This design comes from an exercise in tuning for small area and a short achievable clock period on the open sky130 flow, not from production work.
At most, simulation tests tie the RTL to the original design; equivalence was not proved.
The series may have gaps, and a smaller design here may also do less where the tests do not look.
For runs 3 and 4, only the layout was checked, not whether the RTL still works.

<file path="config.mk">
export PLATFORM = sky130hd
export DESIGN_NAME = circle_gen
export DESIGN_NICKNAME = circle_gen
export VERILOG_FILES = /design/flow/design.v
export SDC_FILE = /design/flow/constraint.sdc
export NUM_CORES = 4
export LEC_CHECK = 0
export CAP_MARGIN = 20
export CORE_MARGIN = 2
export CORE_UTILIZATION = 60
export CTS_BUF_LIST = sky130_fd_sc_hd__clkbuf_4
export SLEW_MARGIN = 60
</file>
<file path="constraint.sdc">
create_clock -name core_clock -period 20.0 [get_ports {clk_d}]
set_input_delay 4.0000 -clock core_clock [delete_from_list [all_inputs] [get_ports {clk_d}]]
set_output_delay 4.0000 -clock core_clock [all_outputs]
set_load 0.01 [all_outputs]
</file>
<file path="design.v">
module circle_gen(
  input clk_d,
  input [9:0] pixel_x,
  input [9:0] pixel_y,
  input video_on,
  input [9:0] x,
  input [9:0] y,
  input [5:0] r,
  input [9:0] E1x,
  input [9:0] E1y,
  input [9:0] E2x,
  input [9:0] E2y,
  input [9:0] E3x,
  input [9:0] E3y,
  input [9:0] E4x,
  input [9:0] E4y,
  input [9:0] F1x,
  input [9:0] F1y,
  input gamemenu,
  input gamerun,
  input gamepause,
  output [3:0] red,
  output [3:0] green,
  output [3:0] blue
  );
  wire bx = (pixel_x <= 10'd14) || (pixel_x >= 10'd626 && pixel_x <= 10'd640);
  wire by = (pixel_y <= 10'd14) || (pixel_y >= 10'd466 && pixel_y <= 10'd480);
  wire border = bx | by;
  wire rok = ~r[0] & ((r[5:1] == 5'd5) | (r[5:1] == 5'd6) | (r[5:1] == 5'd7) |
                      (r[5:1] == 5'd8) | (r[5:1] == 5'd9) | (r[5:1] == 5'd10));
  wire [10:0] vx10 = 11'd20 - {1'b0, pixel_x};
  wire [10:0] vy10 = 11'd20 - {1'b0, pixel_y};
  wire [10:0] vxp = 11'd40 - {1'b0, pixel_x};
  wire [10:0] vyp = 11'd40 - {1'b0, pixel_y};
  wire e1, e2, e3, e4, f1, p1;
  circ10 c_e1(.vx(vx10), .vy(vy10), .cx(E1x), .cy(E1y), .o(e1));
  circ10 c_e2(.vx(vx10), .vy(vy10), .cx(E2x), .cy(E2y), .o(e2));
  circ10 c_e3(.vx(vx10), .vy(vy10), .cx(E3x), .cy(E3y), .o(e3));
  circ10 c_e4(.vx(vx10), .vy(vy10), .cx(E4x), .cy(E4y), .o(e4));
  circ10 c_f1(.vx(vx10), .vy(vy10), .cx(F1x), .cy(F1y), .o(f1));
  circp  c_p1(.vx(vxp), .vy(vyp), .cx(x), .cy(y), .k(r[3:1]), .o(p1));
  reg red_q, green_q, blue_q;
  always @(posedge clk_d) begin
    if (border) begin
      red_q <= gamepause;
      green_q <= gamemenu;
      blue_q <= gamerun;
    end else if (rok) begin
      red_q <= video_on & p1;
      green_q <= video_on & (e1 | e2 | e3 | e4);
      blue_q <= video_on & f1;
    end
  end
  assign red = {4{red_q}};
  assign green = {4{green_q}};
  assign blue = {4{blue_q}};
endmodule
module near #(parameter W = 5) (
  input [10:0] v,
  input [9:0] c,
  output [W-1:0] t,
  output ok
  );
  assign t = v[W-1:0] + c[W-1:0];
  wire k = (v[W-1] & c[W-1]) | ((v[W-1] | c[W-1]) & v[W-2] & c[W-2]);
  wire [10-W:0] a = -v[10:W];
  wire [10-W:0] b = ~v[10:W];
  wire [10-W:0] ch = {1'b0, c[9:W]};
  assign ok = k ? (b == ch) : (a == ch);
endmodule
module circ10(
  input [10:0] vx,
  input [10:0] vy,
  input [9:0] cx,
  input [9:0] cy,
  output o
  );
  wire [4:0] tx, ty;
  wire okx, oky;
  near #(.W(5)) nx(.v(vx), .c(cx), .t(tx), .ok(okx));
  near #(.W(5)) ny(.v(vy), .c(cy), .t(ty), .ok(oky));
  reg in;
  always @* begin
    case ({tx, ty})
      10'd340, 10'd368, 10'd369, 10'd370, 10'd371, 10'd372, 10'd373, 10'd374, 10'd375, 10'd376, 10'd398, 10'd399,
      10'd400, 10'd401, 10'd402, 10'd403, 10'd404, 10'd405, 10'd406, 10'd407, 10'd408, 10'd409, 10'd410, 10'd429,
      10'd430, 10'd431, 10'd432, 10'd433, 10'd434, 10'd435, 10'd436, 10'd437, 10'd438, 10'd439, 10'd440, 10'd441,
      10'd442, 10'd443, 10'd460, 10'd461, 10'd462, 10'd463, 10'd464, 10'd465, 10'd466, 10'd467, 10'd468, 10'd469,
      10'd470, 10'd471, 10'd472, 10'd473, 10'd474, 10'd475, 10'd476, 10'd492, 10'd493, 10'd494, 10'd495, 10'd496,
      10'd497, 10'd498, 10'd499, 10'd500, 10'd501, 10'd502, 10'd503, 10'd504, 10'd505, 10'd506, 10'd507, 10'd508,
      10'd523, 10'd524, 10'd525, 10'd526, 10'd527, 10'd528, 10'd529, 10'd530, 10'd531, 10'd532, 10'd533, 10'd534,
      10'd535, 10'd536, 10'd537, 10'd538, 10'd539, 10'd540, 10'd541, 10'd555, 10'd556, 10'd557, 10'd558, 10'd559,
      10'd560, 10'd561, 10'd562, 10'd563, 10'd564, 10'd565, 10'd566, 10'd567, 10'd568, 10'd569, 10'd570, 10'd571,
      10'd572, 10'd573, 10'd587, 10'd588, 10'd589, 10'd590, 10'd591, 10'd592, 10'd593, 10'd594, 10'd595, 10'd596,
      10'd597, 10'd598, 10'd599, 10'd600, 10'd601, 10'd602, 10'd603, 10'd604, 10'd605, 10'd619, 10'd620, 10'd621,
      10'd622, 10'd623, 10'd624, 10'd625, 10'd626, 10'd627, 10'd628, 10'd629, 10'd630, 10'd631, 10'd632, 10'd633,
      10'd634, 10'd635, 10'd636, 10'd637, 10'd650, 10'd651, 10'd652, 10'd653, 10'd654, 10'd655, 10'd656, 10'd657,
      10'd658, 10'd659, 10'd660, 10'd661, 10'd662, 10'd663, 10'd664, 10'd665, 10'd666, 10'd667, 10'd668, 10'd669,
      10'd670, 10'd683, 10'd684, 10'd685, 10'd686, 10'd687, 10'd688, 10'd689, 10'd690, 10'd691, 10'd692, 10'd693,
      10'd694, 10'd695, 10'd696, 10'd697, 10'd698, 10'd699, 10'd700, 10'd701, 10'd715, 10'd716, 10'd717, 10'd718,
      10'd719, 10'd720, 10'd721, 10'd722, 10'd723, 10'd724, 10'd725, 10'd726, 10'd727, 10'd728, 10'd729, 10'd730,
      10'd731, 10'd732, 10'd733, 10'd747, 10'd748, 10'd749, 10'd750, 10'd751, 10'd752, 10'd753, 10'd754, 10'd755,
      10'd756, 10'd757, 10'd758, 10'd759, 10'd760, 10'd761, 10'd762, 10'd763, 10'd764, 10'd765, 10'd779, 10'd780,
      10'd781, 10'd782, 10'd783, 10'd784, 10'd785, 10'd786, 10'd787, 10'd788, 10'd789, 10'd790, 10'd791, 10'd792,
      10'd793, 10'd794, 10'd795, 10'd796, 10'd797, 10'd812, 10'd813, 10'd814, 10'd815, 10'd816, 10'd817, 10'd818,
      10'd819, 10'd820, 10'd821, 10'd822, 10'd823, 10'd824, 10'd825, 10'd826, 10'd827, 10'd828, 10'd844, 10'd845,
      10'd846, 10'd847, 10'd848, 10'd849, 10'd850, 10'd851, 10'd852, 10'd853, 10'd854, 10'd855, 10'd856, 10'd857,
      10'd858, 10'd859, 10'd860, 10'd877, 10'd878, 10'd879, 10'd880, 10'd881, 10'd882, 10'd883, 10'd884, 10'd885,
      10'd886, 10'd887, 10'd888, 10'd889, 10'd890, 10'd891, 10'd910, 10'd911, 10'd912, 10'd913, 10'd914, 10'd915,
      10'd916, 10'd917, 10'd918, 10'd919, 10'd920, 10'd921, 10'd922, 10'd944, 10'd945, 10'd946, 10'd947, 10'd948,
      10'd949, 10'd950, 10'd951, 10'd952, 10'd980: in = 1'b1;
      default: in = 1'b0;
    endcase
  end
  assign o = okx & oky & in;
endmodule
module circp(
  input [10:0] vx,
  input [10:0] vy,
  input [9:0] cx,
  input [9:0] cy,
  input [2:0] k,
  output o
  );
  wire [5:0] tx, ty;
  wire okx, oky;
  near #(.W(6)) nx(.v(vx), .c(cx), .t(tx), .ok(okx));
  near #(.W(6)) ny(.v(vy), .c(cy), .t(ty), .ok(oky));
  wire [5:0] dx = 6'd40 - tx;
  wire [5:0] dy = 6'd40 - ty;
  wire [5:0] ax = dx[5] ? -dx : dx;
  wire [5:0] ay = dy[5] ? -dy : dy;
  reg [4:0] lim;
  reg lv;
  always @* begin
    lv = 1'b1;
    lim = 5'd0;
    case (k)
      3'd0:  
        case (ax)
          6'd0: lim = 5'd16;
          6'd1: lim = 5'd15;
          6'd2: lim = 5'd15;
          6'd3: lim = 5'd15;
          6'd4: lim = 5'd15;
          6'd5: lim = 5'd15;
          6'd6: lim = 5'd14;
          6'd7: lim = 5'd14;
          6'd8: lim = 5'd13;
          6'd9: lim = 5'd13;
          6'd10: lim = 5'd12;
          6'd11: lim = 5'd11;
          6'd12: lim = 5'd10;
          6'd13: lim = 5'd9;
          6'd14: lim = 5'd7;
          6'd15: lim = 5'd5;
          6'd16: lim = 5'd0;
          default: lv = 1'b0;
        endcase
      3'd1:  
        case (ax)
          6'd0: lim = 5'd18;
          6'd1: lim = 5'd17;
          6'd2: lim = 5'd17;
          6'd3: lim = 5'd17;
          6'd4: lim = 5'd17;
          6'd5: lim = 5'd17;
          6'd6: lim = 5'd16;
          6'd7: lim = 5'd16;
          6'd8: lim = 5'd16;
          6'd9: lim = 5'd15;
          6'd10: lim = 5'd14;
          6'd11: lim = 5'd14;
          6'd12: lim = 5'd13;
          6'd13: lim = 5'd12;
          6'd14: lim = 5'd11;
          6'd15: lim = 5'd9;
          6'd16: lim = 5'd8;
          6'd17: lim = 5'd5;
          6'd18: lim = 5'd0;
          default: lv = 1'b0;
        endcase
      3'd2:  
        case (ax)
          6'd0: lim = 5'd20;
          6'd1: lim = 5'd19;
          6'd2: lim = 5'd19;
          6'd3: lim = 5'd19;
          6'd4: lim = 5'd19;
          6'd5: lim = 5'd19;
          6'd6: lim = 5'd19;
          6'd7: lim = 5'd18;
          6'd8: lim = 5'd18;
          6'd9: lim = 5'd17;
          6'd10: lim = 5'd17;
          6'd11: lim = 5'd16;
          6'd12: lim = 5'd16;
          6'd13: lim = 5'd15;
          6'd14: lim = 5'd14;
          6'd15: lim = 5'd13;
          6'd16: lim = 5'd12;
          6'd17: lim = 5'd10;
          6'd18: lim = 5'd8;
          6'd19: lim = 5'd6;
          6'd20: lim = 5'd0;
          default: lv = 1'b0;
        endcase
      3'd6:  
        case (ax)
          6'd0: lim = 5'd12;
          6'd1: lim = 5'd11;
          6'd2: lim = 5'd11;
          6'd3: lim = 5'd11;
          6'd4: lim = 5'd11;
          6'd5: lim = 5'd10;
          6'd6: lim = 5'd10;
          6'd7: lim = 5'd9;
          6'd8: lim = 5'd8;
          6'd9: lim = 5'd7;
          6'd10: lim = 5'd6;
          6'd11: lim = 5'd4;
          6'd12: lim = 5'd0;
          default: lv = 1'b0;
        endcase
      3'd7:  
        case (ax)
          6'd0: lim = 5'd14;
          6'd1: lim = 5'd13;
          6'd2: lim = 5'd13;
          6'd3: lim = 5'd13;
          6'd4: lim = 5'd13;
          6'd5: lim = 5'd13;
          6'd6: lim = 5'd12;
          6'd7: lim = 5'd12;
          6'd8: lim = 5'd11;
          6'd9: lim = 5'd10;
          6'd10: lim = 5'd9;
          6'd11: lim = 5'd8;
          6'd12: lim = 5'd7;
          6'd13: lim = 5'd5;
          6'd14: lim = 5'd0;
          default: lv = 1'b0;
        endcase
      default: lv = 1'b0;
    endcase
  end
  assign o = okx & oky & lv & (ay <= {1'b0, lim});
endmodule
</file>
<file path="flow/run.sh">
#!/bin/bash
# Standard ORFS layout, except:
#  - synthesis maps the logic with flow/abc.script (deep AIG optimisation, then
#    mapping) and without the full/half-adder cell extraction;
#  - the port buffers are sky130_fd_sc_hd__buf_1.
# Each tool's output is in the ORFS logs under orfs/logs; make's output in flow_make.log.
set -euo pipefail
here=$(pwd)
export OWN_ABC_SCRIPT=$here/flow/abc.script
bash standard.sh SYNTH_SCRIPT=$here/flow/synth.tcl ADDER_MAP_FILE= SYNTH_OPERATIONS_ARGS=-noshare \
  "BUFFER_PORTS_ARGS=-buffer_cell sky130_fd_sc_hd__buf_1" finish > flow_make.log 2>&1
</file>
<file path="flow/abc.script">
strash
&get -n
&deepsyn -T 60
&put
dch -f
map -D 2000
topo
stime -c
buffer -c
upsize -c
dnsize -c
</file>
<file path="flow/synth.tcl">
proc synth {args} { yosys synth -nofsm -noshare {*}$args }
proc abc {args} {
  set out {}
  set skip 0
  foreach a $args {
    if {$skip} { set skip 0; continue }
    if {$a eq "-script" || $a eq "-D"} { set skip 1; continue }
    lappend out $a
  }
  yosys abc -script $::env(OWN_ABC_SCRIPT) {*}$out
}
source $::env(SCRIPTS_DIR)/synth.tcl
# left out here: clear keep_hierarchy, flatten, clean up, hide names made inside functions, write 1_2_yosys.v
</file>
<file path="standard.sh">
#!/bin/bash
# synth_recipe.tcl (not shown) runs the flow's synth.tcl, then flattens the netlist and writes it again
# the make line also repeats each setting of config.mk as NAME=value (left out here)
make -C /OpenROAD-flow-scripts/flow DESIGN_CONFIG=/design/flow/config.mk WORK_HOME=/design/flow/orfs CLKGATE_MAP_FILE= SYNTH_SCRIPT=/design/flow/synth_recipe.tcl "${@:-finish}"
</file>
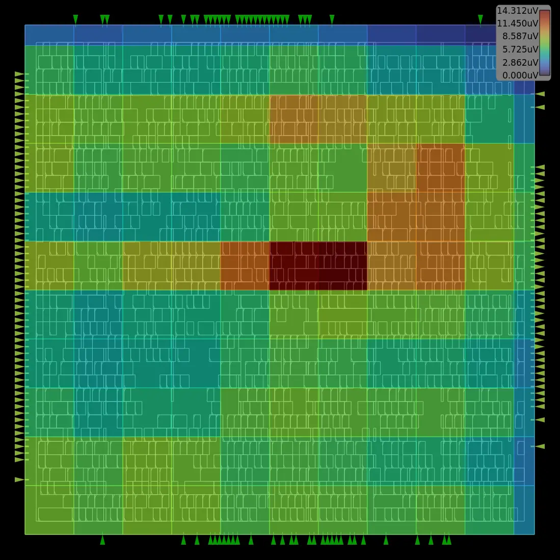
(run_1/final_ir_drop.png)

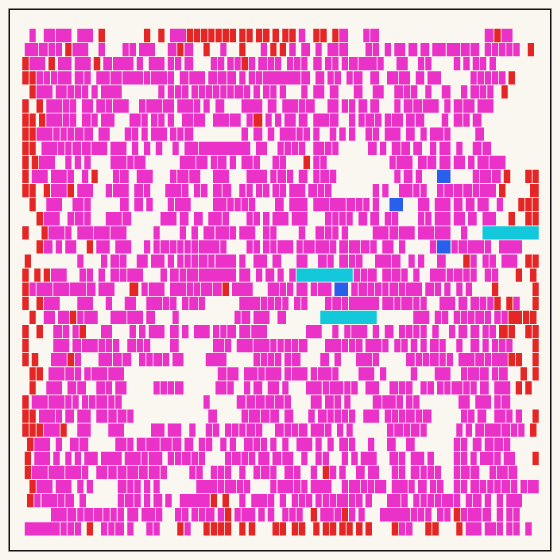
(run_1/cell_classes.png)
cyan -> flip-flops  # cells 3
magenta -> all other logic  # cells 1134
red -> other buffers and delay cells  # cells 164
blue -> clock drivers and dummy loads  # cells 4
post-route design area: 6740 µm²
core outline area: 9770 µm²
number of cell rows: 36
post-layout utilization of the core: 68.9%

==> qor_table.md, run 1 <==
| Quantity | Reported |
|:---|:---|
| Outcome | complete, no violations |
| Dominant cell type by count on the critical path | sky130_fd_sc_hd__nand2_1 |
| Buffer count from post-CTS setup fixing | 0 |
| TritonCTS clock tree | yes |
| Hold violation count in the final report | 0 |
| Most frequent cells in the layout | sky130_fd_sc_hd__nand2_1 (262), sky130_fd_sc_hd__inv_1 (178), sky130_fd_sc_hd__nor2_1 (171) |
| Final net count | 1457 |
| Total global routing track utilization | 35.5% |
| Total global routing overflow | 0 |
| Hold Path Class | in2reg |
| Post-Route Hold Slack | 4.10 ns |
| Total negative slack | 0 ns |
| Yosys Warn Count | 3 |
| Area growth from synthesis to final layout | 11.8% |
| Cts-stage hold buffer count | 0 |
| Resized cells post-CTS | 0 |
| Critical path class | in2reg |
| Source of the critical timing path | pixel_x[3] |
| Detailed-route vias per instance | 5.60 |
| Slew at the pin with the worst max-slew slack | 0.534 ns |
| Detail-routed net length per standard cell | 13.9 µm |
| Setup-violating endpoint count in the final report | 0 |
| Buffer type at the clock tree root | sky130_fd_sc_hd__clkbuf_4 |
| Die outline area | 10900 µm² |
| Top fanout value on the critical path | 8 |
| Share of cells above drive strength 1 | 5.98% |
| Master of the slowest instance on the critical path | sky130_fd_sc_hd__nor2_1 |
| Predominant post-synthesis flop cell | sky130_fd_sc_hd__edfxtp_1 |
| CTS Buf Count | 3 |
| Crit path largest cell delay | 0.43 ns |
| Portion of the clock cycle consumed by the worst path in the final layout | 35.7% |
| Timing-limited maximum frequency | 0.140 GHz |
| Number of enable flip-flop cells after synthesis | 3 |
| 1st-iter DRT viols | 731 |
| Post-Syn Area per Cell | 5.21 µm² |
| DRC violation count after routing | 0 |
| Remaining number of nets flagged by the antenna check after routing | 0 |
| Number of clock sinks | 3 |
| DIE HEIGHT | 104 µm |
| CTS Buffer Depth | 2 |
| Asr flop ratio synth | 0% |
| Vias in the first global route | 6989 |
| Clock slew at the register clock pins of the worst setup and hold paths | 0.05 ns |
| Total vias in the final route | 8057 |
| Post-synthesis sequential element count | 3 |
| HPWL Detailed | 17000 µm |
| Sequential-to-total area share from yosys stat | 1.50% |
| First-pass iteration count of the detailed router | 5 |
| Synthesized instance count | 1157 |
| Setup repair after global routing missed its margin | false |
| Cell area after synthesis | 6020 µm² |
| ANT cells | 0 |
| Most common library cell in the layout ignoring fill and taps | sky130_fd_sc_hd__nand2_1 |
| Routability congestion estimate from global placement | 1.07 |
| Start point of the worst hold path | gamepause |
| Yosys cell types | 64 |
| Total wirelength of the detailed-routed design | 20000 µm |
| Kind of launch point of the worst setup path | input pin |
| Data arrival time of the critical path | 7.25 ns |
| CTS H-Tree Depth | 1 |
| Final max-slew violation count | 0 |
| Required time worst endpoint | 20.12 ns |
| Element type at the critical path end | register |
| Largest net degree at the start of global routing | 17 |
| Max-cap violation count | 0 |
| Wire length of the first global-routing pass | 32300 µm |
| Post-synth net total | 1308 |
| Final min period | 7.13 ns |
| Headroom to the max-slew limit | 64.4% |
| CP Cell Sequence | buf_1 > nor2_4 > nor2_1 > inv_1 > nor2_1 > o21ai_0 > nand2_1 > inv_1 > nand2_1 > o22ai_1 > a31oi_1 > o2111ai_1 > nor4_1 > nand4_1 > o21bai_1 > o2111ai_1 > nand2_1 > nand2_1 |
| Antenna violations before repair | 0 |
| Ports | 163 |
| Die width | 104 µm |
| Initial core utilization | 61.6% |
| Count of input and output buffers | 162 |
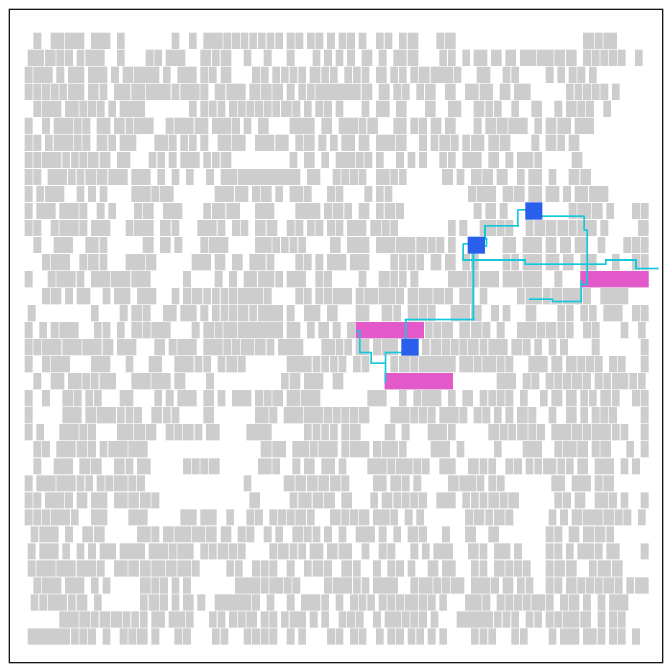
(run_1/clock_map.png)
blue -> cells driving clock nets  # count 3
cyan -> clock wires  # length 132 µm
magenta -> flip-flops  # count 3
routed clock nets = 4

-- run 1: synth_stat cells (all sizes together) (5+ instances only) --
cell | count | area share [%]
nor3 | 20 | 1.7
o2111ai | 8 | 1.2
o21ai | 99 | 8.7
o211ai | 13 | 1.6
nor2 | 193 | 14
and2 | 7 | 0.73
xnor2 | 38 | 5.5
nand3 | 61 | 5.2
a31oi | 22 | 2.3
buf | 17 | 2.1
o22ai | 11 | 1.1
xor2 | 60 | 9.2
a22oi | 6 | 0.75
nand4 | 16 | 1.7
nand2 | 271 | 17
or2 | 12 | 1.3
a21oi | 54 | 4.5
inv | 189 | 12
o32ai | 5 | 0.73
o31ai | 8 | 1.0
-- run 1: worst max-delay path, delay by kind of cell --
| kind | cells | cell delay [ns] |
|---|---|---|
| and+or+nand+nor | 9 | 1.71 |
| AOI/OAI and AO/OA | 6 | 0.81 |
| buffers and inverters | 3 | 0.71 |
-- run 1: per-layer routing --
metal  track usage [%]  up-vias  wire (µm)  share of wire, %
met5                 0        -          0                 0
met4              8.01        0        478               2.4
met3              4.51       40       1880               9.4
met2              61.2      439       9030                45
met1              47.1     3483       8600                43
li1                  -     4095          -                 -
-- run 1: per-stage QoR --
step	setup slack [ns]	utilization (%)	cell area, µm²	std cells
after floorplan	13.62	-	6020	1157
after global routing	12.64	68.9	6740	1438
final	12.87	68.9	6740	1438
after detailed placement	12.75	68.5	6700	1434
after CTS	13.00	68.8	6730	1438
after global placement	12.36	68.2	6670	1433
-- run 1: cell families (layout without fill, tap and decap cells) --
group / after synthesis / after routing / share of synthesized area [%]
AOI/OAI and AO/OA: 258 / 258 / 26.4
xor gates and xnor gates: 98 / 98 / 14.7
and+or+nand+nor: 589 / 589 / 43.2
DFF: 3 / 3 / 1.50
buffers and inverters: 209 / 357 / 14.2
-- run 1: path summary, 6_finish.rpt --
check / end / slack, ns / cells after the start
max: green_q / 12.87 / 18
min: red_q / 4.10 / 3
-- run 1: registers in the layout, summed over array words and instances (netlist names) --
name / flops
red_q: 1
blue_q: 1
green_q: 1
-- run 1: area by class of cell --
type | instances | area (µm²)
sequential | 3 | 90.1
tap | 133 | 166
timing repair buffer | 164 | 624
fill | 999 | 3040
clock buffer | 4 | 30.0
inverter | 189 | 717
multi-input combinational | 945 | 5110
==> inputs of run 2 (changes only) <==
==> flow/run.sh (replaced) <==
#!/bin/bash
# Standard ORFS layout, except:
#  - synthesis maps the logic with flow/abc.script (deep AIG optimisation with
#    several seeds, keeping the smallest, then mapping) and without the
#    full/half-adder cell extraction (see flow/synth.tcl);
#  - the port buffers are sky130_fd_sc_hd__buf_1.
# Each tool's log is under orfs/logs; make's output is in flow_make.log.
set -euo pipefail
here=$(pwd)
mkdir -p $here/abc_tmp
export OWN_ABC_SCRIPT=$here/flow/abc.script OWN_ABC_DIR=$here/abc_tmp OWN_ABC_SEEDS="1 2 3 4 5 6"
bash standard.sh SYNTH_SCRIPT=$here/flow/synth.tcl ADDER_MAP_FILE= SYNTH_OPERATIONS_ARGS=-noshare \
  "BUFFER_PORTS_ARGS=-buffer_cell sky130_fd_sc_hd__buf_1" finish > flow_make.log 2>&1
==> flow/abc.script (replaced) <==
strash
&get -n
&deepsyn -T 40 -S @SEED@
&put
dch -f
map -D 2000
topo
stime -c
buffer -c
upsize -c
dnsize -c
--- a/flow/synth.tcl
+++ b/flow/synth.tcl
@@ -9,3 +9,24 @@
   }
-  yosys abc -script $::env(OWN_ABC_SCRIPT) {*}$out
+  set f [open $::env(OWN_ABC_SCRIPT) r]
+  set template [read $f]
+  close $f
+  yosys design -save own_pre
+  set best_area 1e30
+  foreach seed $::env(OWN_ABC_SEEDS) {
+    yosys design -load own_pre
+    set script $::env(OWN_ABC_DIR)/abc_$seed.script
+    set f [open $script w]
+    puts $f [string map [list @SEED@ $seed] $template]
+    close $f
+    yosys abc -script $script {*}$out
+    set st [tee -q -s result.string stat {*}$::lib_args]
+    regexp {Chip area for module[^:]*: *([0-9.]+)} $st -> area
+    puts "own abc seed $seed: area $area"
+    if {$area < $best_area} {
+      set best_area $area
+      yosys design -save own_best
+    }
+  }
+  yosys design -load own_best
+  puts "own abc: kept area $best_area"
 }
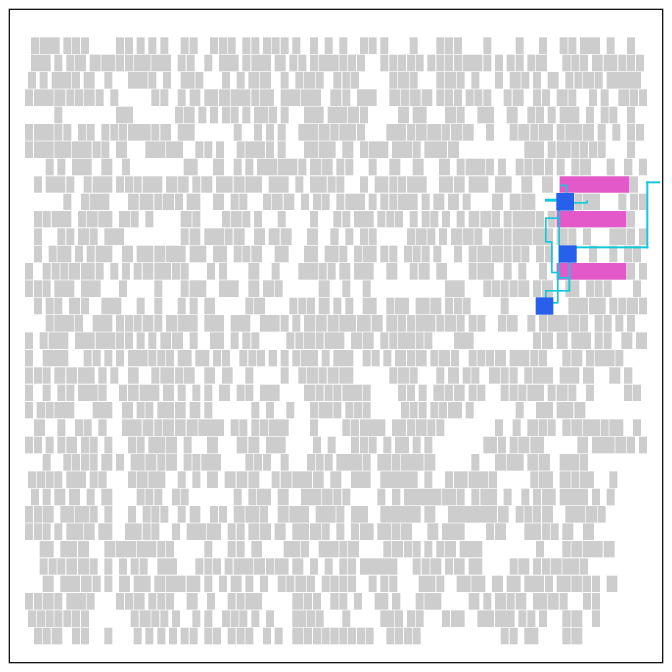
(run_2/clock_map.png)
cyan -> clock wires  # length 82.2 µm
magenta -> flip-flops  # count 3
blue -> cells driving clock nets  # count 3
routed clock nets = 4

==> qor_table.md, run 2 <==
| Quantity | Reported | vs previous |
|:---|:---|:---|
| Outcome | complete, no violations | unchanged |
| Predominant post-synthesis flop cell | sky130_fd_sc_hd__edfxtp_1 | unchanged |
| Resized cells post-CTS | 0 | unchanged |
| Remaining number of nets flagged by the antenna check after routing | 0 | unchanged |
| Data arrival time of the critical path | 7.45 ns | was 7.25 ns |
| Total global routing track utilization | 35.9% | was 35.5% |
| Asr flop ratio synth | 0% | unchanged |
| Post-synth net total | 1294 | was 1308 |
| Routability congestion estimate from global placement | 1.05 | was 1.07 |
| Slew at the pin with the worst max-slew slack | 0.577 ns | was 0.534 ns |
| Critical path class | in2reg | unchanged |
| Final max-slew violation count | 0 | unchanged |
| Hold violation count in the final report | 0 | unchanged |
| Clock slew at the register clock pins of the worst setup and hold paths | 0.04 ns | was 0.05 ns |
| Post-Syn Area per Cell | 5.06 µm² | was 5.21 µm² |
| Most common library cell in the layout ignoring fill and taps | sky130_fd_sc_hd__nor2_1 | was sky130_fd_sc_hd__nand2_1 |
| Cell accounting for the most synthesized area | sky130_fd_sc_hd__nor2_1 | was sky130_fd_sc_hd__nand2_1 |
| Core outline area | 9280 µm² | was 9770 µm² |
| Final net count | 1439 | was 1457 |
| Dominant cell type by count on the critical path | sky130_fd_sc_hd__nor2_1 | was sky130_fd_sc_hd__nand2_1 |
| Yosys cell types | 64 | unchanged |
| Detail-routed net length per standard cell | 13.6 µm | was 13.9 µm |
| Wire length of the first global-routing pass | 30300 µm | was 32300 µm |
| Final min period | 7.36 ns | was 7.13 ns |
| Share of Yosys cell area claimed by the top area cell type | 14.9% | was 16.3% |
| Number of fillers in the final layout | 972 | was 999 |
| CTS H-Tree Depth | 1 | unchanged |
| Post-Route Hold Slack | 4.08 ns | was 4.10 ns |
| Synthesized instance count | 1143 | was 1157 |
| Most repeated cell in the gate-level netlist after synthesis | sky130_fd_sc_hd__nor2_1 | was sky130_fd_sc_hd__nand2_1 |
| Number of clock sinks | 3 | unchanged |
| Registers with the most flip-flops | blue_q x1, green_q x1, red_q x1 | unchanged |
| Required time worst endpoint | 20.09 ns | was 20.12 ns |
| DRC violation count after routing | 0 | unchanged |
| Detailed-route vias per instance | 5.68 | was 5.60 |
| Timing-limited maximum frequency | 0.136 GHz | was 0.140 GHz |
| TritonCTS clock tree | yes | unchanged |
| Ports | 163 | unchanged |
| Total global routing overflow | 0 | unchanged |
| Most frequent cells in the layout | sky130_fd_sc_hd__nor2_1 (229), sky130_fd_sc_hd__nand2_1 (220), sky130_fd_sc_hd__inv_1 (176) | was sky130_fd_sc_hd__nand2_1 (262), sky130_fd_sc_hd__inv_1 (178), sky130_fd_sc_hd__nor2_1 (171) |
| Initial core utilization | 62.2% | was 61.6% |
| DIE HEIGHT | 102 µm | was 104 µm |
| Cell Count, Final, Fillers Out | 1416 | was 1438 |
| Kind of launch point of the worst setup path | input pin | unchanged |
| CP top delay family | simple AND/OR/NAND/NOR gates | unchanged |
| Die outline area | 10400 µm² | was 10900 µm² |
| Max-cap violation count | 0 | unchanged |
| Master of the slowest instance on the critical path | sky130_fd_sc_hd__nor2_2 | was sky130_fd_sc_hd__nor2_1 |
| HPWL Detailed | 16300 µm | was 17000 µm |
| Number of cell rows | 35 | was 36 |
| CTS Buf Count | 3 | unchanged |
| CP Cell Sequence | buf_1 > nor2_1 > nor2_1 > inv_1 > nand2_1 > nor2_1 > nor2_2 > nor2_1 > nand2_1 > xnor2_1 > a21oi_1 > xor2_1 > nor3_1 > nand4_1 > nand3_1 > a21oi_1 > o21ai_1 | was buf_1 > nor2_4 > nor2_1 > inv_1 > nor2_1 > o21ai_0 > nand2_1 > inv_1 > nand2_1 > o22ai_1 > a31oi_1 > o2111ai_1 > nor4_1 > nand4_1 > o21bai_1 > o2111ai_1 > nand2_1 > nand2_1 |
| Leading post-synthesis cells by instance count | sky130_fd_sc_hd__nor2_1 (229), sky130_fd_sc_hd__nand2_1 (220), sky130_fd_sc_hd__inv_1 (176) | was sky130_fd_sc_hd__nand2_1 (262), sky130_fd_sc_hd__inv_1 (178), sky130_fd_sc_hd__nor2_1 (171) |
| Top fanout value on the critical path | 9 | was 8 |
| First-pass iteration count of the detailed router | 7 | was 5 |
| Post-route design area | 6450 µm² | was 6740 µm² |
| Setup-violating endpoint count in the final report | 0 | unchanged |
| Largest net degree at the start of global routing | 16 | was 17 |
| 1st-iter DRT viols | 562 | was 731 |
| ANT cells | 0 | unchanged |
| Share of cells above drive strength 1 | 3.89% | was 5.98% |
| Element type at the critical path end | register | unchanged |
| Yosys Warn Count | 3 | unchanged |
| Standard cell area after detailed placement | 6400 µm² | was 6700 µm² |
| Hold Path Class | in2reg | unchanged |
| Total negative slack | 0 ns | unchanged |
| Setup repair after global routing missed its margin | false | unchanged |
| Vias in the first global route | 6839 | was 6989 |
| Post-synthesis sequential element count | 3 | unchanged |
| Top cells by area in the synthesized netlist | sky130_fd_sc_hd__nor2_1 (15%), sky130_fd_sc_hd__nand2_1 (14%), sky130_fd_sc_hd__inv_1 (11%) | was sky130_fd_sc_hd__nand2_1 (16%), sky130_fd_sc_hd__inv_1 (11%), sky130_fd_sc_hd__nor2_1 (11%) |
| Headroom to the max-slew limit | 61.5% | was 64.4% |
| Cell area after synthesis | 5780 µm² | was 6020 µm² |
| Die width | 102 µm | was 104 µm |
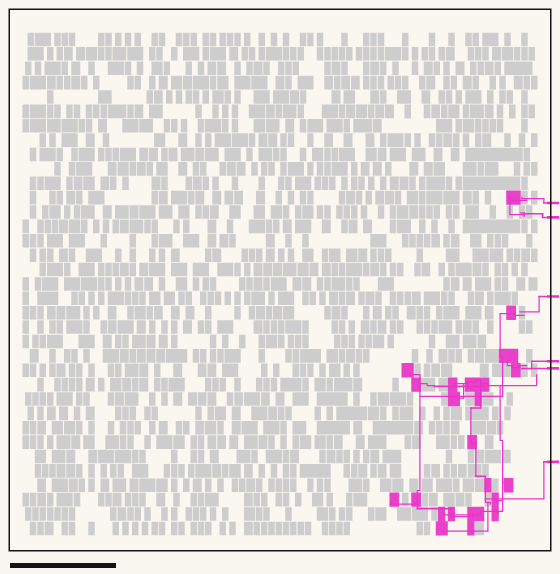
(run_2/port_nets.png)
Bar = 20 µm.
magenta -> r  # bits 6, direction input, edge right, end cells 25, buffers 6, wire 266 µm

==> run 2: final timing paths <==
path        from  slack [ns]  depth (start not counted)      end
max   pixel_x[2]       12.64                         17  green_q
min     gamemenu        4.08                          3  green_q
==> run 2: cells by family after synthesis <==
logic type | Yosys count | synth area share [%]
and+or+nand+nor | 578 | 42.6
buffers and inverters | 208 | 14.6
adders and majority gates | 1 | 0.195
DFF | 3 | 1.56
xor gates and xnor gates | 72 | 10.9
AOI/OAI and AO/OA | 281 | 30.2
==> run 2: area by class of cell <==
class / instances / area (µm²) / share of cell area (%)
clock buffer: 4 / 30.0 / 0.466
timing repair buffer: 165 / 628 / 9.74
sequential: 3 / 90.1 / 1.40
tap: 129 / 161 / 2.50
multi-input combinational: 932 / 4850 / 75.2
inverter: 183 / 687 / 10.6
==> run 2: per-stage QoR <==
| stage | util (%) | worst slack (ns) |
|---|---|---|
| after floorplan | - | 13.46 |
| after global placement | 68.9 | 12.30 |
| after detailed placement | 68.9 | 12.52 |
| after CTS | 69.3 | 12.75 |
| after global routing | 69.5 | 12.43 |
| final | 69.5 | 12.64 |
==> run 2: layer usage <==
layer	wire, µm	vias to the layer above	part of all wire (%)	GRT usage (%)
met5	0	-	0	0
met3	1820	57	9.5	3.90
met2	8620	432	45	61.3
li1	-	4099	-	-
met4	653	0	3.4	13.5
met1	8120	3457	42	46.5
--- run 3 (changed files replaced; the others as in run 2) ---
removed: flow/run.sh
removed: flow/abc.script
removed: flow/synth.tcl
removed: standard.sh
==> design.v <==
module circle_gen(
  input clk_d,
  input [9:0] pixel_x,
  input [9:0] pixel_y,
  input video_on,
  input [9:0] x, 
  input [9:0] y, 
  input [5:0] r,
  input [9:0] E1x, 
  input [9:0] E1y,
  input [9:0] E2x, 
  input [9:0] E2y,
  input [9:0] E3x, 
  input [9:0] E3y,
  input [9:0] E4x, 
  input [9:0] E4y,
  input [9:0] F1x, 
  input [9:0] F1y,
  input gamemenu,
  input gamerun,
  input gamepause,
  output reg [3:0] red,
  output reg [3:0] green,
  output reg [3:0] blue
  );
  always @(posedge clk_d) 
  begin
          if ((pixel_x<=14 && pixel_x >=0)||(pixel_x >=626 && pixel_x <=640)||(pixel_y<=14&&pixel_y >=0)||(pixel_y>=466 && pixel_y <= 480)) 
        begin
          red <= gamepause?(((pixel_x<=14 && pixel_x >=0)||(pixel_x >=626 && pixel_x <=640)||(pixel_y<=14&&pixel_y >=0)||(pixel_y>=466 && pixel_y <= 480))?(4'hF):(4'h0)):(4'h0);
          green <= gamemenu?(((pixel_x<=14 && pixel_x >=0)||(pixel_x >=626 && pixel_x <=640)||(pixel_y<=14&&pixel_y >=0)||(pixel_y>=466 && pixel_y <= 480))?(4'hF):(4'h0)):(4'h0);
          blue <= gamerun?(((pixel_x<=14 && pixel_x >=0)||(pixel_x >=626 && pixel_x <=640)||(pixel_y<=14&&pixel_y >=0)||(pixel_y>=466 && pixel_y <= 480))?(4'hF):(4'h0)):(4'h0);
          end  
          else
          begin
              if (r == 20)
              begin
                  red <= video_on?((pixel_x - x)*(pixel_x - x) + (pixel_y - y) * (pixel_y - y) <= 20 * 20 ? 4'hF:4'h0):(4'h0);
                  green <= (video_on?((pixel_x - E1x)*(pixel_x - E1x) + (pixel_y - E1y) * (pixel_y - E1y) <= 10 * 10 ? 4'hF:4'h0):(4'h0)) | (video_on?((pixel_x - E2x)*(pixel_x - E2x) + (pixel_y - E2y) * (pixel_y - E2y) <= 10 * 10 ? 4'hF:4'h0):(4'h0))|(video_on?((pixel_x - E3x)*(pixel_x - E3x) + (pixel_y - E3y) * (pixel_y - E3y) <= 10 * 10 ? 4'hF:4'h0) | (video_on?((pixel_x - E4x)*(pixel_x - E4x) + (pixel_y - E4y) * (pixel_y - E4y) <= 10 * 10 ? 4'hF:4'h0):(4'h0)):(4'h0));
                  blue <= video_on?((pixel_x - F1x)*(pixel_x - F1x) + (pixel_y - F1y) * (pixel_y - F1y) <= 10 * 10 ? 4'hF:4'h0):(4'h0);
              end
              else if (r == 18)
              begin 
                  red <= video_on?((pixel_x - x)*(pixel_x - x) + (pixel_y - y) * (pixel_y - y) <= 18 * 18 ? 4'hF:4'h0):(4'h0);
                  green <= (video_on?((pixel_x - E1x)*(pixel_x - E1x) + (pixel_y - E1y) * (pixel_y - E1y) <= 10 * 10 ? 4'hF:4'h0):(4'h0)) | (video_on?((pixel_x - E2x)*(pixel_x - E2x) + (pixel_y - E2y) * (pixel_y - E2y) <= 10 * 10 ? 4'hF:4'h0):(4'h0))|(video_on?((pixel_x - E3x)*(pixel_x - E3x) + (pixel_y - E3y) * (pixel_y - E3y) <= 10 * 10 ? 4'hF:4'h0) | (video_on?((pixel_x - E4x)*(pixel_x - E4x) + (pixel_y - E4y) * (pixel_y - E4y) <= 10 * 10 ? 4'hF:4'h0):(4'h0)):(4'h0));
                  blue <= video_on?((pixel_x - F1x)*(pixel_x - F1x) + (pixel_y - F1y) * (pixel_y - F1y) <= 10 * 10 ? 4'hF:4'h0):(4'h0);
              end
              else if (r == 16)
              begin 
                  red <= video_on?((pixel_x - x)*(pixel_x - x) + (pixel_y - y) * (pixel_y - y) <= 16 * 16 ? 4'hF:4'h0):(4'h0);
                  green <= (video_on?((pixel_x - E1x)*(pixel_x - E1x) + (pixel_y - E1y) * (pixel_y - E1y) <= 10 * 10 ? 4'hF:4'h0):(4'h0)) | (video_on?((pixel_x - E2x)*(pixel_x - E2x) + (pixel_y - E2y) * (pixel_y - E2y) <= 10 * 10 ? 4'hF:4'h0):(4'h0))|(video_on?((pixel_x - E3x)*(pixel_x - E3x) + (pixel_y - E3y) * (pixel_y - E3y) <= 10 * 10 ? 4'hF:4'h0) | (video_on?((pixel_x - E4x)*(pixel_x - E4x) + (pixel_y - E4y) * (pixel_y - E4y) <= 10 * 10 ? 4'hF:4'h0):(4'h0)):(4'h0));
                  blue <= video_on?((pixel_x - F1x)*(pixel_x - F1x) + (pixel_y - F1y) * (pixel_y - F1y) <= 10 * 10 ? 4'hF:4'h0):(4'h0);
              end
              else if (r == 14)
              begin 
                  red <= video_on?((pixel_x - x)*(pixel_x - x) + (pixel_y - y) * (pixel_y - y) <= 14 * 14 ? 4'hF:4'h0):(4'h0);
                  green <= (video_on?((pixel_x - E1x)*(pixel_x - E1x) + (pixel_y - E1y) * (pixel_y - E1y) <= 10 * 10 ? 4'hF:4'h0):(4'h0)) | (video_on?((pixel_x - E2x)*(pixel_x - E2x) + (pixel_y - E2y) * (pixel_y - E2y) <= 10 * 10 ? 4'hF:4'h0):(4'h0))|(video_on?((pixel_x - E3x)*(pixel_x - E3x) + (pixel_y - E3y) * (pixel_y - E3y) <= 10 * 10 ? 4'hF:4'h0) | (video_on?((pixel_x - E4x)*(pixel_x - E4x) + (pixel_y - E4y) * (pixel_y - E4y) <= 10 * 10 ? 4'hF:4'h0):(4'h0)):(4'h0));
                  blue <= video_on?((pixel_x - F1x)*(pixel_x - F1x) + (pixel_y - F1y) * (pixel_y - F1y) <= 10 * 10 ? 4'hF:4'h0):(4'h0);
              end
              else if (r == 12)
              begin 
                  red <= video_on?((pixel_x - x)*(pixel_x - x) + (pixel_y - y) * (pixel_y - y) <= 12 * 12 ? 4'hF:4'h0):(4'h0);
                  green <= (video_on?((pixel_x - E1x)*(pixel_x - E1x) + (pixel_y - E1y) * (pixel_y - E1y) <= 10 * 10 ? 4'hF:4'h0):(4'h0)) | (video_on?((pixel_x - E2x)*(pixel_x - E2x) + (pixel_y - E2y) * (pixel_y - E2y) <= 10 * 10 ? 4'hF:4'h0):(4'h0))|(video_on?((pixel_x - E3x)*(pixel_x - E3x) + (pixel_y - E3y) * (pixel_y - E3y) <= 10 * 10 ? 4'hF:4'h0) | (video_on?((pixel_x - E4x)*(pixel_x - E4x) + (pixel_y - E4y) * (pixel_y - E4y) <= 10 * 10 ? 4'hF:4'h0):(4'h0)):(4'h0));
                  blue <= video_on?((pixel_x - F1x)*(pixel_x - F1x) + (pixel_y - F1y) * (pixel_y - F1y) <= 10 * 10 ? 4'hF:4'h0):(4'h0);
              end
              else if (r == 10)
              begin 
                  red <= 4'h0;
                  green <= (video_on?((pixel_x - E1x)*(pixel_x - E1x) + (pixel_y - E1y) * (pixel_y - E1y) <= 10 * 10 ? 4'hF:4'h0):(4'h0)) | (video_on?((pixel_x - E2x)*(pixel_x - E2x) + (pixel_y - E2y) * (pixel_y - E2y) <= 10 * 10 ? 4'hF:4'h0):(4'h0))|(video_on?((pixel_x - E3x)*(pixel_x - E3x) + (pixel_y - E3y) * (pixel_y - E3y) <= 10 * 10 ? 4'hF:4'h0) | (video_on?((pixel_x - E4x)*(pixel_x - E4x) + (pixel_y - E4y) * (pixel_y - E4y) <= 10 * 10 ? 4'hF:4'h0):(4'h0)):(4'h0));
                  blue <= video_on?((pixel_x - F1x)*(pixel_x - F1x) + (pixel_y - F1y) * (pixel_y - F1y) <= 10 * 10 ? 4'hF:4'h0):(4'h0);
              end
          end
   end
endmodule 
==> run.sh <==
#!/bin/bash
# synth_recipe.tcl (not shown) runs the flow's synth.tcl, then flattens the netlist and writes it again
# the make line also repeats each setting of config.mk as NAME=value (left out here)
make -C /OpenROAD-flow-scripts/flow DESIGN_CONFIG=/design/flow/config.mk WORK_HOME=/design/flow/orfs CLKGATE_MAP_FILE= SYNTH_SCRIPT=/design/flow/synth_recipe.tcl finish
==> config.mk <==
export PLATFORM = sky130hd
export DESIGN_NAME = circle_gen
export DESIGN_NICKNAME = circle_gen
export VERILOG_FILES = /design/flow/design.v
export SDC_FILE = /design/flow/constraint.sdc
export NUM_CORES = 4
export LEC_CHECK = 0
export CAP_MARGIN = 20
export CORE_MARGIN = 2
export CORE_UTILIZATION = 40
export SLEW_MARGIN = 20
==> qor_table.md, run 3 <==
| Quantity | Reported | vs previous |
|:---|:---|:---|
| Outcome | complete, no violations | unchanged |
| TritonCTS clock tree | yes | unchanged |
| Share of cells above drive strength 1 | 2.31% | was 3.89% |
| CTS H-Tree Depth | 1 | unchanged |
| Yosys Warn Count | 1 | was 3 |
| Post-Syn Area per Cell | 9.88 µm² | was 5.06 µm² |
| Cell Count, Final, Fillers Out | 14961 | was 1416 |
| Die width | 529 µm | was 102 µm |
| Worst-case setup slack after placement | 1.96 ns | was 12.52 ns |
| Max-cap violation count | 0 | unchanged |
| Final min period | 17.71 ns | was 7.36 ns |
| CTS Buffer Depth | 2 | unchanged |
| Die outline area | 280000 µm² | was 10400 µm² |
| Vias in the first global route | 79692 | was 6839 |
| Largest net degree at the start of global routing | 30 | was 16 |
| Total global routing overflow | 0 | unchanged |
| Hold Path Class | in2reg | unchanged |
| Cts-stage hold buffer count | 0 | unchanged |
| Min-Delay Endpoint | blue[2] | was green_q |
| Start point of the worst hold path | gamerun | was gamemenu |
| Detail-routed net length per standard cell | 19.2 µm | was 13.6 µm |
| Standard cell area after detailed placement | 117000 µm² | was 6400 µm² |
| DIE HEIGHT | 529 µm | was 102 µm |
| Total negative slack | 0 ns | unchanged |
| Placed instance count | 14954 | was 1410 |
| Slew at the pin with the worst max-slew slack | 1.10 ns | was 0.577 ns |
| Element type at the critical path end | register | unchanged |
| Area growth from synthesis to final layout | 5.65% | was 11.6% |
| Crit path largest cell delay | 0.85 ns | was 0.45 ns |
| Hold violation count in the final report | 0 | unchanged |
| Number of clock sinks | 3 | unchanged |
| Critical path class | in2reg | unchanged |
| Sequential-to-total area share from yosys stat | 0.0816% | was 1.56% |
| Antenna violations before repair | 25 | was 0 |
| Most repeated cell in the gate-level netlist after synthesis | sky130_fd_sc_hd__inv_1 | was sky130_fd_sc_hd__nor2_1 |
| Asr flop ratio synth | 0% | unchanged |
| Synthesized instance count | 11172 | was 1143 |
| Post-synthesis sequential element count | 3 | unchanged |
| Top fanout value on the critical path | 17 | was 9 |
| Timing-limited maximum frequency | 0.0565 GHz | was 0.136 GHz |
| Top cells by area in the synthesized netlist | sky130_fd_sc_hd__fa_1 (55%), sky130_fd_sc_hd__ha_1 (16%), sky130_fd_sc_hd__inv_1 (13%) | was sky130_fd_sc_hd__nor2_1 (15%), sky130_fd_sc_hd__nand2_1 (14%), sky130_fd_sc_hd__inv_1 (11%) |
| 1st-iter DRT viols | 4062 | was 562 |
| Cell accounting for the most synthesized area | sky130_fd_sc_hd__fa_1 | was sky130_fd_sc_hd__nor2_1 |
| Cell area after synthesis | 110000 µm² | was 5780 µm² |
| Most common library cell in the layout ignoring fill and taps | sky130_fd_sc_hd__inv_1 | was sky130_fd_sc_hd__nor2_1 |
| Setup-violating endpoint count in the final report | 0 | unchanged |
| Leading post-synthesis cells by instance count | sky130_fd_sc_hd__inv_1 (3782), sky130_fd_sc_hd__fa_1 (3046), sky130_fd_sc_hd__ha_1 (1421) | was sky130_fd_sc_hd__nor2_1 (229), sky130_fd_sc_hd__nand2_1 (220), sky130_fd_sc_hd__inv_1 (176) |
| Final net count | 15891 | was 1439 |
| Post-layout utilization of the core | 42.5% | was 69.5% |
| Number of cell rows | 192 | was 35 |
| Number of cells traversed by the worst hold path | 3 | unchanged |
| Registers with the most flip-flops | blue x1, green x1, red x1 | was blue_q x1, green_q x1, red_q x1 |
| Share of Yosys cell area claimed by the top area cell type | 55.2% | was 14.9% |
| Clock slew at the register clock pins of the worst setup and hold paths | 0.06 ns | was 0.04 ns |
| Kind of launch point of the worst setup path | input pin | unchanged |
| Total vias in the final route | 71269 | was 8045 |
| Required time worst endpoint | 20.10 ns | was 20.09 ns |
## run 3: changes by cell type after synthesis, sizes merged, moves of 106 or more
cell	before	now
nand2b	0	106
inv	179	3791
clkbuf	6	121
ha	0	1421
xnor2	39	386
nor2	234	586
fa	0	3046
a21oi	63	187
## run 3: final cells by class
cell class | instances | area, µm²
Antenna cell | 3 | 7.51
Clock buffer | 4 | 78.8
Fill cell | 26856 | 157000
Inverter | 3805 | 14300
Multi-Input combinational cell | 7222 | 95400
Sequential cell | 3 | 90.1
Tap cell | 3686 | 4610
Timing Repair Buffer | 238 | 2100
## run 3: cells by family (layout without fill, tap and decap cells)
group           after synthesis  after routing  synth area share [%]
fa+ha+maj                  4467           4467                  71.4
buf+inv                    3947           4047                  13.5
simple gates               1419           1419                  5.98
compound gates              818            818                  4.93
xor+xnor                    492            492                  3.94
mux                          26             26                 0.243
flops                         3              3                0.0816
other cells                   0              3                     0
## run 3: worst max path at each step
stage,start,to,slack [ns],depth (start not counted)
6_report,pixel_x[1],green[2],2.29,39
3_5_place_dp,pixel_x[1],green[2],1.96,41
3_3_place_gp,pixel_y[0],green[2],2.11,44
5_1_grt,pixel_x[1],green[2],1.15,41
2_1_floorplan,pixel_x[0],blue[2],4.47,39
4_1_cts,pixel_x[1],green[2],2.23,41
## run 3: layer usage
layer | vias up | GRT usage (%) | routed length [µm]
met1 | 36701 | 29.3 | 124000
li1 | 32797 | - | -
met4 | 14 | 5.46 | 9030
met2 | 1505 | 36.1 | 139000
met3 | 252 | 2.65 | 15000
met5 | - | 0 | 91
## run 3: critical path: cells and delay by family
family | cells | cell delay, ns
fa+ha+maj | 12 | 7.03
buf+inv | 8 | 2.04
simple gates | 9 | 2.58
compound gates | 10 | 2.10
## run 3: through the flow
| stage | hold WS [ns] |
|---|---|
| 2_1_floorplan | 4.18 |
| 3_3_place_gp | 4.87 |
| 3_5_place_dp | 4.86 |
| 5_1_grt | 4.59 |
| 4_1_cts | 4.58 |
| 6_report | 4.59 |
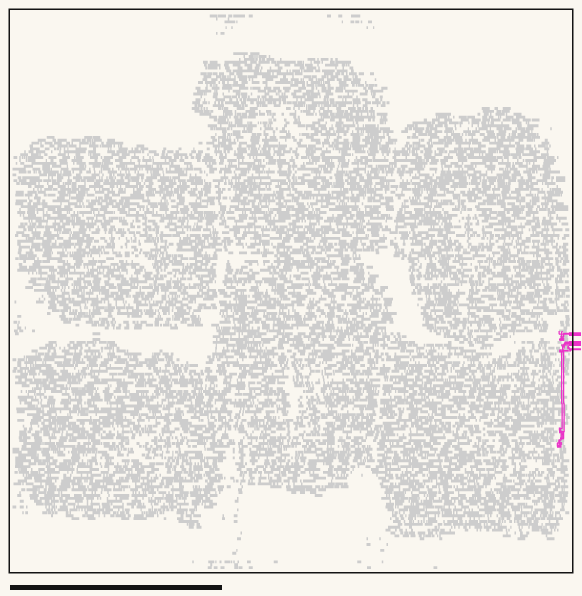
(run_3/port_nets.png)
Bar = 200 µm.
magenta -> r  # bits 6, direction input, edge right, end cells 13, buffers 6, wire 293 µm
count of input and output buffers: 162
Ports: 163

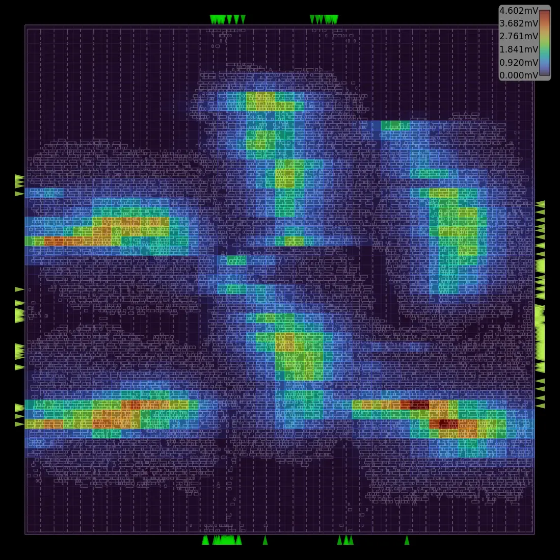
(run_3/final_ir_drop.png)

--- run 4 (changed files replaced; the others as in run 3) ---
==> design.v <==
module circle_gen(
  input clk_d,
  input [9:0] pixel_x,
  input [9:0] pixel_y,
  input video_on,
  input [9:0] x,
  input [9:0] y,
  input [5:0] r,
  input [9:0] E1x,
  input [9:0] E1y,
  input [9:0] E2x,
  input [9:0] E2y,
  input [9:0] E3x,
  input [9:0] E3y,
  input [9:0] E4x,
  input [9:0] E4y,
  input [9:0] F1x,
  input [9:0] F1y,
  input gamemenu,
  input gamerun,
  input gamepause,
  output [3:0] red,
  output [3:0] green,
  output [3:0] blue
  );
  wire bx = (pixel_x <= 10'd14) || (pixel_x >= 10'd626 && pixel_x <= 10'd640);
  wire by = (pixel_y <= 10'd14) || (pixel_y >= 10'd466 && pixel_y <= 10'd480);
  wire border = bx | by;
  wire rok = (r == 6'd10) | (r == 6'd12) | (r == 6'd14) | (r == 6'd16) | (r == 6'd18) | (r == 6'd20);
  wire [10:0] ux16 = {1'b0, pixel_x} + 11'd16;
  wire [10:0] uy16 = {1'b0, pixel_y} + 11'd16;
  wire [10:0] ux32 = {1'b0, pixel_x} + 11'd32;
  wire [10:0] uy32 = {1'b0, pixel_y} + 11'd32;
  wire e1, e2, e3, e4, f1, p1;
  circ10 c_e1(.ux(ux16), .uy(uy16), .cx(E1x), .cy(E1y), .o(e1));
  circ10 c_e2(.ux(ux16), .uy(uy16), .cx(E2x), .cy(E2y), .o(e2));
  circ10 c_e3(.ux(ux16), .uy(uy16), .cx(E3x), .cy(E3y), .o(e3));
  circ10 c_e4(.ux(ux16), .uy(uy16), .cx(E4x), .cy(E4y), .o(e4));
  circ10 c_f1(.ux(ux16), .uy(uy16), .cx(F1x), .cy(F1y), .o(f1));
  circp  c_p1(.ux(ux32), .uy(uy32), .cx(x), .cy(y), .k(r[3:1]), .o(p1));
  reg red_q, green_q, blue_q;
  always @(posedge clk_d) begin
    if (border) begin
      red_q <= gamepause;
      green_q <= gamemenu;
      blue_q <= gamerun;
    end else if (rok) begin
      red_q <= video_on & p1;
      green_q <= video_on & (e1 | e2 | e3 | e4);
      blue_q <= video_on & f1;
    end
  end
  assign red = {4{red_q}};
  assign green = {4{green_q}};
  assign blue = {4{blue_q}};
endmodule
module win #(parameter W = 5) (
  input [10:0] u,
  input [9:0] c,
  output [W-1:0] e,
  output ok
  );
  wire [W:0] lo = {1'b0, u[W-1:0]} - {1'b0, c[W-1:0]};
  wire [10-W:0] uh = u[10:W];
  wire [10-W:0] uhm = uh - 1'b1;
  wire [10-W:0] ch = {1'b0, c[9:W]};
  assign e = {~lo[W-1], lo[W-2:0]};
  assign ok = lo[W] ? (uhm == ch) : (uh == ch);
endmodule
module circ10(
  input [10:0] ux,
  input [10:0] uy,
  input [9:0] cx,
  input [9:0] cy,
  output o
  );
  wire [4:0] ex, ey;
  wire okx, oky;
  win #(.W(5)) wx(.u(ux), .c(cx), .e(ex), .ok(okx));
  win #(.W(5)) wy(.u(uy), .c(cy), .e(ey), .ok(oky));
  reg t;
  always @* begin
    case ({ex, ey})
      10'd0, 10'd1, 10'd2, 10'd3, 10'd4, 10'd5, 10'd6, 10'd7, 10'd8, 10'd9, 10'd10, 10'd22,
      10'd23, 10'd24, 10'd25, 10'd26, 10'd27, 10'd28, 10'd29, 10'd30, 10'd31, 10'd32, 10'd33, 10'd34,
      10'd35, 10'd36, 10'd37, 10'd38, 10'd39, 10'd40, 10'd41, 10'd55, 10'd56, 10'd57, 10'd58, 10'd59,
      10'd60, 10'd61, 10'd62, 10'd63, 10'd64, 10'd65, 10'd66, 10'd67, 10'd68, 10'd69, 10'd70, 10'd71,
      10'd72, 10'd73, 10'd87, 10'd88, 10'd89, 10'd90, 10'd91, 10'd92, 10'd93, 10'd94, 10'd95, 10'd96,
      10'd97, 10'd98, 10'd99, 10'd100, 10'd101, 10'd102, 10'd103, 10'd104, 10'd105, 10'd119, 10'd120, 10'd121,
      10'd122, 10'd123, 10'd124, 10'd125, 10'd126, 10'd127, 10'd128, 10'd129, 10'd130, 10'd131, 10'd132, 10'd133,
      10'd134, 10'd135, 10'd136, 10'd137, 10'd151, 10'd152, 10'd153, 10'd154, 10'd155, 10'd156, 10'd157, 10'd158,
      10'd159, 10'd160, 10'd161, 10'd162, 10'd163, 10'd164, 10'd165, 10'd166, 10'd167, 10'd168, 10'd184, 10'd185,
      10'd186, 10'd187, 10'd188, 10'd189, 10'd190, 10'd191, 10'd192, 10'd193, 10'd194, 10'd195, 10'd196, 10'd197,
      10'd198, 10'd199, 10'd200, 10'd216, 10'd217, 10'd218, 10'd219, 10'd220, 10'd221, 10'd222, 10'd223, 10'd224,
      10'd225, 10'd226, 10'd227, 10'd228, 10'd229, 10'd230, 10'd231, 10'd249, 10'd250, 10'd251, 10'd252, 10'd253,
      10'd254, 10'd255, 10'd256, 10'd257, 10'd258, 10'd259, 10'd260, 10'd261, 10'd262, 10'd282, 10'd283, 10'd284,
      10'd285, 10'd286, 10'd287, 10'd288, 10'd289, 10'd290, 10'd291, 10'd292, 10'd316, 10'd317, 10'd318, 10'd319,
      10'd320, 10'd704, 10'd736, 10'd737, 10'd738, 10'd739, 10'd740, 10'd764, 10'd765, 10'd766, 10'd767, 10'd768,
      10'd769, 10'd770, 10'd771, 10'd772, 10'd773, 10'd774, 10'd794, 10'd795, 10'd796, 10'd797, 10'd798, 10'd799,
      10'd800, 10'd801, 10'd802, 10'd803, 10'd804, 10'd805, 10'd806, 10'd807, 10'd825, 10'd826, 10'd827, 10'd828,
      10'd829, 10'd830, 10'd831, 10'd832, 10'd833, 10'd834, 10'd835, 10'd836, 10'd837, 10'd838, 10'd839, 10'd840,
      10'd856, 10'd857, 10'd858, 10'd859, 10'd860, 10'd861, 10'd862, 10'd863, 10'd864, 10'd865, 10'd866, 10'd867,
      10'd868, 10'd869, 10'd870, 10'd871, 10'd872, 10'd888, 10'd889, 10'd890, 10'd891, 10'd892, 10'd893, 10'd894,
      10'd895, 10'd896, 10'd897, 10'd898, 10'd899, 10'd900, 10'd901, 10'd902, 10'd903, 10'd904, 10'd905, 10'd919,
      10'd920, 10'd921, 10'd922, 10'd923, 10'd924, 10'd925, 10'd926, 10'd927, 10'd928, 10'd929, 10'd930, 10'd931,
      10'd932, 10'd933, 10'd934, 10'd935, 10'd936, 10'd937, 10'd951, 10'd952, 10'd953, 10'd954, 10'd955, 10'd956,
      10'd957, 10'd958, 10'd959, 10'd960, 10'd961, 10'd962, 10'd963, 10'd964, 10'd965, 10'd966, 10'd967, 10'd968,
      10'd969, 10'd983, 10'd984, 10'd985, 10'd986, 10'd987, 10'd988, 10'd989, 10'd990, 10'd991, 10'd992, 10'd993,
      10'd994, 10'd995, 10'd996, 10'd997, 10'd998, 10'd999, 10'd1000, 10'd1001, 10'd1015, 10'd1016, 10'd1017, 10'd1018,
      10'd1019, 10'd1020, 10'd1021, 10'd1022, 10'd1023: t = 1'b1;
      default: t = 1'b0;
    endcase
  end
  assign o = okx & oky & t;
endmodule
module circp(
  input [10:0] ux,
  input [10:0] uy,
  input [9:0] cx,
  input [9:0] cy,
  input [2:0] k,
  output o
  );
  wire [5:0] ex, ey;
  wire okx, oky;
  win #(.W(6)) wx(.u(ux), .c(cx), .e(ex), .ok(okx));
  win #(.W(6)) wy(.u(uy), .c(cy), .e(ey), .ok(oky));
  wire [4:0] ax = ex[5] ? -ex[4:0] : ex[4:0];
  wire [4:0] ay = ey[5] ? -ey[4:0] : ey[4:0];
  reg [4:0] lim;
  reg lv;
  always @* begin
    lv = 1'b1;
    lim = 5'd0;
    case (k)
      3'd0:  
        case (ax)
          5'd0: lim = 5'd16;
          5'd1: lim = 5'd15;
          5'd2: lim = 5'd15;
          5'd3: lim = 5'd15;
          5'd4: lim = 5'd15;
          5'd5: lim = 5'd15;
          5'd6: lim = 5'd14;
          5'd7: lim = 5'd14;
          5'd8: lim = 5'd13;
          5'd9: lim = 5'd13;
          5'd10: lim = 5'd12;
          5'd11: lim = 5'd11;
          5'd12: lim = 5'd10;
          5'd13: lim = 5'd9;
          5'd14: lim = 5'd7;
          5'd15: lim = 5'd5;
          5'd16: lim = 5'd0;
          default: lv = 1'b0;
        endcase
      3'd1:  
        case (ax)
          5'd0: lim = 5'd18;
          5'd1: lim = 5'd17;
          5'd2: lim = 5'd17;
          5'd3: lim = 5'd17;
          5'd4: lim = 5'd17;
          5'd5: lim = 5'd17;
          5'd6: lim = 5'd16;
          5'd7: lim = 5'd16;
          5'd8: lim = 5'd16;
          5'd9: lim = 5'd15;
          5'd10: lim = 5'd14;
          5'd11: lim = 5'd14;
          5'd12: lim = 5'd13;
          5'd13: lim = 5'd12;
          5'd14: lim = 5'd11;
          5'd15: lim = 5'd9;
          5'd16: lim = 5'd8;
          5'd17: lim = 5'd5;
          5'd18: lim = 5'd0;
          default: lv = 1'b0;
        endcase
      3'd2:  
        case (ax)
          5'd0: lim = 5'd20;
          5'd1: lim = 5'd19;
          5'd2: lim = 5'd19;
          5'd3: lim = 5'd19;
          5'd4: lim = 5'd19;
          5'd5: lim = 5'd19;
          5'd6: lim = 5'd19;
          5'd7: lim = 5'd18;
          5'd8: lim = 5'd18;
          5'd9: lim = 5'd17;
          5'd10: lim = 5'd17;
          5'd11: lim = 5'd16;
          5'd12: lim = 5'd16;
          5'd13: lim = 5'd15;
          5'd14: lim = 5'd14;
          5'd15: lim = 5'd13;
          5'd16: lim = 5'd12;
          5'd17: lim = 5'd10;
          5'd18: lim = 5'd8;
          5'd19: lim = 5'd6;
          5'd20: lim = 5'd0;
          default: lv = 1'b0;
        endcase
      3'd6:  
        case (ax)
          5'd0: lim = 5'd12;
          5'd1: lim = 5'd11;
          5'd2: lim = 5'd11;
          5'd3: lim = 5'd11;
          5'd4: lim = 5'd11;
          5'd5: lim = 5'd10;
          5'd6: lim = 5'd10;
          5'd7: lim = 5'd9;
          5'd8: lim = 5'd8;
          5'd9: lim = 5'd7;
          5'd10: lim = 5'd6;
          5'd11: lim = 5'd4;
          5'd12: lim = 5'd0;
          default: lv = 1'b0;
        endcase
      3'd7:  
        case (ax)
          5'd0: lim = 5'd14;
          5'd1: lim = 5'd13;
          5'd2: lim = 5'd13;
          5'd3: lim = 5'd13;
          5'd4: lim = 5'd13;
          5'd5: lim = 5'd13;
          5'd6: lim = 5'd12;
          5'd7: lim = 5'd12;
          5'd8: lim = 5'd11;
          5'd9: lim = 5'd10;
          5'd10: lim = 5'd9;
          5'd11: lim = 5'd8;
          5'd12: lim = 5'd7;
          5'd13: lim = 5'd5;
          5'd14: lim = 5'd0;
          default: lv = 1'b0;
        endcase
      default: lv = 1'b0;
    endcase
  end
  assign o = okx & oky & lv & (ay <= lim) & ~(ex[5] & ex[4:0] == 5'd0) & ~(ey[5] & ey[4:0] == 5'd0);
endmodule
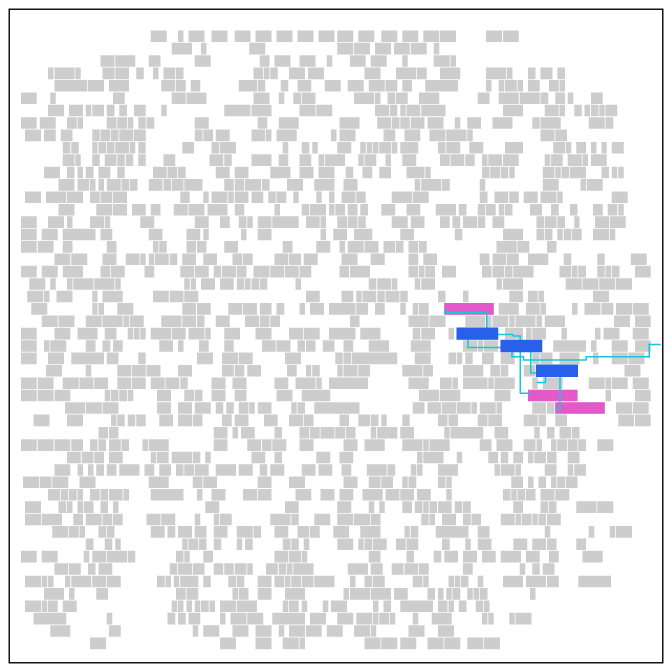
(run_4/clock_map.png)
cyan -> clock wires  # length 120 µm
magenta -> flip-flops  # count 3
blue -> cells driving clock nets  # count 3
routed clock nets = 4

==> qor_table.md, run 4 <==
| Quantity | Reported | vs previous |
|:---|:---|:---|
| Outcome | complete, no violations | unchanged |
| Remaining number of nets flagged by the antenna check after routing | 0 | unchanged |
| Setup repair after global routing missed its margin | false | unchanged |
| Most frequent cells in the layout | sky130_fd_sc_hd__clkdlybuf4s50_1 (162), sky130_fd_sc_hd__inv_1 (104), sky130_fd_sc_hd__ha_1 (93) | was sky130_fd_sc_hd__inv_1 (3781), sky130_fd_sc_hd__fa_1 (3046), sky130_fd_sc_hd__ha_1 (1421) |
| Initial core utilization | 41.1% | was 40.3% |
| DRC violation count after routing | 0 | unchanged |
| Sequential-to-total area share from yosys stat | 1.16% | was 0.0816% |
| Wire length of the first global-routing pass | 40900 µm | was 461000 µm |
| Buffer type at the clock tree root | sky130_fd_sc_hd__clkbuf_16 | unchanged |
| Total global routing overflow | 0 | unchanged |
| Data arrival time of the critical path | 10.27 ns | was 17.82 ns |
| Total wirelength of the detailed-routed design | 25900 µm | was 287000 µm |
| Share of cells above drive strength 1 | 3.55% | was 2.31% |
| Number of enable flip-flop cells after synthesis | 3 | unchanged |
| Final max-slew violation count | 0 | unchanged |
| Max-cap violation count | 0 | unchanged |
| Post-synthesis sequential element count | 3 | unchanged |
| Number of fillers in the final layout | 1879 | was 26856 |
| CTS Buf Count | 3 | unchanged |
| Buffer count from post-CTS setup fixing | 0 | unchanged |
| Area growth from synthesis to final layout | 23.2% | was 5.65% |
| Placed instance count | 1467 | was 14954 |
| Share of Yosys cell area claimed by the top area cell type | 15.0% | was 55.2% |
| Resized cells post-CTS | 0 | unchanged |
| Cell Count, Final, Fillers Out | 1472 | was 14961 |
| Critical path class | in2reg | unchanged |
| Cts-stage hold buffer count | 0 | unchanged |
| Total negative slack | 0 ns | unchanged |
| Element type at the critical path end | register | unchanged |
| Endpoint of the most critical setup path | red_q | was green[2] |
| Die outline area | 20500 µm² | was 280000 µm² |
| Final net count | 1468 | was 15891 |
| First-pass iteration count of the detailed router | 5 | was 6 |
| Most repeated cell in the gate-level netlist after synthesis | sky130_fd_sc_hd__inv_1 | unchanged |
| Final min period | 10.25 ns | was 17.71 ns |
| CTS H-Tree Depth | 1 | unchanged |
| Cell area after synthesis | 7740 µm² | was 110000 µm² |
| Asr flop ratio synth | 0% | unchanged |
| Ports | 163 | unchanged |
| Number of cells traversed by the worst hold path | 3 | unchanged |
| Cell accounting for the most synthesized area | sky130_fd_sc_hd__ha_1 | was sky130_fd_sc_hd__fa_1 |
| Setup-violating endpoint count in the final report | 0 | unchanged |
| Registers with the most flip-flops | blue_q x1, green_q x1, red_q x1 | was blue x1, green x1, red x1 |
| Leading post-synthesis cells by instance count | sky130_fd_sc_hd__inv_1 (104), sky130_fd_sc_hd__ha_1 (93), sky130_fd_sc_hd__xnor2_1 (86) | was sky130_fd_sc_hd__inv_1 (3782), sky130_fd_sc_hd__fa_1 (3046), sky130_fd_sc_hd__ha_1 (1421) |
| Start point of the worst hold path | gamepause | was gamerun |
| Post-Route Hold Slack | 4.52 ns | was 4.59 ns |
| Synthesized instance count | 1094 | was 11172 |
| Core outline area | 18800 µm² | was 274000 µm² |
| Hold violation count in the final report | 0 | unchanged |
| TritonCTS clock tree | yes | unchanged |
| Routability congestion estimate from global placement | 0.901 | was 0.931 |
| Post-Syn Area per Cell | 7.08 µm² | was 9.88 µm² |
| Top cells by area in the synthesized netlist | sky130_fd_sc_hd__ha_1 (15%), sky130_fd_sc_hd__xnor2_1 (9.7%), sky130_fd_sc_hd__xor2_1 (5.9%) | was sky130_fd_sc_hd__fa_1 (55%), sky130_fd_sc_hd__ha_1 (16%), sky130_fd_sc_hd__inv_1 (13%) |
| Die width | 143 µm | was 529 µm |
| Required time worst endpoint | 20.03 ns | was 20.10 ns |
| Slew at the pin with the worst max-slew slack | 1.04 ns | was 1.10 ns |
| 1st-iter DRT viols | 642 | was 4062 |
| Most common library cell in the layout ignoring fill and taps | sky130_fd_sc_hd__clkdlybuf4s50_1 | was sky130_fd_sc_hd__inv_1 |
| HPWL Detailed | 21200 µm | was 265000 µm |
| Top fanout value on the critical path | 10 | was 17 |
| Detailed-route vias per instance | 5.73 | was 4.76 |
| Count of input and output buffers | 162 | unchanged |
| Total vias in the final route | 8434 | was 71269 |
| Antenna violations before repair | 0 | was 25 |
| CTS Buffer Depth | 2 | unchanged |
| Total global routing track utilization | 24.9% | was 21.5% |
| Smallest setup slack after layout | 9.75 ns | was 2.29 ns |
| Yosys cell types | 84 | was 95 |
| Min-Delay Endpoint | red_q | was blue[2] |
| Clock slew at the register clock pins of the worst setup and hold paths | 0.03 ns | was 0.06 ns |
| Vias in the first global route | 7944 | was 79692 |
| DIE HEIGHT | 143 µm | was 529 µm |
| Worst-case setup slack after placement | 9.53 ns | was 1.96 ns |
| Timing-limited maximum frequency | 0.0976 GHz | was 0.0565 GHz |
| Hold Path Class | in2reg | unchanged |
| Kind of launch point of the worst setup path | input pin | unchanged |
| Yosys Warn Count | 3 | was 1 |
| Number of cell rows | 50 | was 192 |
| Source of the critical timing path | pixel_x[0] | was pixel_x[1] |
| Headroom to the max-slew limit | 30.4% | was 26.5% |
| Portion of the clock cycle consumed by the worst path in the final layout | 51.2% | was 88.6% |
| Post-synth net total | 1350 | was 15790 |
| Predominant post-synthesis flop cell | sky130_fd_sc_hd__edfxtp_1 | unchanged |
| Number of clock sinks | 3 | unchanged |
| Detail-routed net length per standard cell | 17.6 µm | was 19.2 µm |
| Largest net degree at the start of global routing | 22 | was 30 |
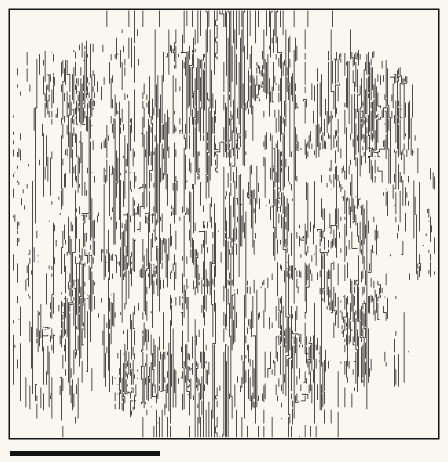
(run_4/met2.png)
Bar = 50 µm.
wire length on this layer = 12000 µm
nets with wire on the layer = 1209
share of all routed wire = 47%

## run 4: critical path: stages
cell	delay, ns
sky130_fd_sc_hd__clkdlybuf4s50_1	0.42
sky130_fd_sc_hd__inv_1	0.44
sky130_fd_sc_hd__ha_1	0.28
sky130_fd_sc_hd__inv_1	0.06
sky130_fd_sc_hd__fa_1	0.58
sky130_fd_sc_hd__inv_1	0.07
sky130_fd_sc_hd__ha_1	0.31
sky130_fd_sc_hd__mux2i_1	0.15
sky130_fd_sc_hd__o32ai_1	0.11
sky130_fd_sc_hd__a221oi_2	0.54
sky130_fd_sc_hd__ha_1	0.49
sky130_fd_sc_hd__mux2_2	0.23
sky130_fd_sc_hd__o22ai_1	0.07
sky130_fd_sc_hd__a32o_1	0.27
sky130_fd_sc_hd__a211oi_1	0.22
sky130_fd_sc_hd__ha_1	0.27
sky130_fd_sc_hd__nor2b_1	0.13
sky130_fd_sc_hd__o21a_1	0.16
sky130_fd_sc_hd__o21a_1	0.16
sky130_fd_sc_hd__o21ai_0	0.14
sky130_fd_sc_hd__a22oi_1	0.07
sky130_fd_sc_hd__or3_1	0.32
sky130_fd_sc_hd__nor4_1	0.27
sky130_fd_sc_hd__o2111ai_1	0.14
sky130_fd_sc_hd__o41ai_1	0.33
## run 4: cell families (layout without fill, tap and decap cells)
logic type	count (synthesis)	in the layout	share of synthesized area, %
buf+inv	158	275	8.55
mux	29	29	3.83
other cells	0	1	0
fa+ha+maj	108	108	18.5
xor+xnor	144	144	17.2
simple gates	336	336	23.0
compound gates	316	316	27.8
flops	3	3	1.16
## run 4: metal layers
metal  GRT usage (%)  vias to the layer above  share of wire, %
li1                -                     4236                 -
met4            5.84                        0               2.5
met5               0                        -                 0
met3            2.21                       41               5.5
met2            42.2                      311                46
met1            33.9                     3846                46
## run 4: per-stage QoR
step	util, %	area, µm²
3_5_place_dp	50.2	9450
2_1_floorplan	-	7740
4_1_cts	50.6	9530
3_3_place_gp	50.2	9450
6_report	50.6	9540
5_1_grt	50.6	9530
## run 4: cell type report
cell class | count | area [µm²] | area share [%]
antenna | 1 | 2.50 | 0.0262
clock buffer | 4 | 78.8 | 0.827
inverter | 104 | 390 | 4.09
multi-input combinational | 933 | 6990 | 73.3
sequential | 3 | 90.1 | 0.945
tap | 260 | 325 | 3.41
timing repair buffer | 167 | 1660 | 17.4
## Run 5: files that changed since run 4, shown whole
removed: run.sh
==> design.v <==
module circle_gen(
  input clk_d,
  input [9:0] pixel_x,
  input [9:0] pixel_y,
  input video_on,
  input [9:0] x,
  input [9:0] y,
  input [5:0] r,
  input [9:0] E1x,
  input [9:0] E1y,
  input [9:0] E2x,
  input [9:0] E2y,
  input [9:0] E3x,
  input [9:0] E3y,
  input [9:0] E4x,
  input [9:0] E4y,
  input [9:0] F1x,
  input [9:0] F1y,
  input gamemenu,
  input gamerun,
  input gamepause,
  output [3:0] red,
  output [3:0] green,
  output [3:0] blue
  );
  wire bx = (pixel_x <= 10'd14) || (pixel_x >= 10'd626 && pixel_x <= 10'd640);
  wire by = (pixel_y <= 10'd14) || (pixel_y >= 10'd466 && pixel_y <= 10'd480);
  wire border = bx | by;
  wire rok = ~r[0] & ((r[5:1] == 5'd5) | (r[5:1] == 5'd6) | (r[5:1] == 5'd7) |
                      (r[5:1] == 5'd8) | (r[5:1] == 5'd9) | (r[5:1] == 5'd10));
  wire [10:0] vx10 = 11'd20 - {1'b0, pixel_x};
  wire [10:0] vy10 = 11'd20 - {1'b0, pixel_y};
  wire [10:0] vxp = 11'd32 - {1'b0, pixel_x};
  wire [10:0] vyp = 11'd32 - {1'b0, pixel_y};
  wire e1, e2, e3, e4, f1, p1;
  circ10 c_e1(.vx(vx10), .vy(vy10), .cx(E1x), .cy(E1y), .o(e1));
  circ10 c_e2(.vx(vx10), .vy(vy10), .cx(E2x), .cy(E2y), .o(e2));
  circ10 c_e3(.vx(vx10), .vy(vy10), .cx(E3x), .cy(E3y), .o(e3));
  circ10 c_e4(.vx(vx10), .vy(vy10), .cx(E4x), .cy(E4y), .o(e4));
  circ10 c_f1(.vx(vx10), .vy(vy10), .cx(F1x), .cy(F1y), .o(f1));
  circp  c_p1(.vx(vxp), .vy(vyp), .cx(x), .cy(y), .k(r[3:1]), .o(p1));
  reg red_q, green_q, blue_q;
  always @(posedge clk_d) begin
    if (border) begin
      red_q <= gamepause;
      green_q <= gamemenu;
      blue_q <= gamerun;
    end else if (rok) begin
      red_q <= video_on & p1;
      green_q <= video_on & (e1 | e2 | e3 | e4);
      blue_q <= video_on & f1;
    end
  end
  assign red = {4{red_q}};
  assign green = {4{green_q}};
  assign blue = {4{blue_q}};
endmodule
module near #(parameter W = 5, parameter G = 2) (
  input [10:0] v,
  input [9:0] c,
  output [W-1:0] t,
  output ok
  );
  assign t = v[W-1:0] + c[W-1:0];
  wire [G:0] top = {1'b0, v[W-1:W-G]} + {1'b0, c[W-1:W-G]};
  wire k = top[G];
  wire [10-W:0] a = -v[10:W];
  wire [10-W:0] b = ~v[10:W];
  wire [10-W:0] ch = {1'b0, c[9:W]};
  assign ok = k ? (b == ch) : (a == ch);
endmodule
module circ10(
  input [10:0] vx,
  input [10:0] vy,
  input [9:0] cx,
  input [9:0] cy,
  output o
  );
  wire [4:0] tx, ty;
  wire okx, oky;
  near #(.W(5)) nx(.v(vx), .c(cx), .t(tx), .ok(okx));
  near #(.W(5)) ny(.v(vy), .c(cy), .t(ty), .ok(oky));
  reg in;
  always @* begin
    case ({tx, ty})
      10'd340, 10'd368, 10'd369, 10'd370, 10'd371, 10'd372, 10'd373, 10'd374, 10'd375, 10'd376, 10'd398, 10'd399,
      10'd400, 10'd401, 10'd402, 10'd403, 10'd404, 10'd405, 10'd406, 10'd407, 10'd408, 10'd409, 10'd410, 10'd429,
      10'd430, 10'd431, 10'd432, 10'd433, 10'd434, 10'd435, 10'd436, 10'd437, 10'd438, 10'd439, 10'd440, 10'd441,
      10'd442, 10'd443, 10'd460, 10'd461, 10'd462, 10'd463, 10'd464, 10'd465, 10'd466, 10'd467, 10'd468, 10'd469,
      10'd470, 10'd471, 10'd472, 10'd473, 10'd474, 10'd475, 10'd476, 10'd492, 10'd493, 10'd494, 10'd495, 10'd496,
      10'd497, 10'd498, 10'd499, 10'd500, 10'd501, 10'd502, 10'd503, 10'd504, 10'd505, 10'd506, 10'd507, 10'd508,
      10'd523, 10'd524, 10'd525, 10'd526, 10'd527, 10'd528, 10'd529, 10'd530, 10'd531, 10'd532, 10'd533, 10'd534,
      10'd535, 10'd536, 10'd537, 10'd538, 10'd539, 10'd540, 10'd541, 10'd555, 10'd556, 10'd557, 10'd558, 10'd559,
      10'd560, 10'd561, 10'd562, 10'd563, 10'd564, 10'd565, 10'd566, 10'd567, 10'd568, 10'd569, 10'd570, 10'd571,
      10'd572, 10'd573, 10'd587, 10'd588, 10'd589, 10'd590, 10'd591, 10'd592, 10'd593, 10'd594, 10'd595, 10'd596,
      10'd597, 10'd598, 10'd599, 10'd600, 10'd601, 10'd602, 10'd603, 10'd604, 10'd605, 10'd619, 10'd620, 10'd621,
      10'd622, 10'd623, 10'd624, 10'd625, 10'd626, 10'd627, 10'd628, 10'd629, 10'd630, 10'd631, 10'd632, 10'd633,
      10'd634, 10'd635, 10'd636, 10'd637, 10'd650, 10'd651, 10'd652, 10'd653, 10'd654, 10'd655, 10'd656, 10'd657,
      10'd658, 10'd659, 10'd660, 10'd661, 10'd662, 10'd663, 10'd664, 10'd665, 10'd666, 10'd667, 10'd668, 10'd669,
      10'd670, 10'd683, 10'd684, 10'd685, 10'd686, 10'd687, 10'd688, 10'd689, 10'd690, 10'd691, 10'd692, 10'd693,
      10'd694, 10'd695, 10'd696, 10'd697, 10'd698, 10'd699, 10'd700, 10'd701, 10'd715, 10'd716, 10'd717, 10'd718,
      10'd719, 10'd720, 10'd721, 10'd722, 10'd723, 10'd724, 10'd725, 10'd726, 10'd727, 10'd728, 10'd729, 10'd730,
      10'd731, 10'd732, 10'd733, 10'd747, 10'd748, 10'd749, 10'd750, 10'd751, 10'd752, 10'd753, 10'd754, 10'd755,
      10'd756, 10'd757, 10'd758, 10'd759, 10'd760, 10'd761, 10'd762, 10'd763, 10'd764, 10'd765, 10'd779, 10'd780,
      10'd781, 10'd782, 10'd783, 10'd784, 10'd785, 10'd786, 10'd787, 10'd788, 10'd789, 10'd790, 10'd791, 10'd792,
      10'd793, 10'd794, 10'd795, 10'd796, 10'd797, 10'd812, 10'd813, 10'd814, 10'd815, 10'd816, 10'd817, 10'd818,
      10'd819, 10'd820, 10'd821, 10'd822, 10'd823, 10'd824, 10'd825, 10'd826, 10'd827, 10'd828, 10'd844, 10'd845,
      10'd846, 10'd847, 10'd848, 10'd849, 10'd850, 10'd851, 10'd852, 10'd853, 10'd854, 10'd855, 10'd856, 10'd857,
      10'd858, 10'd859, 10'd860, 10'd877, 10'd878, 10'd879, 10'd880, 10'd881, 10'd882, 10'd883, 10'd884, 10'd885,
      10'd886, 10'd887, 10'd888, 10'd889, 10'd890, 10'd891, 10'd910, 10'd911, 10'd912, 10'd913, 10'd914, 10'd915,
      10'd916, 10'd917, 10'd918, 10'd919, 10'd920, 10'd921, 10'd922, 10'd944, 10'd945, 10'd946, 10'd947, 10'd948,
      10'd949, 10'd950, 10'd951, 10'd952, 10'd980: in = 1'b1;
      default: in = 1'b0;
    endcase
  end
  assign o = okx & oky & in;
endmodule
module circp(
  input [10:0] vx,
  input [10:0] vy,
  input [9:0] cx,
  input [9:0] cy,
  input [2:0] k,
  output o
  );
  wire [5:0] tx, ty;
  wire okx, oky;
  near #(.W(6), .G(3)) nx(.v(vx), .c(cx), .t(tx), .ok(okx));
  near #(.W(6), .G(3)) ny(.v(vy), .c(cy), .t(ty), .ok(oky));
  reg [4:0] lim;
  reg lv;
  always @* begin
    lv = 1'b1;
    lim = 5'd0;
    case (k)
      3'd0:  
        case (tx)
          6'd16: lim = 5'd0;
          6'd17: lim = 5'd5;
          6'd18: lim = 5'd7;
          6'd19: lim = 5'd9;
          6'd20: lim = 5'd10;
          6'd21: lim = 5'd11;
          6'd22: lim = 5'd12;
          6'd23: lim = 5'd13;
          6'd24: lim = 5'd13;
          6'd25: lim = 5'd14;
          6'd26: lim = 5'd14;
          6'd27: lim = 5'd15;
          6'd28: lim = 5'd15;
          6'd29: lim = 5'd15;
          6'd30: lim = 5'd15;
          6'd31: lim = 5'd15;
          6'd32: lim = 5'd16;
          6'd33: lim = 5'd15;
          6'd34: lim = 5'd15;
          6'd35: lim = 5'd15;
          6'd36: lim = 5'd15;
          6'd37: lim = 5'd15;
          6'd38: lim = 5'd14;
          6'd39: lim = 5'd14;
          6'd40: lim = 5'd13;
          6'd41: lim = 5'd13;
          6'd42: lim = 5'd12;
          6'd43: lim = 5'd11;
          6'd44: lim = 5'd10;
          6'd45: lim = 5'd9;
          6'd46: lim = 5'd7;
          6'd47: lim = 5'd5;
          6'd48: lim = 5'd0;
          default: lv = 1'b0;
        endcase
      3'd1:  
        case (tx)
          6'd14: lim = 5'd0;
          6'd15: lim = 5'd5;
          6'd16: lim = 5'd8;
          6'd17: lim = 5'd9;
          6'd18: lim = 5'd11;
          6'd19: lim = 5'd12;
          6'd20: lim = 5'd13;
          6'd21: lim = 5'd14;
          6'd22: lim = 5'd14;
          6'd23: lim = 5'd15;
          6'd24: lim = 5'd16;
          6'd25: lim = 5'd16;
          6'd26: lim = 5'd16;
          6'd27: lim = 5'd17;
          6'd28: lim = 5'd17;
          6'd29: lim = 5'd17;
          6'd30: lim = 5'd17;
          6'd31: lim = 5'd17;
          6'd32: lim = 5'd18;
          6'd33: lim = 5'd17;
          6'd34: lim = 5'd17;
          6'd35: lim = 5'd17;
          6'd36: lim = 5'd17;
          6'd37: lim = 5'd17;
          6'd38: lim = 5'd16;
          6'd39: lim = 5'd16;
          6'd40: lim = 5'd16;
          6'd41: lim = 5'd15;
          6'd42: lim = 5'd14;
          6'd43: lim = 5'd14;
          6'd44: lim = 5'd13;
          6'd45: lim = 5'd12;
          6'd46: lim = 5'd11;
          6'd47: lim = 5'd9;
          6'd48: lim = 5'd8;
          6'd49: lim = 5'd5;
          6'd50: lim = 5'd0;
          default: lv = 1'b0;
        endcase
      3'd2:  
        case (tx)
          6'd12: lim = 5'd0;
          6'd13: lim = 5'd6;
          6'd14: lim = 5'd8;
          6'd15: lim = 5'd10;
          6'd16: lim = 5'd12;
          6'd17: lim = 5'd13;
          6'd18: lim = 5'd14;
          6'd19: lim = 5'd15;
          6'd20: lim = 5'd16;
          6'd21: lim = 5'd16;
          6'd22: lim = 5'd17;
          6'd23: lim = 5'd17;
          6'd24: lim = 5'd18;
          6'd25: lim = 5'd18;
          6'd26: lim = 5'd19;
          6'd27: lim = 5'd19;
          6'd28: lim = 5'd19;
          6'd29: lim = 5'd19;
          6'd30: lim = 5'd19;
          6'd31: lim = 5'd19;
          6'd32: lim = 5'd20;
          6'd33: lim = 5'd19;
          6'd34: lim = 5'd19;
          6'd35: lim = 5'd19;
          6'd36: lim = 5'd19;
          6'd37: lim = 5'd19;
          6'd38: lim = 5'd19;
          6'd39: lim = 5'd18;
          6'd40: lim = 5'd18;
          6'd41: lim = 5'd17;
          6'd42: lim = 5'd17;
          6'd43: lim = 5'd16;
          6'd44: lim = 5'd16;
          6'd45: lim = 5'd15;
          6'd46: lim = 5'd14;
          6'd47: lim = 5'd13;
          6'd48: lim = 5'd12;
          6'd49: lim = 5'd10;
          6'd50: lim = 5'd8;
          6'd51: lim = 5'd6;
          6'd52: lim = 5'd0;
          default: lv = 1'b0;
        endcase
      3'd6:  
        case (tx)
          6'd20: lim = 5'd0;
          6'd21: lim = 5'd4;
          6'd22: lim = 5'd6;
          6'd23: lim = 5'd7;
          6'd24: lim = 5'd8;
          6'd25: lim = 5'd9;
          6'd26: lim = 5'd10;
          6'd27: lim = 5'd10;
          6'd28: lim = 5'd11;
          6'd29: lim = 5'd11;
          6'd30: lim = 5'd11;
          6'd31: lim = 5'd11;
          6'd32: lim = 5'd12;
          6'd33: lim = 5'd11;
          6'd34: lim = 5'd11;
          6'd35: lim = 5'd11;
          6'd36: lim = 5'd11;
          6'd37: lim = 5'd10;
          6'd38: lim = 5'd10;
          6'd39: lim = 5'd9;
          6'd40: lim = 5'd8;
          6'd41: lim = 5'd7;
          6'd42: lim = 5'd6;
          6'd43: lim = 5'd4;
          6'd44: lim = 5'd0;
          default: lv = 1'b0;
        endcase
      3'd7:  
        case (tx)
          6'd18: lim = 5'd0;
          6'd19: lim = 5'd5;
          6'd20: lim = 5'd7;
          6'd21: lim = 5'd8;
          6'd22: lim = 5'd9;
          6'd23: lim = 5'd10;
          6'd24: lim = 5'd11;
          6'd25: lim = 5'd12;
          6'd26: lim = 5'd12;
          6'd27: lim = 5'd13;
          6'd28: lim = 5'd13;
          6'd29: lim = 5'd13;
          6'd30: lim = 5'd13;
          6'd31: lim = 5'd13;
          6'd32: lim = 5'd14;
          6'd33: lim = 5'd13;
          6'd34: lim = 5'd13;
          6'd35: lim = 5'd13;
          6'd36: lim = 5'd13;
          6'd37: lim = 5'd13;
          6'd38: lim = 5'd12;
          6'd39: lim = 5'd12;
          6'd40: lim = 5'd11;
          6'd41: lim = 5'd10;
          6'd42: lim = 5'd9;
          6'd43: lim = 5'd8;
          6'd44: lim = 5'd7;
          6'd45: lim = 5'd5;
          6'd46: lim = 5'd0;
          default: lv = 1'b0;
        endcase
      default: lv = 1'b0;
    endcase
  end
  wire [4:0] fy = ty[4:0] ^ {5{~ty[5]}};
  assign o = okx & oky & lv & ({1'b0, fy} < {1'b0, lim} + ty[5]);
endmodule
==> flow/run.sh <==
#!/bin/bash
# Standard ORFS layout, except:
#  - the port buffers are sky130_fd_sc_hd__buf_1.
# Each tool's log is under orfs/logs; make's output is in flow_make.log.
set -euo pipefail
here=$(pwd)
mkdir -p $here/abc_tmp
export OWN_ABC_SCRIPT=$here/flow/abc.script OWN_STA_SCRIPT=$here/flow/sta.tcl OWN_ABC_DIR=$here/abc_tmp
export OWN_ABC_CANDS="1:2000 2:2000 3:2000 4:2000 5:2000 6:2000 1:1500 2:1500" OWN_AREA_PAD=800 OWN_CLOCK_PORT=clk_d
export OWN_PERIOD=${FLOW_PERIOD_NS:-20}
# OpenSTA, installed beside openroad
export OWN_STA=$(dirname $(command -v openroad))/sta
bash standard.sh SYNTH_SCRIPT=$here/flow/synth.tcl ADDER_MAP_FILE= SYNTH_OPERATIONS_ARGS=-noshare \
  "BUFFER_PORTS_ARGS=-buffer_cell sky130_fd_sc_hd__buf_1" finish > flow_make.log 2>&1
==> flow/abc.script <==
strash
&get -n
&deepsyn -I 1 -J 40 -S @SEED@
&put
dch -f
map -D @D@
topo
stime -c
buffer -c
upsize -c
dnsize -c
==> flow/sta.tcl <==
read_liberty $::env(OWN_LIB)
read_verilog $::env(OWN_NET)
link_design $::env(OWN_TOP)
read_sdc $::env(OWN_SDC)
set_driving_cell -lib_cell sky130_fd_sc_hd__buf_1 [delete_from_list [all_inputs] [get_ports $::env(OWN_CLK)]]
set_load 0.002 [get_nets *]
puts "OWN_WS [sta::worst_slack_cmd max]"
==> flow/synth.tcl <==
proc synth {args} { yosys synth -nofsm -noshare {*}$args }
proc abc {args} {
  set out {}
  set skip 0
  foreach a $args {
    if {$skip} { set skip 0; continue }
    if {$a eq "-script" || $a eq "-D"} { set skip 1; continue }
    lappend out $a
  }
  set f [open $::env(OWN_ABC_SCRIPT) r]
  set template [read $f]
  close $f
  set dir $::env(OWN_ABC_DIR)
  set period $::env(OWN_PERIOD)
  yosys design -save own_pre
  set best 1e30
  foreach cand $::env(OWN_ABC_CANDS) {
    lassign [split $cand :] seed d
    yosys design -load own_pre
    set script $dir/abc_${seed}_$d.script
    set f [open $script w]
    puts $f [string map [list @SEED@ $seed @D@ $d] $template]
    close $f
    yosys abc -script $script {*}$out
    set st [tee -q -s result.string stat {*}$::lib_args]
    regexp {Chip area for module[^:]*: *([0-9.]+)} $st -> area
    set net $dir/cand_${seed}_$d.v
    yosys write_verilog -noattr -noexpr $net
    set sta [exec env OWN_NET=$net OWN_LIB=[lindex $::env(LIB_FILES) 0] OWN_TOP=$::env(DESIGN_NAME) \
      OWN_SDC=$::env(SDC_FILE) OWN_CLK=$::env(OWN_CLOCK_PORT) \
      $::env(OWN_STA) -no_init -exit $::env(OWN_STA_SCRIPT) 2>@1]
    regexp {OWN_WS ([-0-9.eE+]+)} $sta -> ws
    set p [expr {$period - $ws * 1e9}]
    set est [expr {($area + $::env(OWN_AREA_PAD)) * $p}]
    puts "own abc seed $seed D $d: area $area period $p estimate $est"
    if {$est < $best} {
      set best $est
      yosys design -save own_best
    }
  }
  yosys design -load own_best
  puts "own abc: kept estimate $best"
}
source $::env(SCRIPTS_DIR)/synth.tcl
# left out here: clear keep_hierarchy, flatten, clean up, hide names made inside functions, write 1_2_yosys.v
==> standard.sh <==
#!/bin/bash
# synth_recipe.tcl (not shown) runs the flow's synth.tcl, then flattens the netlist and writes it again
# the make line also repeats each setting of config.mk as NAME=value (left out here)
make -C /OpenROAD-flow-scripts/flow DESIGN_CONFIG=/design/flow/config.mk WORK_HOME=/design/flow/orfs CLKGATE_MAP_FILE= SYNTH_SCRIPT=/design/flow/synth_recipe.tcl "${@:-finish}"
==> config.mk <==
export PLATFORM = sky130hd
export DESIGN_NAME = circle_gen
export DESIGN_NICKNAME = circle_gen
export VERILOG_FILES = /design/flow/design.v
export SDC_FILE = /design/flow/constraint.sdc
export NUM_CORES = 4
export LEC_CHECK = 0
export CAP_MARGIN = 20
export CORE_MARGIN = 2
export CORE_UTILIZATION = 60
export CTS_BUF_LIST = sky130_fd_sc_hd__clkbuf_4
export SLEW_MARGIN = 60
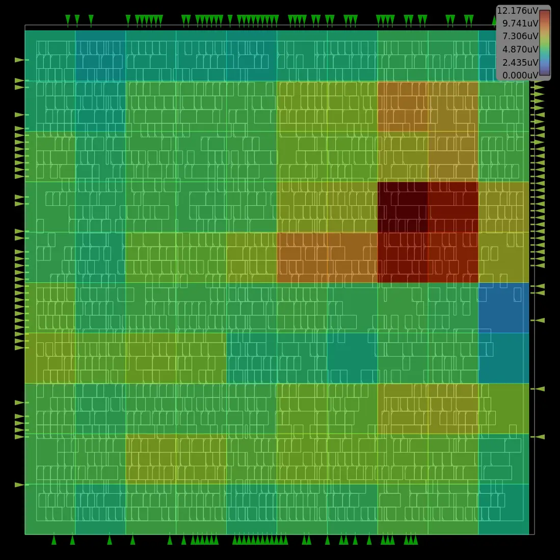
(run_5/final_ir_drop.png)

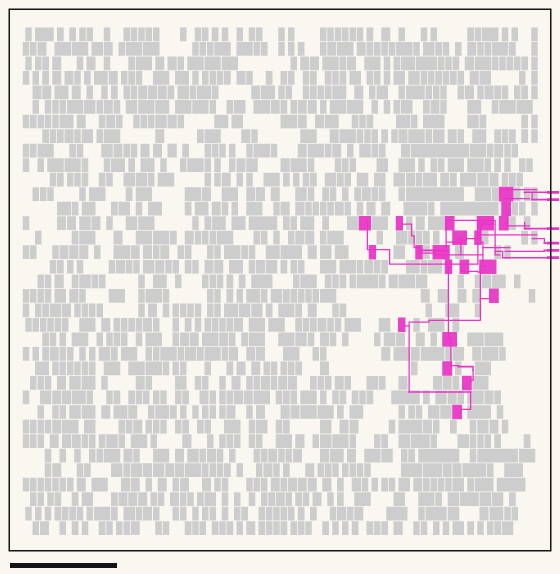
(run_5/port_nets.png)
Bar = 20 µm.
magenta -> r  # bits 6, direction input, edge right, end cells 23, buffers 6, wire 273 µm

==> qor_table.md, run 5 <==
| Quantity | Reported | vs previous |
|:---|:---|:---|
| Top fanout value on the critical path | 10 | unchanged |
| Cell Count, Final, Fillers Out | 1349 | was 1472 |
| Kind of launch point of the worst setup path | input pin | unchanged |
| Timing-limited maximum frequency | 0.143 GHz | was 0.0976 GHz |
| Asr flop ratio synth | 0% | unchanged |
| Smallest setup slack after layout | 13.00 ns | was 9.75 ns |
| Critical path class | in2reg | unchanged |
| Data arrival time of the critical path | 7.00 ns | was 10.27 ns |
| Slew at the pin with the worst max-slew slack | 0.622 ns | was 1.04 ns |
| Portion of the clock cycle consumed by the worst path in the final layout | 35.0% | was 51.2% |
| Buffer count from post-CTS setup fixing | 0 | unchanged |
| CTS Buffer Depth | 2 | unchanged |
| Antenna violations before repair | 0 | unchanged |
| Synthesized instance count | 1096 | was 1094 |
| Total global routing overflow | 0 | unchanged |
| Headroom to the max-slew limit | 58.6% | was 30.4% |
| Area growth from synthesis to final layout | 11.3% | was 23.2% |
| Total negative slack | 0 ns | unchanged |
| Post-Route Hold Slack | 4.06 ns | was 4.52 ns |
| Registers with the most flip-flops | blue_q x1, green_q x1, red_q x1 | unchanged |
| Share of Yosys cell area claimed by the top area cell type | 14.5% | was 15.0% |
| Core outline area | 9200 µm² | was 18800 µm² |
| Source of the critical timing path | pixel_y[3] | was pixel_x[0] |
| Count of input and output buffers | 162 | unchanged |
| Leading post-synthesis cells by instance count | sky130_fd_sc_hd__nand2_1 (218), sky130_fd_sc_hd__nor2_1 (202), sky130_fd_sc_hd__inv_1 (166) | was sky130_fd_sc_hd__inv_1 (104), sky130_fd_sc_hd__ha_1 (93), sky130_fd_sc_hd__xnor2_1 (86) |
| Setup-violating endpoint count in the final report | 0 | unchanged |
| First-pass iteration count of the detailed router | 8 | was 5 |
| Total area of multi-input combinational cells | 4740 µm² | was 6990 µm² |
| Yosys Warn Count | 3 | unchanged |
| Clock slew at the register clock pins of the worst setup and hold paths | 0.04 ns | was 0.03 ns |
| Hold violation count in the final report | 0 | unchanged |
| CTS H-Tree Depth | 1 | unchanged |
| Cell accounting for the most synthesized area | sky130_fd_sc_hd__nand2_1 | was sky130_fd_sc_hd__ha_1 |
| Placed instance count | 1345 | was 1467 |
| Share of cells above drive strength 1 | 7.43% | was 3.55% |
| Post-route design area | 6300 µm² | was 9540 µm² |
| Hold Path Class | in2reg | unchanged |
| Largest net degree at the start of global routing | 14 | was 22 |
| Resized cells post-CTS | 0 | unchanged |
| 1st-iter DRT viols | 509 | was 642 |
| Sequential-to-total area share from yosys stat | 1.59% | was 1.16% |
| Min-Delay Endpoint | green_q | was red_q |
| Vias in the first global route | 6754 | was 7944 |
| Ports | 163 | unchanged |
| DIE HEIGHT | 101 µm | was 143 µm |
| ANT cells | 0 | was 1 |
| Buffer type at the clock tree root | sky130_fd_sc_hd__clkbuf_4 | was sky130_fd_sc_hd__clkbuf_16 |
| Detailed-route vias per instance | 5.74 | was 5.73 |
| Routability congestion estimate from global placement | 1.04 | was 0.901 |
| HPWL Detailed | 16200 µm | was 21200 µm |
| Die outline area | 10200 µm² | was 20500 µm² |
| Post-layout utilization of the core | 68.5% | was 50.6% |
| Final max-slew violation count | 0 | unchanged |
| Standard cell area after detailed placement | 6260 µm² | was 9450 µm² |
| Most repeated cell in the gate-level netlist after synthesis | sky130_fd_sc_hd__nand2_1 | was sky130_fd_sc_hd__inv_1 |
| Total vias in the final route | 7745 | was 8434 |
| Final min period | 7.00 ns | was 10.25 ns |
| Most frequent cells in the layout | sky130_fd_sc_hd__nand2_1 (218), sky130_fd_sc_hd__nor2_1 (200), sky130_fd_sc_hd__inv_1 (166) | was sky130_fd_sc_hd__clkdlybuf4s50_1 (162), sky130_fd_sc_hd__inv_1 (104), sky130_fd_sc_hd__ha_1 (93) |
| Cell area after synthesis | 5660 µm² | was 7740 µm² |
| Total global routing track utilization | 36.6% | was 24.9% |
| Element type at the critical path end | register | unchanged |
| Top cells by area in the synthesized netlist | sky130_fd_sc_hd__nand2_1 (14%), sky130_fd_sc_hd__nor2_1 (13%), sky130_fd_sc_hd__inv_1 (11%) | was sky130_fd_sc_hd__ha_1 (15%), sky130_fd_sc_hd__xnor2_1 (9.7%), sky130_fd_sc_hd__xor2_1 (5.9%) |
| Number of fillers in the final layout | 928 | was 1879 |
| Setup repair after global routing missed its margin | false | unchanged |
| Outcome | complete, no violations | unchanged |
| Detail-routed net length per standard cell | 14.4 µm | was 17.6 µm |
| Remaining number of nets flagged by the antenna check after routing | 0 | unchanged |
| Predominant post-synthesis flop cell | sky130_fd_sc_hd__edfxtp_1 | unchanged |
| Area of all sequential standard cells | 90.1 µm² | unchanged |
| Number of cells traversed by the worst hold path | 3 | unchanged |
| Post-synthesis sequential element count | 3 | unchanged |
| Number of enable flip-flop cells after synthesis | 3 | unchanged |
| Max-cap violation count | 0 | unchanged |
| Number of clock sinks | 3 | unchanged |
| Total wirelength of the detailed-routed design | 19500 µm | was 25900 µm |
| Most common library cell in the layout ignoring fill and taps | sky130_fd_sc_hd__nand2_1 | was sky130_fd_sc_hd__clkdlybuf4s50_1 |
| Initial core utilization | 61.5% | was 41.1% |
| Yosys cell types | 61 | was 84 |
| Post-Syn Area per Cell | 5.16 µm² | was 7.08 µm² |
| TritonCTS clock tree | yes | unchanged |
| Wire length of the first global-routing pass | 30000 µm | was 40900 µm |
| Worst-case setup slack after placement | 12.90 ns | was 9.53 ns |
| Final net count | 1390 | was 1468 |
| Required time worst endpoint | 20.00 ns | was 20.03 ns |
| Die width | 101 µm | was 143 µm |
| Cts-stage hold buffer count | 0 | unchanged |
-- run 5: cell types whose count changed in the layout (fill, tap and decap cells not counted), sizes merged, moves of 77 or more --
cell | before | now
inv | 104 | 181
clkdlybuf4s50 | 162 | 0
nor2 | 65 | 219
nand2 | 75 | 228
ha | 93 | 0
buf | 5 | 162
-- run 5: worst max-delay path by stage --
stage                         end  cells after the start
after floorplan             red_q                     17
after global placement      red_q                     21
after detailed placement    red_q                     17
after CTS                   red_q                     17
after global routing       blue_q                     16
final                     green_q                     18
-- run 5: logic make-up (layout without fill, tap and decap cells) --
kind of cell	Yosys count	count (layout)	share of synthesized area [%]
flip-flops	3	3	1.59
buffers and inverters	206	348	14.8
XOR/XNOR	76	76	11.8
multiplexers	1	1	0.177
AO/OA/AOI/OAI	256	256	29.0
AND/OR/NAND/NOR	554	554	42.7
-- run 5: layout make-up --
type | instances | share of cell area [%]
clock buffers | 4 | 0.477
inverters | 182 | 10.8
multi-input cells | 887 | 75.3
flip-flops and latches | 3 | 1.43
well taps | 111 | 2.20
repair buffers | 162 | 9.75
-- run 5: worst max-delay path: stages --
cell and delay, ns:
sky130_fd_sc_hd__buf_1 0.46, sky130_fd_sc_hd__nor2_4 0.11, sky130_fd_sc_hd__inv_2 0.10, sky130_fd_sc_hd__nand2_1 0.05, sky130_fd_sc_hd__nand2_1 0.11, sky130_fd_sc_hd__and2_1 0.39, sky130_fd_sc_hd__inv_1 0.16, sky130_fd_sc_hd__nand2_1 0.16
sky130_fd_sc_hd__nor2_1 0.10, sky130_fd_sc_hd__nand2_1 0.12, sky130_fd_sc_hd__xor2_1 0.25, sky130_fd_sc_hd__inv_2 0.09, sky130_fd_sc_hd__o211ai_1 0.23, sky130_fd_sc_hd__a22oi_1 0.10, sky130_fd_sc_hd__o2111ai_1 0.09, sky130_fd_sc_hd__o221ai_1 0.19
sky130_fd_sc_hd__o21ai_1 0.22, sky130_fd_sc_hd__nand2_1 0.07
-- run 5: layer usage --
layer	vias up	wire length [µm]	GRT usage, %
li1	3902	-	-
met1	3397	7990	45.8
met2	384	8890	62.5
met3	62	1670	3.05
met4	0	905	19.1
met5	-	0	0
==> inputs of run 6 (changes only) <==
--- a/flow/run.sh
+++ b/flow/run.sh
@@ -8,3 +8,3 @@
 export OWN_ABC_SCRIPT=$here/flow/abc.script OWN_STA_SCRIPT=$here/flow/sta.tcl OWN_ABC_DIR=$here/abc_tmp
-export OWN_ABC_CANDS="1:2000 2:2000 3:2000 4:2000 5:2000 6:2000 1:1500 2:1500" OWN_AREA_PAD=800 OWN_CLOCK_PORT=clk_d
+export OWN_ABC_CANDS="2:2000:40 1:2000:100 2:2000:100 3:2000:100 4:2000:100 5:2000:100" OWN_AREA_PAD=800 OWN_CLOCK_PORT=clk_d
 export OWN_PERIOD=${FLOW_PERIOD_NS:-20}
==> flow/abc.script (replaced) <==
strash
&get -n
&deepsyn -I 1 -J @J@ -S @SEED@
&put
dch -f
map -D @D@
topo
stime -c
buffer -c
upsize -c
dnsize -c
--- a/flow/synth.tcl
+++ b/flow/synth.tcl
@@ -17,7 +17,7 @@
   foreach cand $::env(OWN_ABC_CANDS) {
-    lassign [split $cand :] seed d
+    lassign [split $cand :] seed d j
     yosys design -load own_pre
-    set script $dir/abc_${seed}_$d.script
+    set script $dir/abc_${seed}_${d}_$j.script
     set f [open $script w]
-    puts $f [string map [list @SEED@ $seed @D@ $d] $template]
+    puts $f [string map [list @SEED@ $seed @D@ $d @J@ $j] $template]
     close $f
@@ -26,3 +26,3 @@
     regexp {Chip area for module[^:]*: *([0-9.]+)} $st -> area
-    set net $dir/cand_${seed}_$d.v
+    set net $dir/cand_${seed}_${d}_$j.v
     yosys write_verilog -noattr -noexpr $net
@@ -34,3 +34,3 @@
     set est [expr {($area + $::env(OWN_AREA_PAD)) * $p}]
-    puts "own abc seed $seed D $d: area $area period $p estimate $est"
+    puts "own abc seed $seed D $d J $j: area $area period $p estimate $est"
     if {$est < $best} {
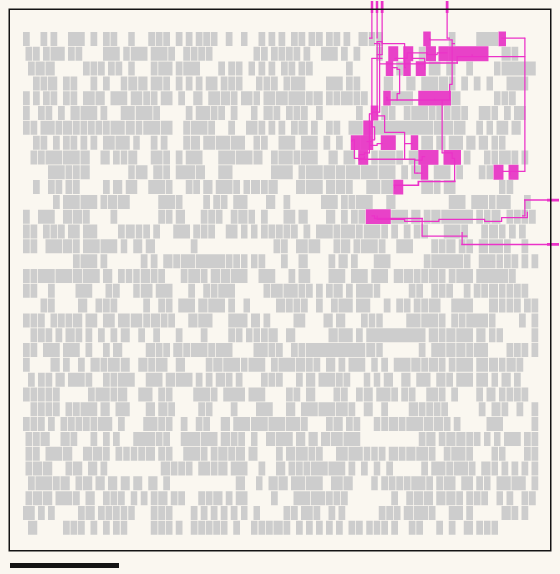
(run_6/port_nets.png)
Bar = 20 µm.
magenta -> r  # bits 6, direction input, edge 4 top, 2 right, end cells 26, buffers 6, wire 356 µm

==> qor_table.md, run 6 <==
| Quantity | Reported | vs previous |
|:---|:---|:---|
| Most common library cell in the layout ignoring fill and taps | sky130_fd_sc_hd__nor2_1 | was sky130_fd_sc_hd__nand2_1 |
| Setup repair after global routing missed its margin | false | unchanged |
| DRC violation count after routing | 0 | unchanged |
| Routability congestion estimate from global placement | 1.03 | was 1.04 |
| Sequential-to-total area share from yosys stat | 1.66% | was 1.59% |
| CP Cell Sequence | clkbuf_2 > nor2_2 > inv_2 > nor2_2 > inv_2 > nor2_1 > inv_2 > nor2_2 > nor2_1 > nor2_2 > a21oi_1 > a31oi_1 > inv_1 > nor2_1 > nand3_1 > a2111oi_2 > o2111ai_1 > o21ai_1 | was buf_1 > nor2_4 > inv_2 > nand2_1 > nand2_1 > and2_1 > inv_1 > nand2_1 > nor2_1 > nand2_1 > xor2_1 > inv_2 > o211ai_1 > a22oi_1 > o2111ai_1 > o221ai_1 > o21ai_1 > nand2_1 |
| CTS Buffer Depth | 2 | unchanged |
| Area growth from synthesis to final layout | 11.6% | was 11.3% |
| Registers with the most flip-flops | blue_q x1, green_q x1, red_q x1 | unchanged |
| CTS H-Tree Depth | 1 | unchanged |
| Post-synth net total | 1208 | was 1247 |
| Final net count | 1351 | was 1390 |
| Number of enable flip-flop cells after synthesis | 3 | unchanged |
| ANT cells | 0 | unchanged |
| Outcome | complete, no violations | unchanged |
| Final min period | 7.14 ns | was 7.00 ns |
| Die outline area | 9830 µm² | was 10200 µm² |
| Total wirelength of the detailed-routed design | 18700 µm | was 19500 µm |
| Buffer count from post-CTS setup fixing | 0 | unchanged |
| Setup-violating endpoint count in the final report | 0 | unchanged |
| Kind of launch point of the worst setup path | input pin | unchanged |
| Cell accounting for the most synthesized area | sky130_fd_sc_hd__nor2_1 | was sky130_fd_sc_hd__nand2_1 |
| Timing-limited maximum frequency | 0.140 GHz | was 0.143 GHz |
| Critical path class | in2reg | unchanged |
| CTS Buf Count | 3 | unchanged |
| Die width | 99.2 µm | was 101 µm |
| Leading post-synthesis cells by instance count | sky130_fd_sc_hd__nor2_1 (226), sky130_fd_sc_hd__nand2_1 (192), sky130_fd_sc_hd__inv_1 (163) | was sky130_fd_sc_hd__nand2_1 (218), sky130_fd_sc_hd__nor2_1 (202), sky130_fd_sc_hd__inv_1 (166) |
| Clock slew at the register clock pins of the worst setup and hold paths | 0.04 ns | about the same |
| Share of cells above drive strength 1 | 5.00% | was 7.43% |
| HPWL Detailed | 15600 µm | was 16200 µm |
| Wire length of the first global-routing pass | 29700 µm | was 30000 µm |
| Final max-slew violation count | 0 | unchanged |
| Element type at the critical path end | register | unchanged |
| Master of the slowest instance on the critical path | sky130_fd_sc_hd__a2111oi_2 | was sky130_fd_sc_hd__buf_1 |
| Data arrival time of the critical path | 7.23 ns | was 7.00 ns |
| Buffer type at the clock tree root | sky130_fd_sc_hd__clkbuf_4 | unchanged |
| Top fanout value on the critical path | 10 | unchanged |
| Headroom to the max-slew limit | 60.2% | was 58.6% |
| Most frequent cells in the layout | sky130_fd_sc_hd__nor2_1 (225), sky130_fd_sc_hd__nand2_1 (192), sky130_fd_sc_hd__inv_1 (163) | was sky130_fd_sc_hd__nand2_1 (218), sky130_fd_sc_hd__nor2_1 (200), sky130_fd_sc_hd__inv_1 (166) |
| Required time worst endpoint | 20.10 ns | was 20.00 ns |
| Slew at the pin with the worst max-slew slack | 0.594 ns | was 0.622 ns |
| Resized cells post-CTS | 0 | unchanged |
| 1st-iter DRT viols | 658 | was 509 |
| Buf+Inv Stages, Crit Path | 5 | was 4 |
| Max-cap violation count | 0 | unchanged |
| Most repeated cell in the gate-level netlist after synthesis | sky130_fd_sc_hd__nor2_1 | was sky130_fd_sc_hd__nand2_1 |
| Antenna violations before repair | 0 | unchanged |
| Remaining number of nets flagged by the antenna check after routing | 0 | unchanged |
| Ports | 163 | unchanged |
| Number of clock sinks | 3 | unchanged |
| Count of input and output buffers | 162 | unchanged |
| TritonCTS clock tree | yes | unchanged |
| Yosys cell types | 63 | was 61 |
| Detail-routed net length per standard cell | 14.3 µm | was 14.4 µm |
| CP top delay family | simple AND/OR/NAND/NOR gates | unchanged |
| Total vias in the final route | 7508 | was 7745 |
| Asr flop ratio synth | 0% | unchanged |
| Cell area after synthesis | 5430 µm² | was 5660 µm² |
| Standard cell area after detailed placement | 6020 µm² | was 6260 µm² |
| Cts-stage hold buffer count | 0 | unchanged |
| Post-Syn Area per Cell | 5.14 µm² | was 5.16 µm² |
| Dominant cell type by count on the critical path | sky130_fd_sc_hd__nor2_2 | was sky130_fd_sc_hd__nand2_1 |
| Vias in the first global route | 6518 | was 6754 |
| Total global routing overflow | 0 | unchanged |
| Total negative slack | 0 ns | unchanged |
| Largest net degree at the start of global routing | 13 | was 14 |
| Top cells by area in the synthesized netlist | sky130_fd_sc_hd__nor2_1 (16%), sky130_fd_sc_hd__nand2_1 (13%), sky130_fd_sc_hd__inv_1 (11%) | was sky130_fd_sc_hd__nand2_1 (14%), sky130_fd_sc_hd__nor2_1 (13%), sky130_fd_sc_hd__inv_1 (11%) |
| Share of Yosys cell area claimed by the top area cell type | 15.6% | was 14.5% |
| Total global routing track utilization | 36.7% | was 36.6% |
| Hold violation count in the final report | 0 | unchanged |
| First-pass iteration count of the detailed router | 7 | was 8 |
| Post-synthesis sequential element count | 3 | unchanged |
| Yosys Warn Count | 3 | unchanged |
| Crit path largest cell delay | 0.39 ns | was 0.46 ns |
| Detailed-route vias per instance | 5.74 | about the same |
| Hold Path Class | in2reg | unchanged |
| Initial core utilization | 62.0% | was 61.5% |
| Predominant post-synthesis flop cell | sky130_fd_sc_hd__edfxtp_1 | unchanged |
| DIE HEIGHT | 99.2 µm | was 101 µm |
| Synthesized instance count | 1057 | was 1096 |
| Portion of the clock cycle consumed by the worst path in the final layout | 35.7% | was 35.0% |
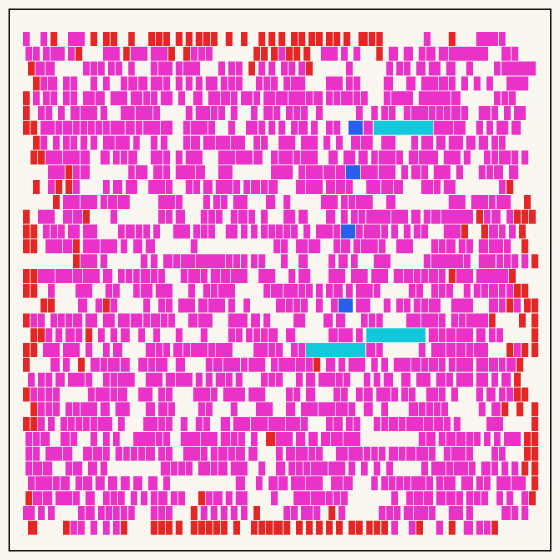
(run_6/cell_classes.png)
blue -> clock drivers and dummy loads  # cells 4
red -> other buffers and delay cells  # cells 162
magenta -> all other logic  # cells 1030
cyan -> flip-flops  # cells 3
post-route design area: 6060 µm²
core outline area: 8760 µm²
fraction of area in registers: 1.49%
number of cell rows: 34

## run 6: cell types whose count changed in the layout (fill, tap and decap cells not counted), moves of 7 or more
cell and delta:
sky130_fd_sc_hd__nor2_1 +25, sky130_fd_sc_hd__nand3_1 -7, sky130_fd_sc_hd__o32ai_1 +7, sky130_fd_sc_hd__o21ai_1 +7, sky130_fd_sc_hd__nand2_1 -26, sky130_fd_sc_hd__nand2_2 -7
sky130_fd_sc_hd__inv_2 -8
## run 6: worst paths after layout
check	start	end	slack (ns)	depth (start not counted)
min	gamerun	blue_q	4.11	3
max	pixel_x[4]	blue_q	12.86	18
## run 6: through the flow
| stage | utilization (%) | setup slack, ns | hold slack (ns) | cells |
|---|---|---|---|---|
| detailed placement | 68.7 | 12.68 | 4.33 | 1303 |
| floorplan | - | 13.62 | 4.19 | 1057 |
| global placement | 68.7 | 12.70 | 4.34 | 1303 |
| CTS | 69.1 | 12.94 | 4.09 | 1307 |
| finish | 69.2 | 12.86 | 4.11 | 1307 |
| global route | 69.2 | 12.61 | 4.11 | 1307 |
## run 6: routing by layer
metal / part of all wire, % / track usage [%] / wire (µm) / vias to the layer above
met1: 40 / 48.6 / 7510 / 3204
met5: 0 / 0 / 0 / -
li1: - / - / - / 3785
met2: 45 / 61.3 / 8420 / 458
met4: 3.4 / 13.1 / 631 / 0
met3: 11 / 4.50 / 2130 / 61
## run 6: final cells by class
type,count,area [µm²]
multi-input combinational,856,4530
fill,917,2700
inverter,174,662
timing repair buffer,162,613
tap,108,135
sequential,3,90.1
clock buffer,4,30.0
## run 6: cell families after synthesis
kind of cell / after synthesis / share of synthesized area (%)
compound gates: 268 / 31.4
xor+xnor: 72 / 11.7
buf+inv: 198 / 15.0
flops: 3 / 1.66
mux: 2 / 0.369
simple gates: 514 / 39.8
==> inputs of run 7 (changes only) <==
--- a/design.v
+++ b/design.v
@@ -41,13 +41,9 @@
   circp  c_p1(.vx(vxp), .vy(vyp), .cx(x), .cy(y), .k(r[3:1]), .o(p1));
+  wire hold = ~border & ~rok;
+  wire draw = ~border & rok & video_on;
   reg red_q, green_q, blue_q;
   always @(posedge clk_d) begin
-    if (border) begin
-      red_q <= gamepause;
-      green_q <= gamemenu;
-      blue_q <= gamerun;
-    end else if (rok) begin
-      red_q <= video_on & p1;
-      green_q <= video_on & (e1 | e2 | e3 | e4);
-      blue_q <= video_on & f1;
-    end
+    red_q <= (border & gamepause) | (draw & p1) | (hold & red_q);
+    green_q <= (border & gamemenu) | (draw & (e1 | e2 | e3 | e4)) | (hold & green_q);
+    blue_q <= (border & gamerun) | (draw & f1) | (hold & blue_q);
   end
--- a/flow/run.sh
+++ b/flow/run.sh
@@ -8,3 +8,3 @@
 export OWN_ABC_SCRIPT=$here/flow/abc.script OWN_STA_SCRIPT=$here/flow/sta.tcl OWN_ABC_DIR=$here/abc_tmp
-export OWN_ABC_CANDS="2:2000:40 1:2000:100 2:2000:100 3:2000:100 4:2000:100 5:2000:100" OWN_AREA_PAD=800 OWN_CLOCK_PORT=clk_d
+export OWN_ABC_CANDS="5:2000:40 1:2000:100 2:2000:100 3:2000:100 4:2000:100 5:2000:100" OWN_AREA_PAD=800 OWN_CLOCK_PORT=clk_d
 export OWN_PERIOD=${FLOW_PERIOD_NS:-20}
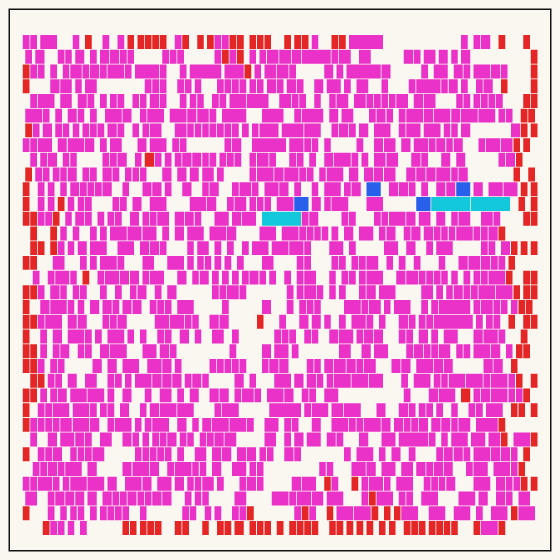
(run_7/cell_classes.png)
red -> other buffers and delay cells  # cells 163
blue -> clock drivers and dummy loads  # cells 4
cyan -> flip-flops  # cells 3
magenta -> all other logic  # cells 1040
post-route design area: 6140 µm²
core outline area: 8810 µm²
fraction of area in registers: 0.978%
post-layout utilization of the core: 69.8%

==> qor_table.md, run 7 <==
| Quantity | Reported | vs previous |
|:---|:---|:---|
| Yosys Warn Count | 3 | unchanged |
| Endpoint of the most critical setup path | green_q | was blue_q |
| Element type at the critical path end | register | unchanged |
| TritonCTS clock tree | yes | unchanged |
| Post-synthesis sequential element count | 3 | unchanged |
| Share of Yosys cell area claimed by the top area cell type | 13.8% | was 15.6% |
| Critical path class | in2reg | unchanged |
| Registers with the most flip-flops | blue_q x1, green_q x1, red_q x1 | unchanged |
| Yosys cell types | 60 | was 63 |
| Total global routing overflow | 0 | unchanged |
| Resized cells post-CTS | 0 | unchanged |
| Wire length of the first global-routing pass | 29400 µm | was 29700 µm |
| Worst reg-to-reg path cell count | 2 |  |
| CTS Buffer Depth | 2 | unchanged |
| Die outline area | 9950 µm² | was 9830 µm² |
| Predominant post-synthesis flop cell | sky130_fd_sc_hd__dfxtp_1 | was sky130_fd_sc_hd__edfxtp_1 |
| CP top delay family | compound AO/OA/AOI/OAI gates | was simple AND/OR/NAND/NOR gates |
| Cell accounting for the most synthesized area | sky130_fd_sc_hd__nand2_1 | was sky130_fd_sc_hd__nor2_1 |
| Share of cells above drive strength 1 | 5.62% | was 5.00% |
| Top cells by area in the synthesized netlist | sky130_fd_sc_hd__nand2_1 (14%), sky130_fd_sc_hd__nor2_1 (13%), sky130_fd_sc_hd__inv_1 (11%) | was sky130_fd_sc_hd__nor2_1 (16%), sky130_fd_sc_hd__nand2_1 (13%), sky130_fd_sc_hd__inv_1 (11%) |
| Most repeated cell in the gate-level netlist after synthesis | sky130_fd_sc_hd__nand2_1 | was sky130_fd_sc_hd__nor2_1 |
| Kind of launch point of the worst setup path | input pin | unchanged |
| Post-Syn Area per Cell | 5.15 µm² | was 5.14 µm² |
| Asr flop ratio synth | 0% | unchanged |
| Latest clock arrival within the worst-skew pair | 0.23 ns |  |
| Setup repair after global routing missed its margin | false | unchanged |
| Remaining number of nets flagged by the antenna check after routing | 0 | unchanged |
| Initial core utilization | 62.5% | was 62.0% |
| Final net count | 1362 | was 1351 |
| Timing-limited maximum frequency | 0.145 GHz | was 0.140 GHz |
| Detailed-route vias per instance | 5.75 | was 5.74 |
| Post-Route Hold Slack | 0.548 ns | was 4.11 ns |
| Antenna violations before repair | 1 | was 0 |
| Data arrival time of the critical path | 7.08 ns | was 7.23 ns |
| Final min period | 6.89 ns | was 7.14 ns |
| HPWL Detailed | 15700 µm | was 15600 µm |
| Logic depth of the worst path, buffers included | 14 | was 18 |
| Buffer type at the clock tree root | sky130_fd_sc_hd__clkbuf_4 | unchanged |
| Number of cell rows | 34 | unchanged |
| Master of the slowest instance on the critical path | sky130_fd_sc_hd__a2111oi_0 | was sky130_fd_sc_hd__a2111oi_2 |
| Launching point of the worst reg2reg path | green_q |  |
| Headroom to the max-slew limit | 63.4% | was 60.2% |
| ANT cells | 0 | unchanged |
| Routability congestion estimate from global placement | 0.979 | was 1.03 |
| Largest net degree at the start of global routing | 13 | unchanged |
| DRC violation count after routing | 0 | unchanged |
| Setup-violating endpoint count in the final report | 0 | unchanged |
| Buf+Inv Stages, Crit Path | 3 | was 5 |
| Buffer count from post-CTS setup fixing | 0 | unchanged |
| Hold violation count in the final report | 0 | unchanged |
| Dominant cell type by count on the critical path | sky130_fd_sc_hd__nand2_1 | was sky130_fd_sc_hd__nor2_2 |
| 1st-iter DRT viols | 514 | was 658 |
| Cell area after synthesis | 5500 µm² | was 5430 µm² |
| Worst-case setup slack after placement | 12.99 ns | was 12.68 ns |
| Hold Path Class | reg2reg | was in2reg |
| Most frequent cells in the layout | sky130_fd_sc_hd__nand2_1 (202), sky130_fd_sc_hd__nor2_1 (191), sky130_fd_sc_hd__buf_1 (160) | was sky130_fd_sc_hd__nor2_1 (225), sky130_fd_sc_hd__nand2_1 (192), sky130_fd_sc_hd__inv_1 (163) |
| Portion of the clock cycle consumed by the worst path in the final layout | 34.5% | was 35.7% |
| Most common library cell in the layout ignoring fill and taps | sky130_fd_sc_hd__nand2_1 | was sky130_fd_sc_hd__nor2_1 |
| Setup slack on the worst flop-to-flop path | 19.13 ns |  |
| Clock slew at the register clock pins of the worst setup and hold paths | 0.05 ns | was 0.04 ns |
| Vias in the first global route | 6357 | was 6518 |
| Smallest setup slack after layout | 13.11 ns | was 12.86 ns |
| Detail-routed net length per standard cell | 13.9 µm | was 14.3 µm |
| Total vias in the final route | 7575 | was 7508 |
| Ports | 163 | unchanged |
| Outcome | complete, no violations | unchanged |
| Number of enable flip-flop cells after synthesis | 0 | was 3 |
| Standard cell area after detailed placement | 6110 µm² | was 6020 µm² |
| Sequential-to-total area share from yosys stat | 1.09% | was 1.66% |
| First-pass iteration count of the detailed router | 6 | was 7 |
| CTS Buf Count | 3 | unchanged |
| Terminus of the critical flop-to-flop path | green_q |  |
| Max-cap violation count | 0 | unchanged |
| Number of clock sinks | 3 | unchanged |
| Source of the critical timing path | pixel_y[4] | was pixel_x[4] |
| Area growth from synthesis to final layout | 11.7% | was 11.6% |
| Total negative slack | 0 ns | unchanged |
| Crit path largest cell delay | 0.56 ns | was 0.39 ns |
| Synthesized instance count | 1068 | was 1057 |
| CP Cell Sequence | buf_1 > nor2_1 > inv_1 > nor2_1 > nand2_1 > nand2_1 > inv_1 > a2111oi_0 > nand3_1 > a21oi_1 > o311ai_0 > a211oi_1 > o21ai_1 > nand2_1 | was clkbuf_2 > nor2_2 > inv_2 > nor2_2 > inv_2 > nor2_1 > inv_2 > nor2_2 > nor2_1 > nor2_2 > a21oi_1 > a31oi_1 > inv_1 > nor2_1 > nand3_1 > a2111oi_2 > o2111ai_1 > o21ai_1 |
| Final max-slew violation count | 0 | unchanged |
| Cts-stage hold buffer count | 0 | unchanged |
| Post-synth net total | 1219 | was 1208 |
| Count of input and output buffers | 162 | unchanged |
| Required time worst endpoint | 20.19 ns | was 20.10 ns |
| Slew at the pin with the worst max-slew slack | 0.535 ns | was 0.594 ns |
| Leading post-synthesis cells by instance count | sky130_fd_sc_hd__nand2_1 (202), sky130_fd_sc_hd__nor2_1 (193), sky130_fd_sc_hd__inv_1 (159) | was sky130_fd_sc_hd__nor2_1 (226), sky130_fd_sc_hd__nand2_1 (192), sky130_fd_sc_hd__inv_1 (163) |
| Top fanout value on the critical path | 9 | was 10 |
| CTS H-Tree Depth | 1 | unchanged |
| Total global routing track utilization | 35.7% | was 36.7% |
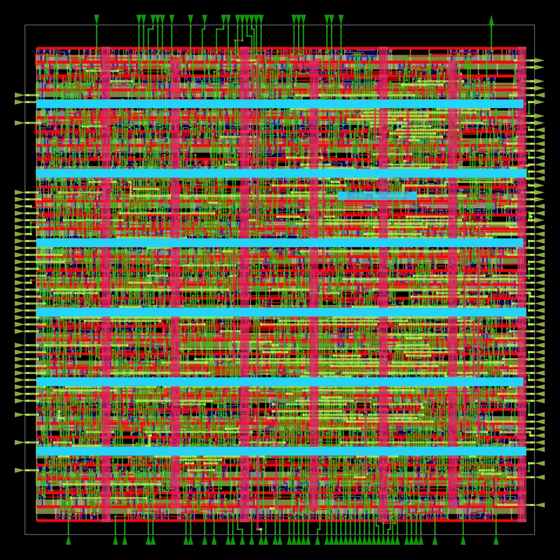
(run_7/final_all.png)
die width: 99.8 µm
total wirelength of the detailed-routed design: 18400 µm
Cell Count, Final, Fillers Out: 1318

run 7: cell type report:
| class | count | area [µm²] |
|---|---|---|
| Multi-Input combinational cell | 873 | 4680 |
| Fill cell | 915 | 2660 |
| Inverter | 167 | 627 |
| Timing Repair Buffer | 163 | 616 |
| Tap cell | 108 | 135 |
| Sequential cell | 3 | 60.1 |
| Clock buffer | 4 | 30.0 |
run 7: how the worst min path moves through the flow:
| stage | from | depth (start not counted) | to |
|---|---|---|---|
| detailed placement | blue_q | 2 | blue_q |
| finish | blue_q | 2 | blue_q |
| global placement | blue_q | 2 | blue_q |
| floorplan | green_q | 2 | green_q |
| CTS | blue_q | 2 | blue_q |
| global route | blue_q | 2 | blue_q |
run 7: routing by layer:
| layer | wire [µm] | up-vias | global-route usage, % | share of wire (%) |
|---|---|---|---|---|
| li1 | - | 3840 | - | - |
| met1 | 7890 | 3286 | 48.8 | 43 |
| met2 | 8080 | 418 | 59.8 | 44 |
| met3 | 2070 | 29 | 5.69 | 11 |
| met4 | 314 | 2 | 6.43 | 1.7 |
| met5 | 13 | - | 0 | 0.071 |
run 7: cells by family after synthesis:
| logic type | Yosys count | share of synthesized area (%) |
|---|---|---|
| and+or+nand+nor | 519 | 40.8 |
| DFF | 3 | 1.09 |
| AOI/OAI and AO/OA | 276 | 31.0 |
| xor gates and xnor gates | 78 | 12.8 |
| buffers and inverters | 192 | 14.2 |
run 7: per-stage QoR:
stage | util, % | std cells
2_1_floorplan | - | 1068
3_5_place_dp | 69.4 | 1314
3_3_place_gp | 69.1 | 1313
4_1_cts | 69.8 | 1318
6_report | 69.8 | 1318
5_1_grt | 69.8 | 1318

[static timing again, ports no longer ideal]
The results above use ideal ports. As a check the final layouts listed here were re-extracted and re-timed, cells and wires unchanged.
Step 1: set_driving_cell puts a clkbuf_16 on clk_d and a buf_2 on each other input, an assumption about the parent block.
Step 2, shift: input delay + t, output delay - t, t = (earliest + latest rising clock arrival at the registers) / 2. This alone moves slack from input paths to output paths.
Slacks: ideal / step 1 / step 2; pairs: ideal / step 1.
| run | t, ns | setup slack, ns | worst register clock-pin slew, ns | worst data-port slew with drivers (ns) |
|---|---|---|---|---|
| run 1 | 0.271 | 12.866 / 12.860 / 12.589 | 0.05 / 0.05 | 0.06 |
| run 2 | 0.257 | 12.637 / 12.634 / 12.377 | 0.04 / 0.04 | 0.05 |
| run 3 | 0.317 | 2.289 / 2.326 / 2.009 | 0.06 / 0.06 | 0.15 |
| run 4 | 0.252 | 9.753 / 9.757 / 9.505 | 0.03 / 0.03 | 0.08 |
| run 5 | 0.276 | 13.001 / 12.999 / 12.724 | 0.04 / 0.04 | 0.06 |
| run 6 | 0.278 | 12.863 / 12.872 / 12.595 | 0.04 / 0.04 | 0.05 |
| run 7 | 0.262 | 13.109 / 13.112 / 12.850 | 0.05 / 0.05 | 0.05 |
After both steps every run listed still meets setup and hold. For run 3, which loses most, drivers alone change the setup slack by +0.037 ns; drivers and shift together by -0.280 ns.
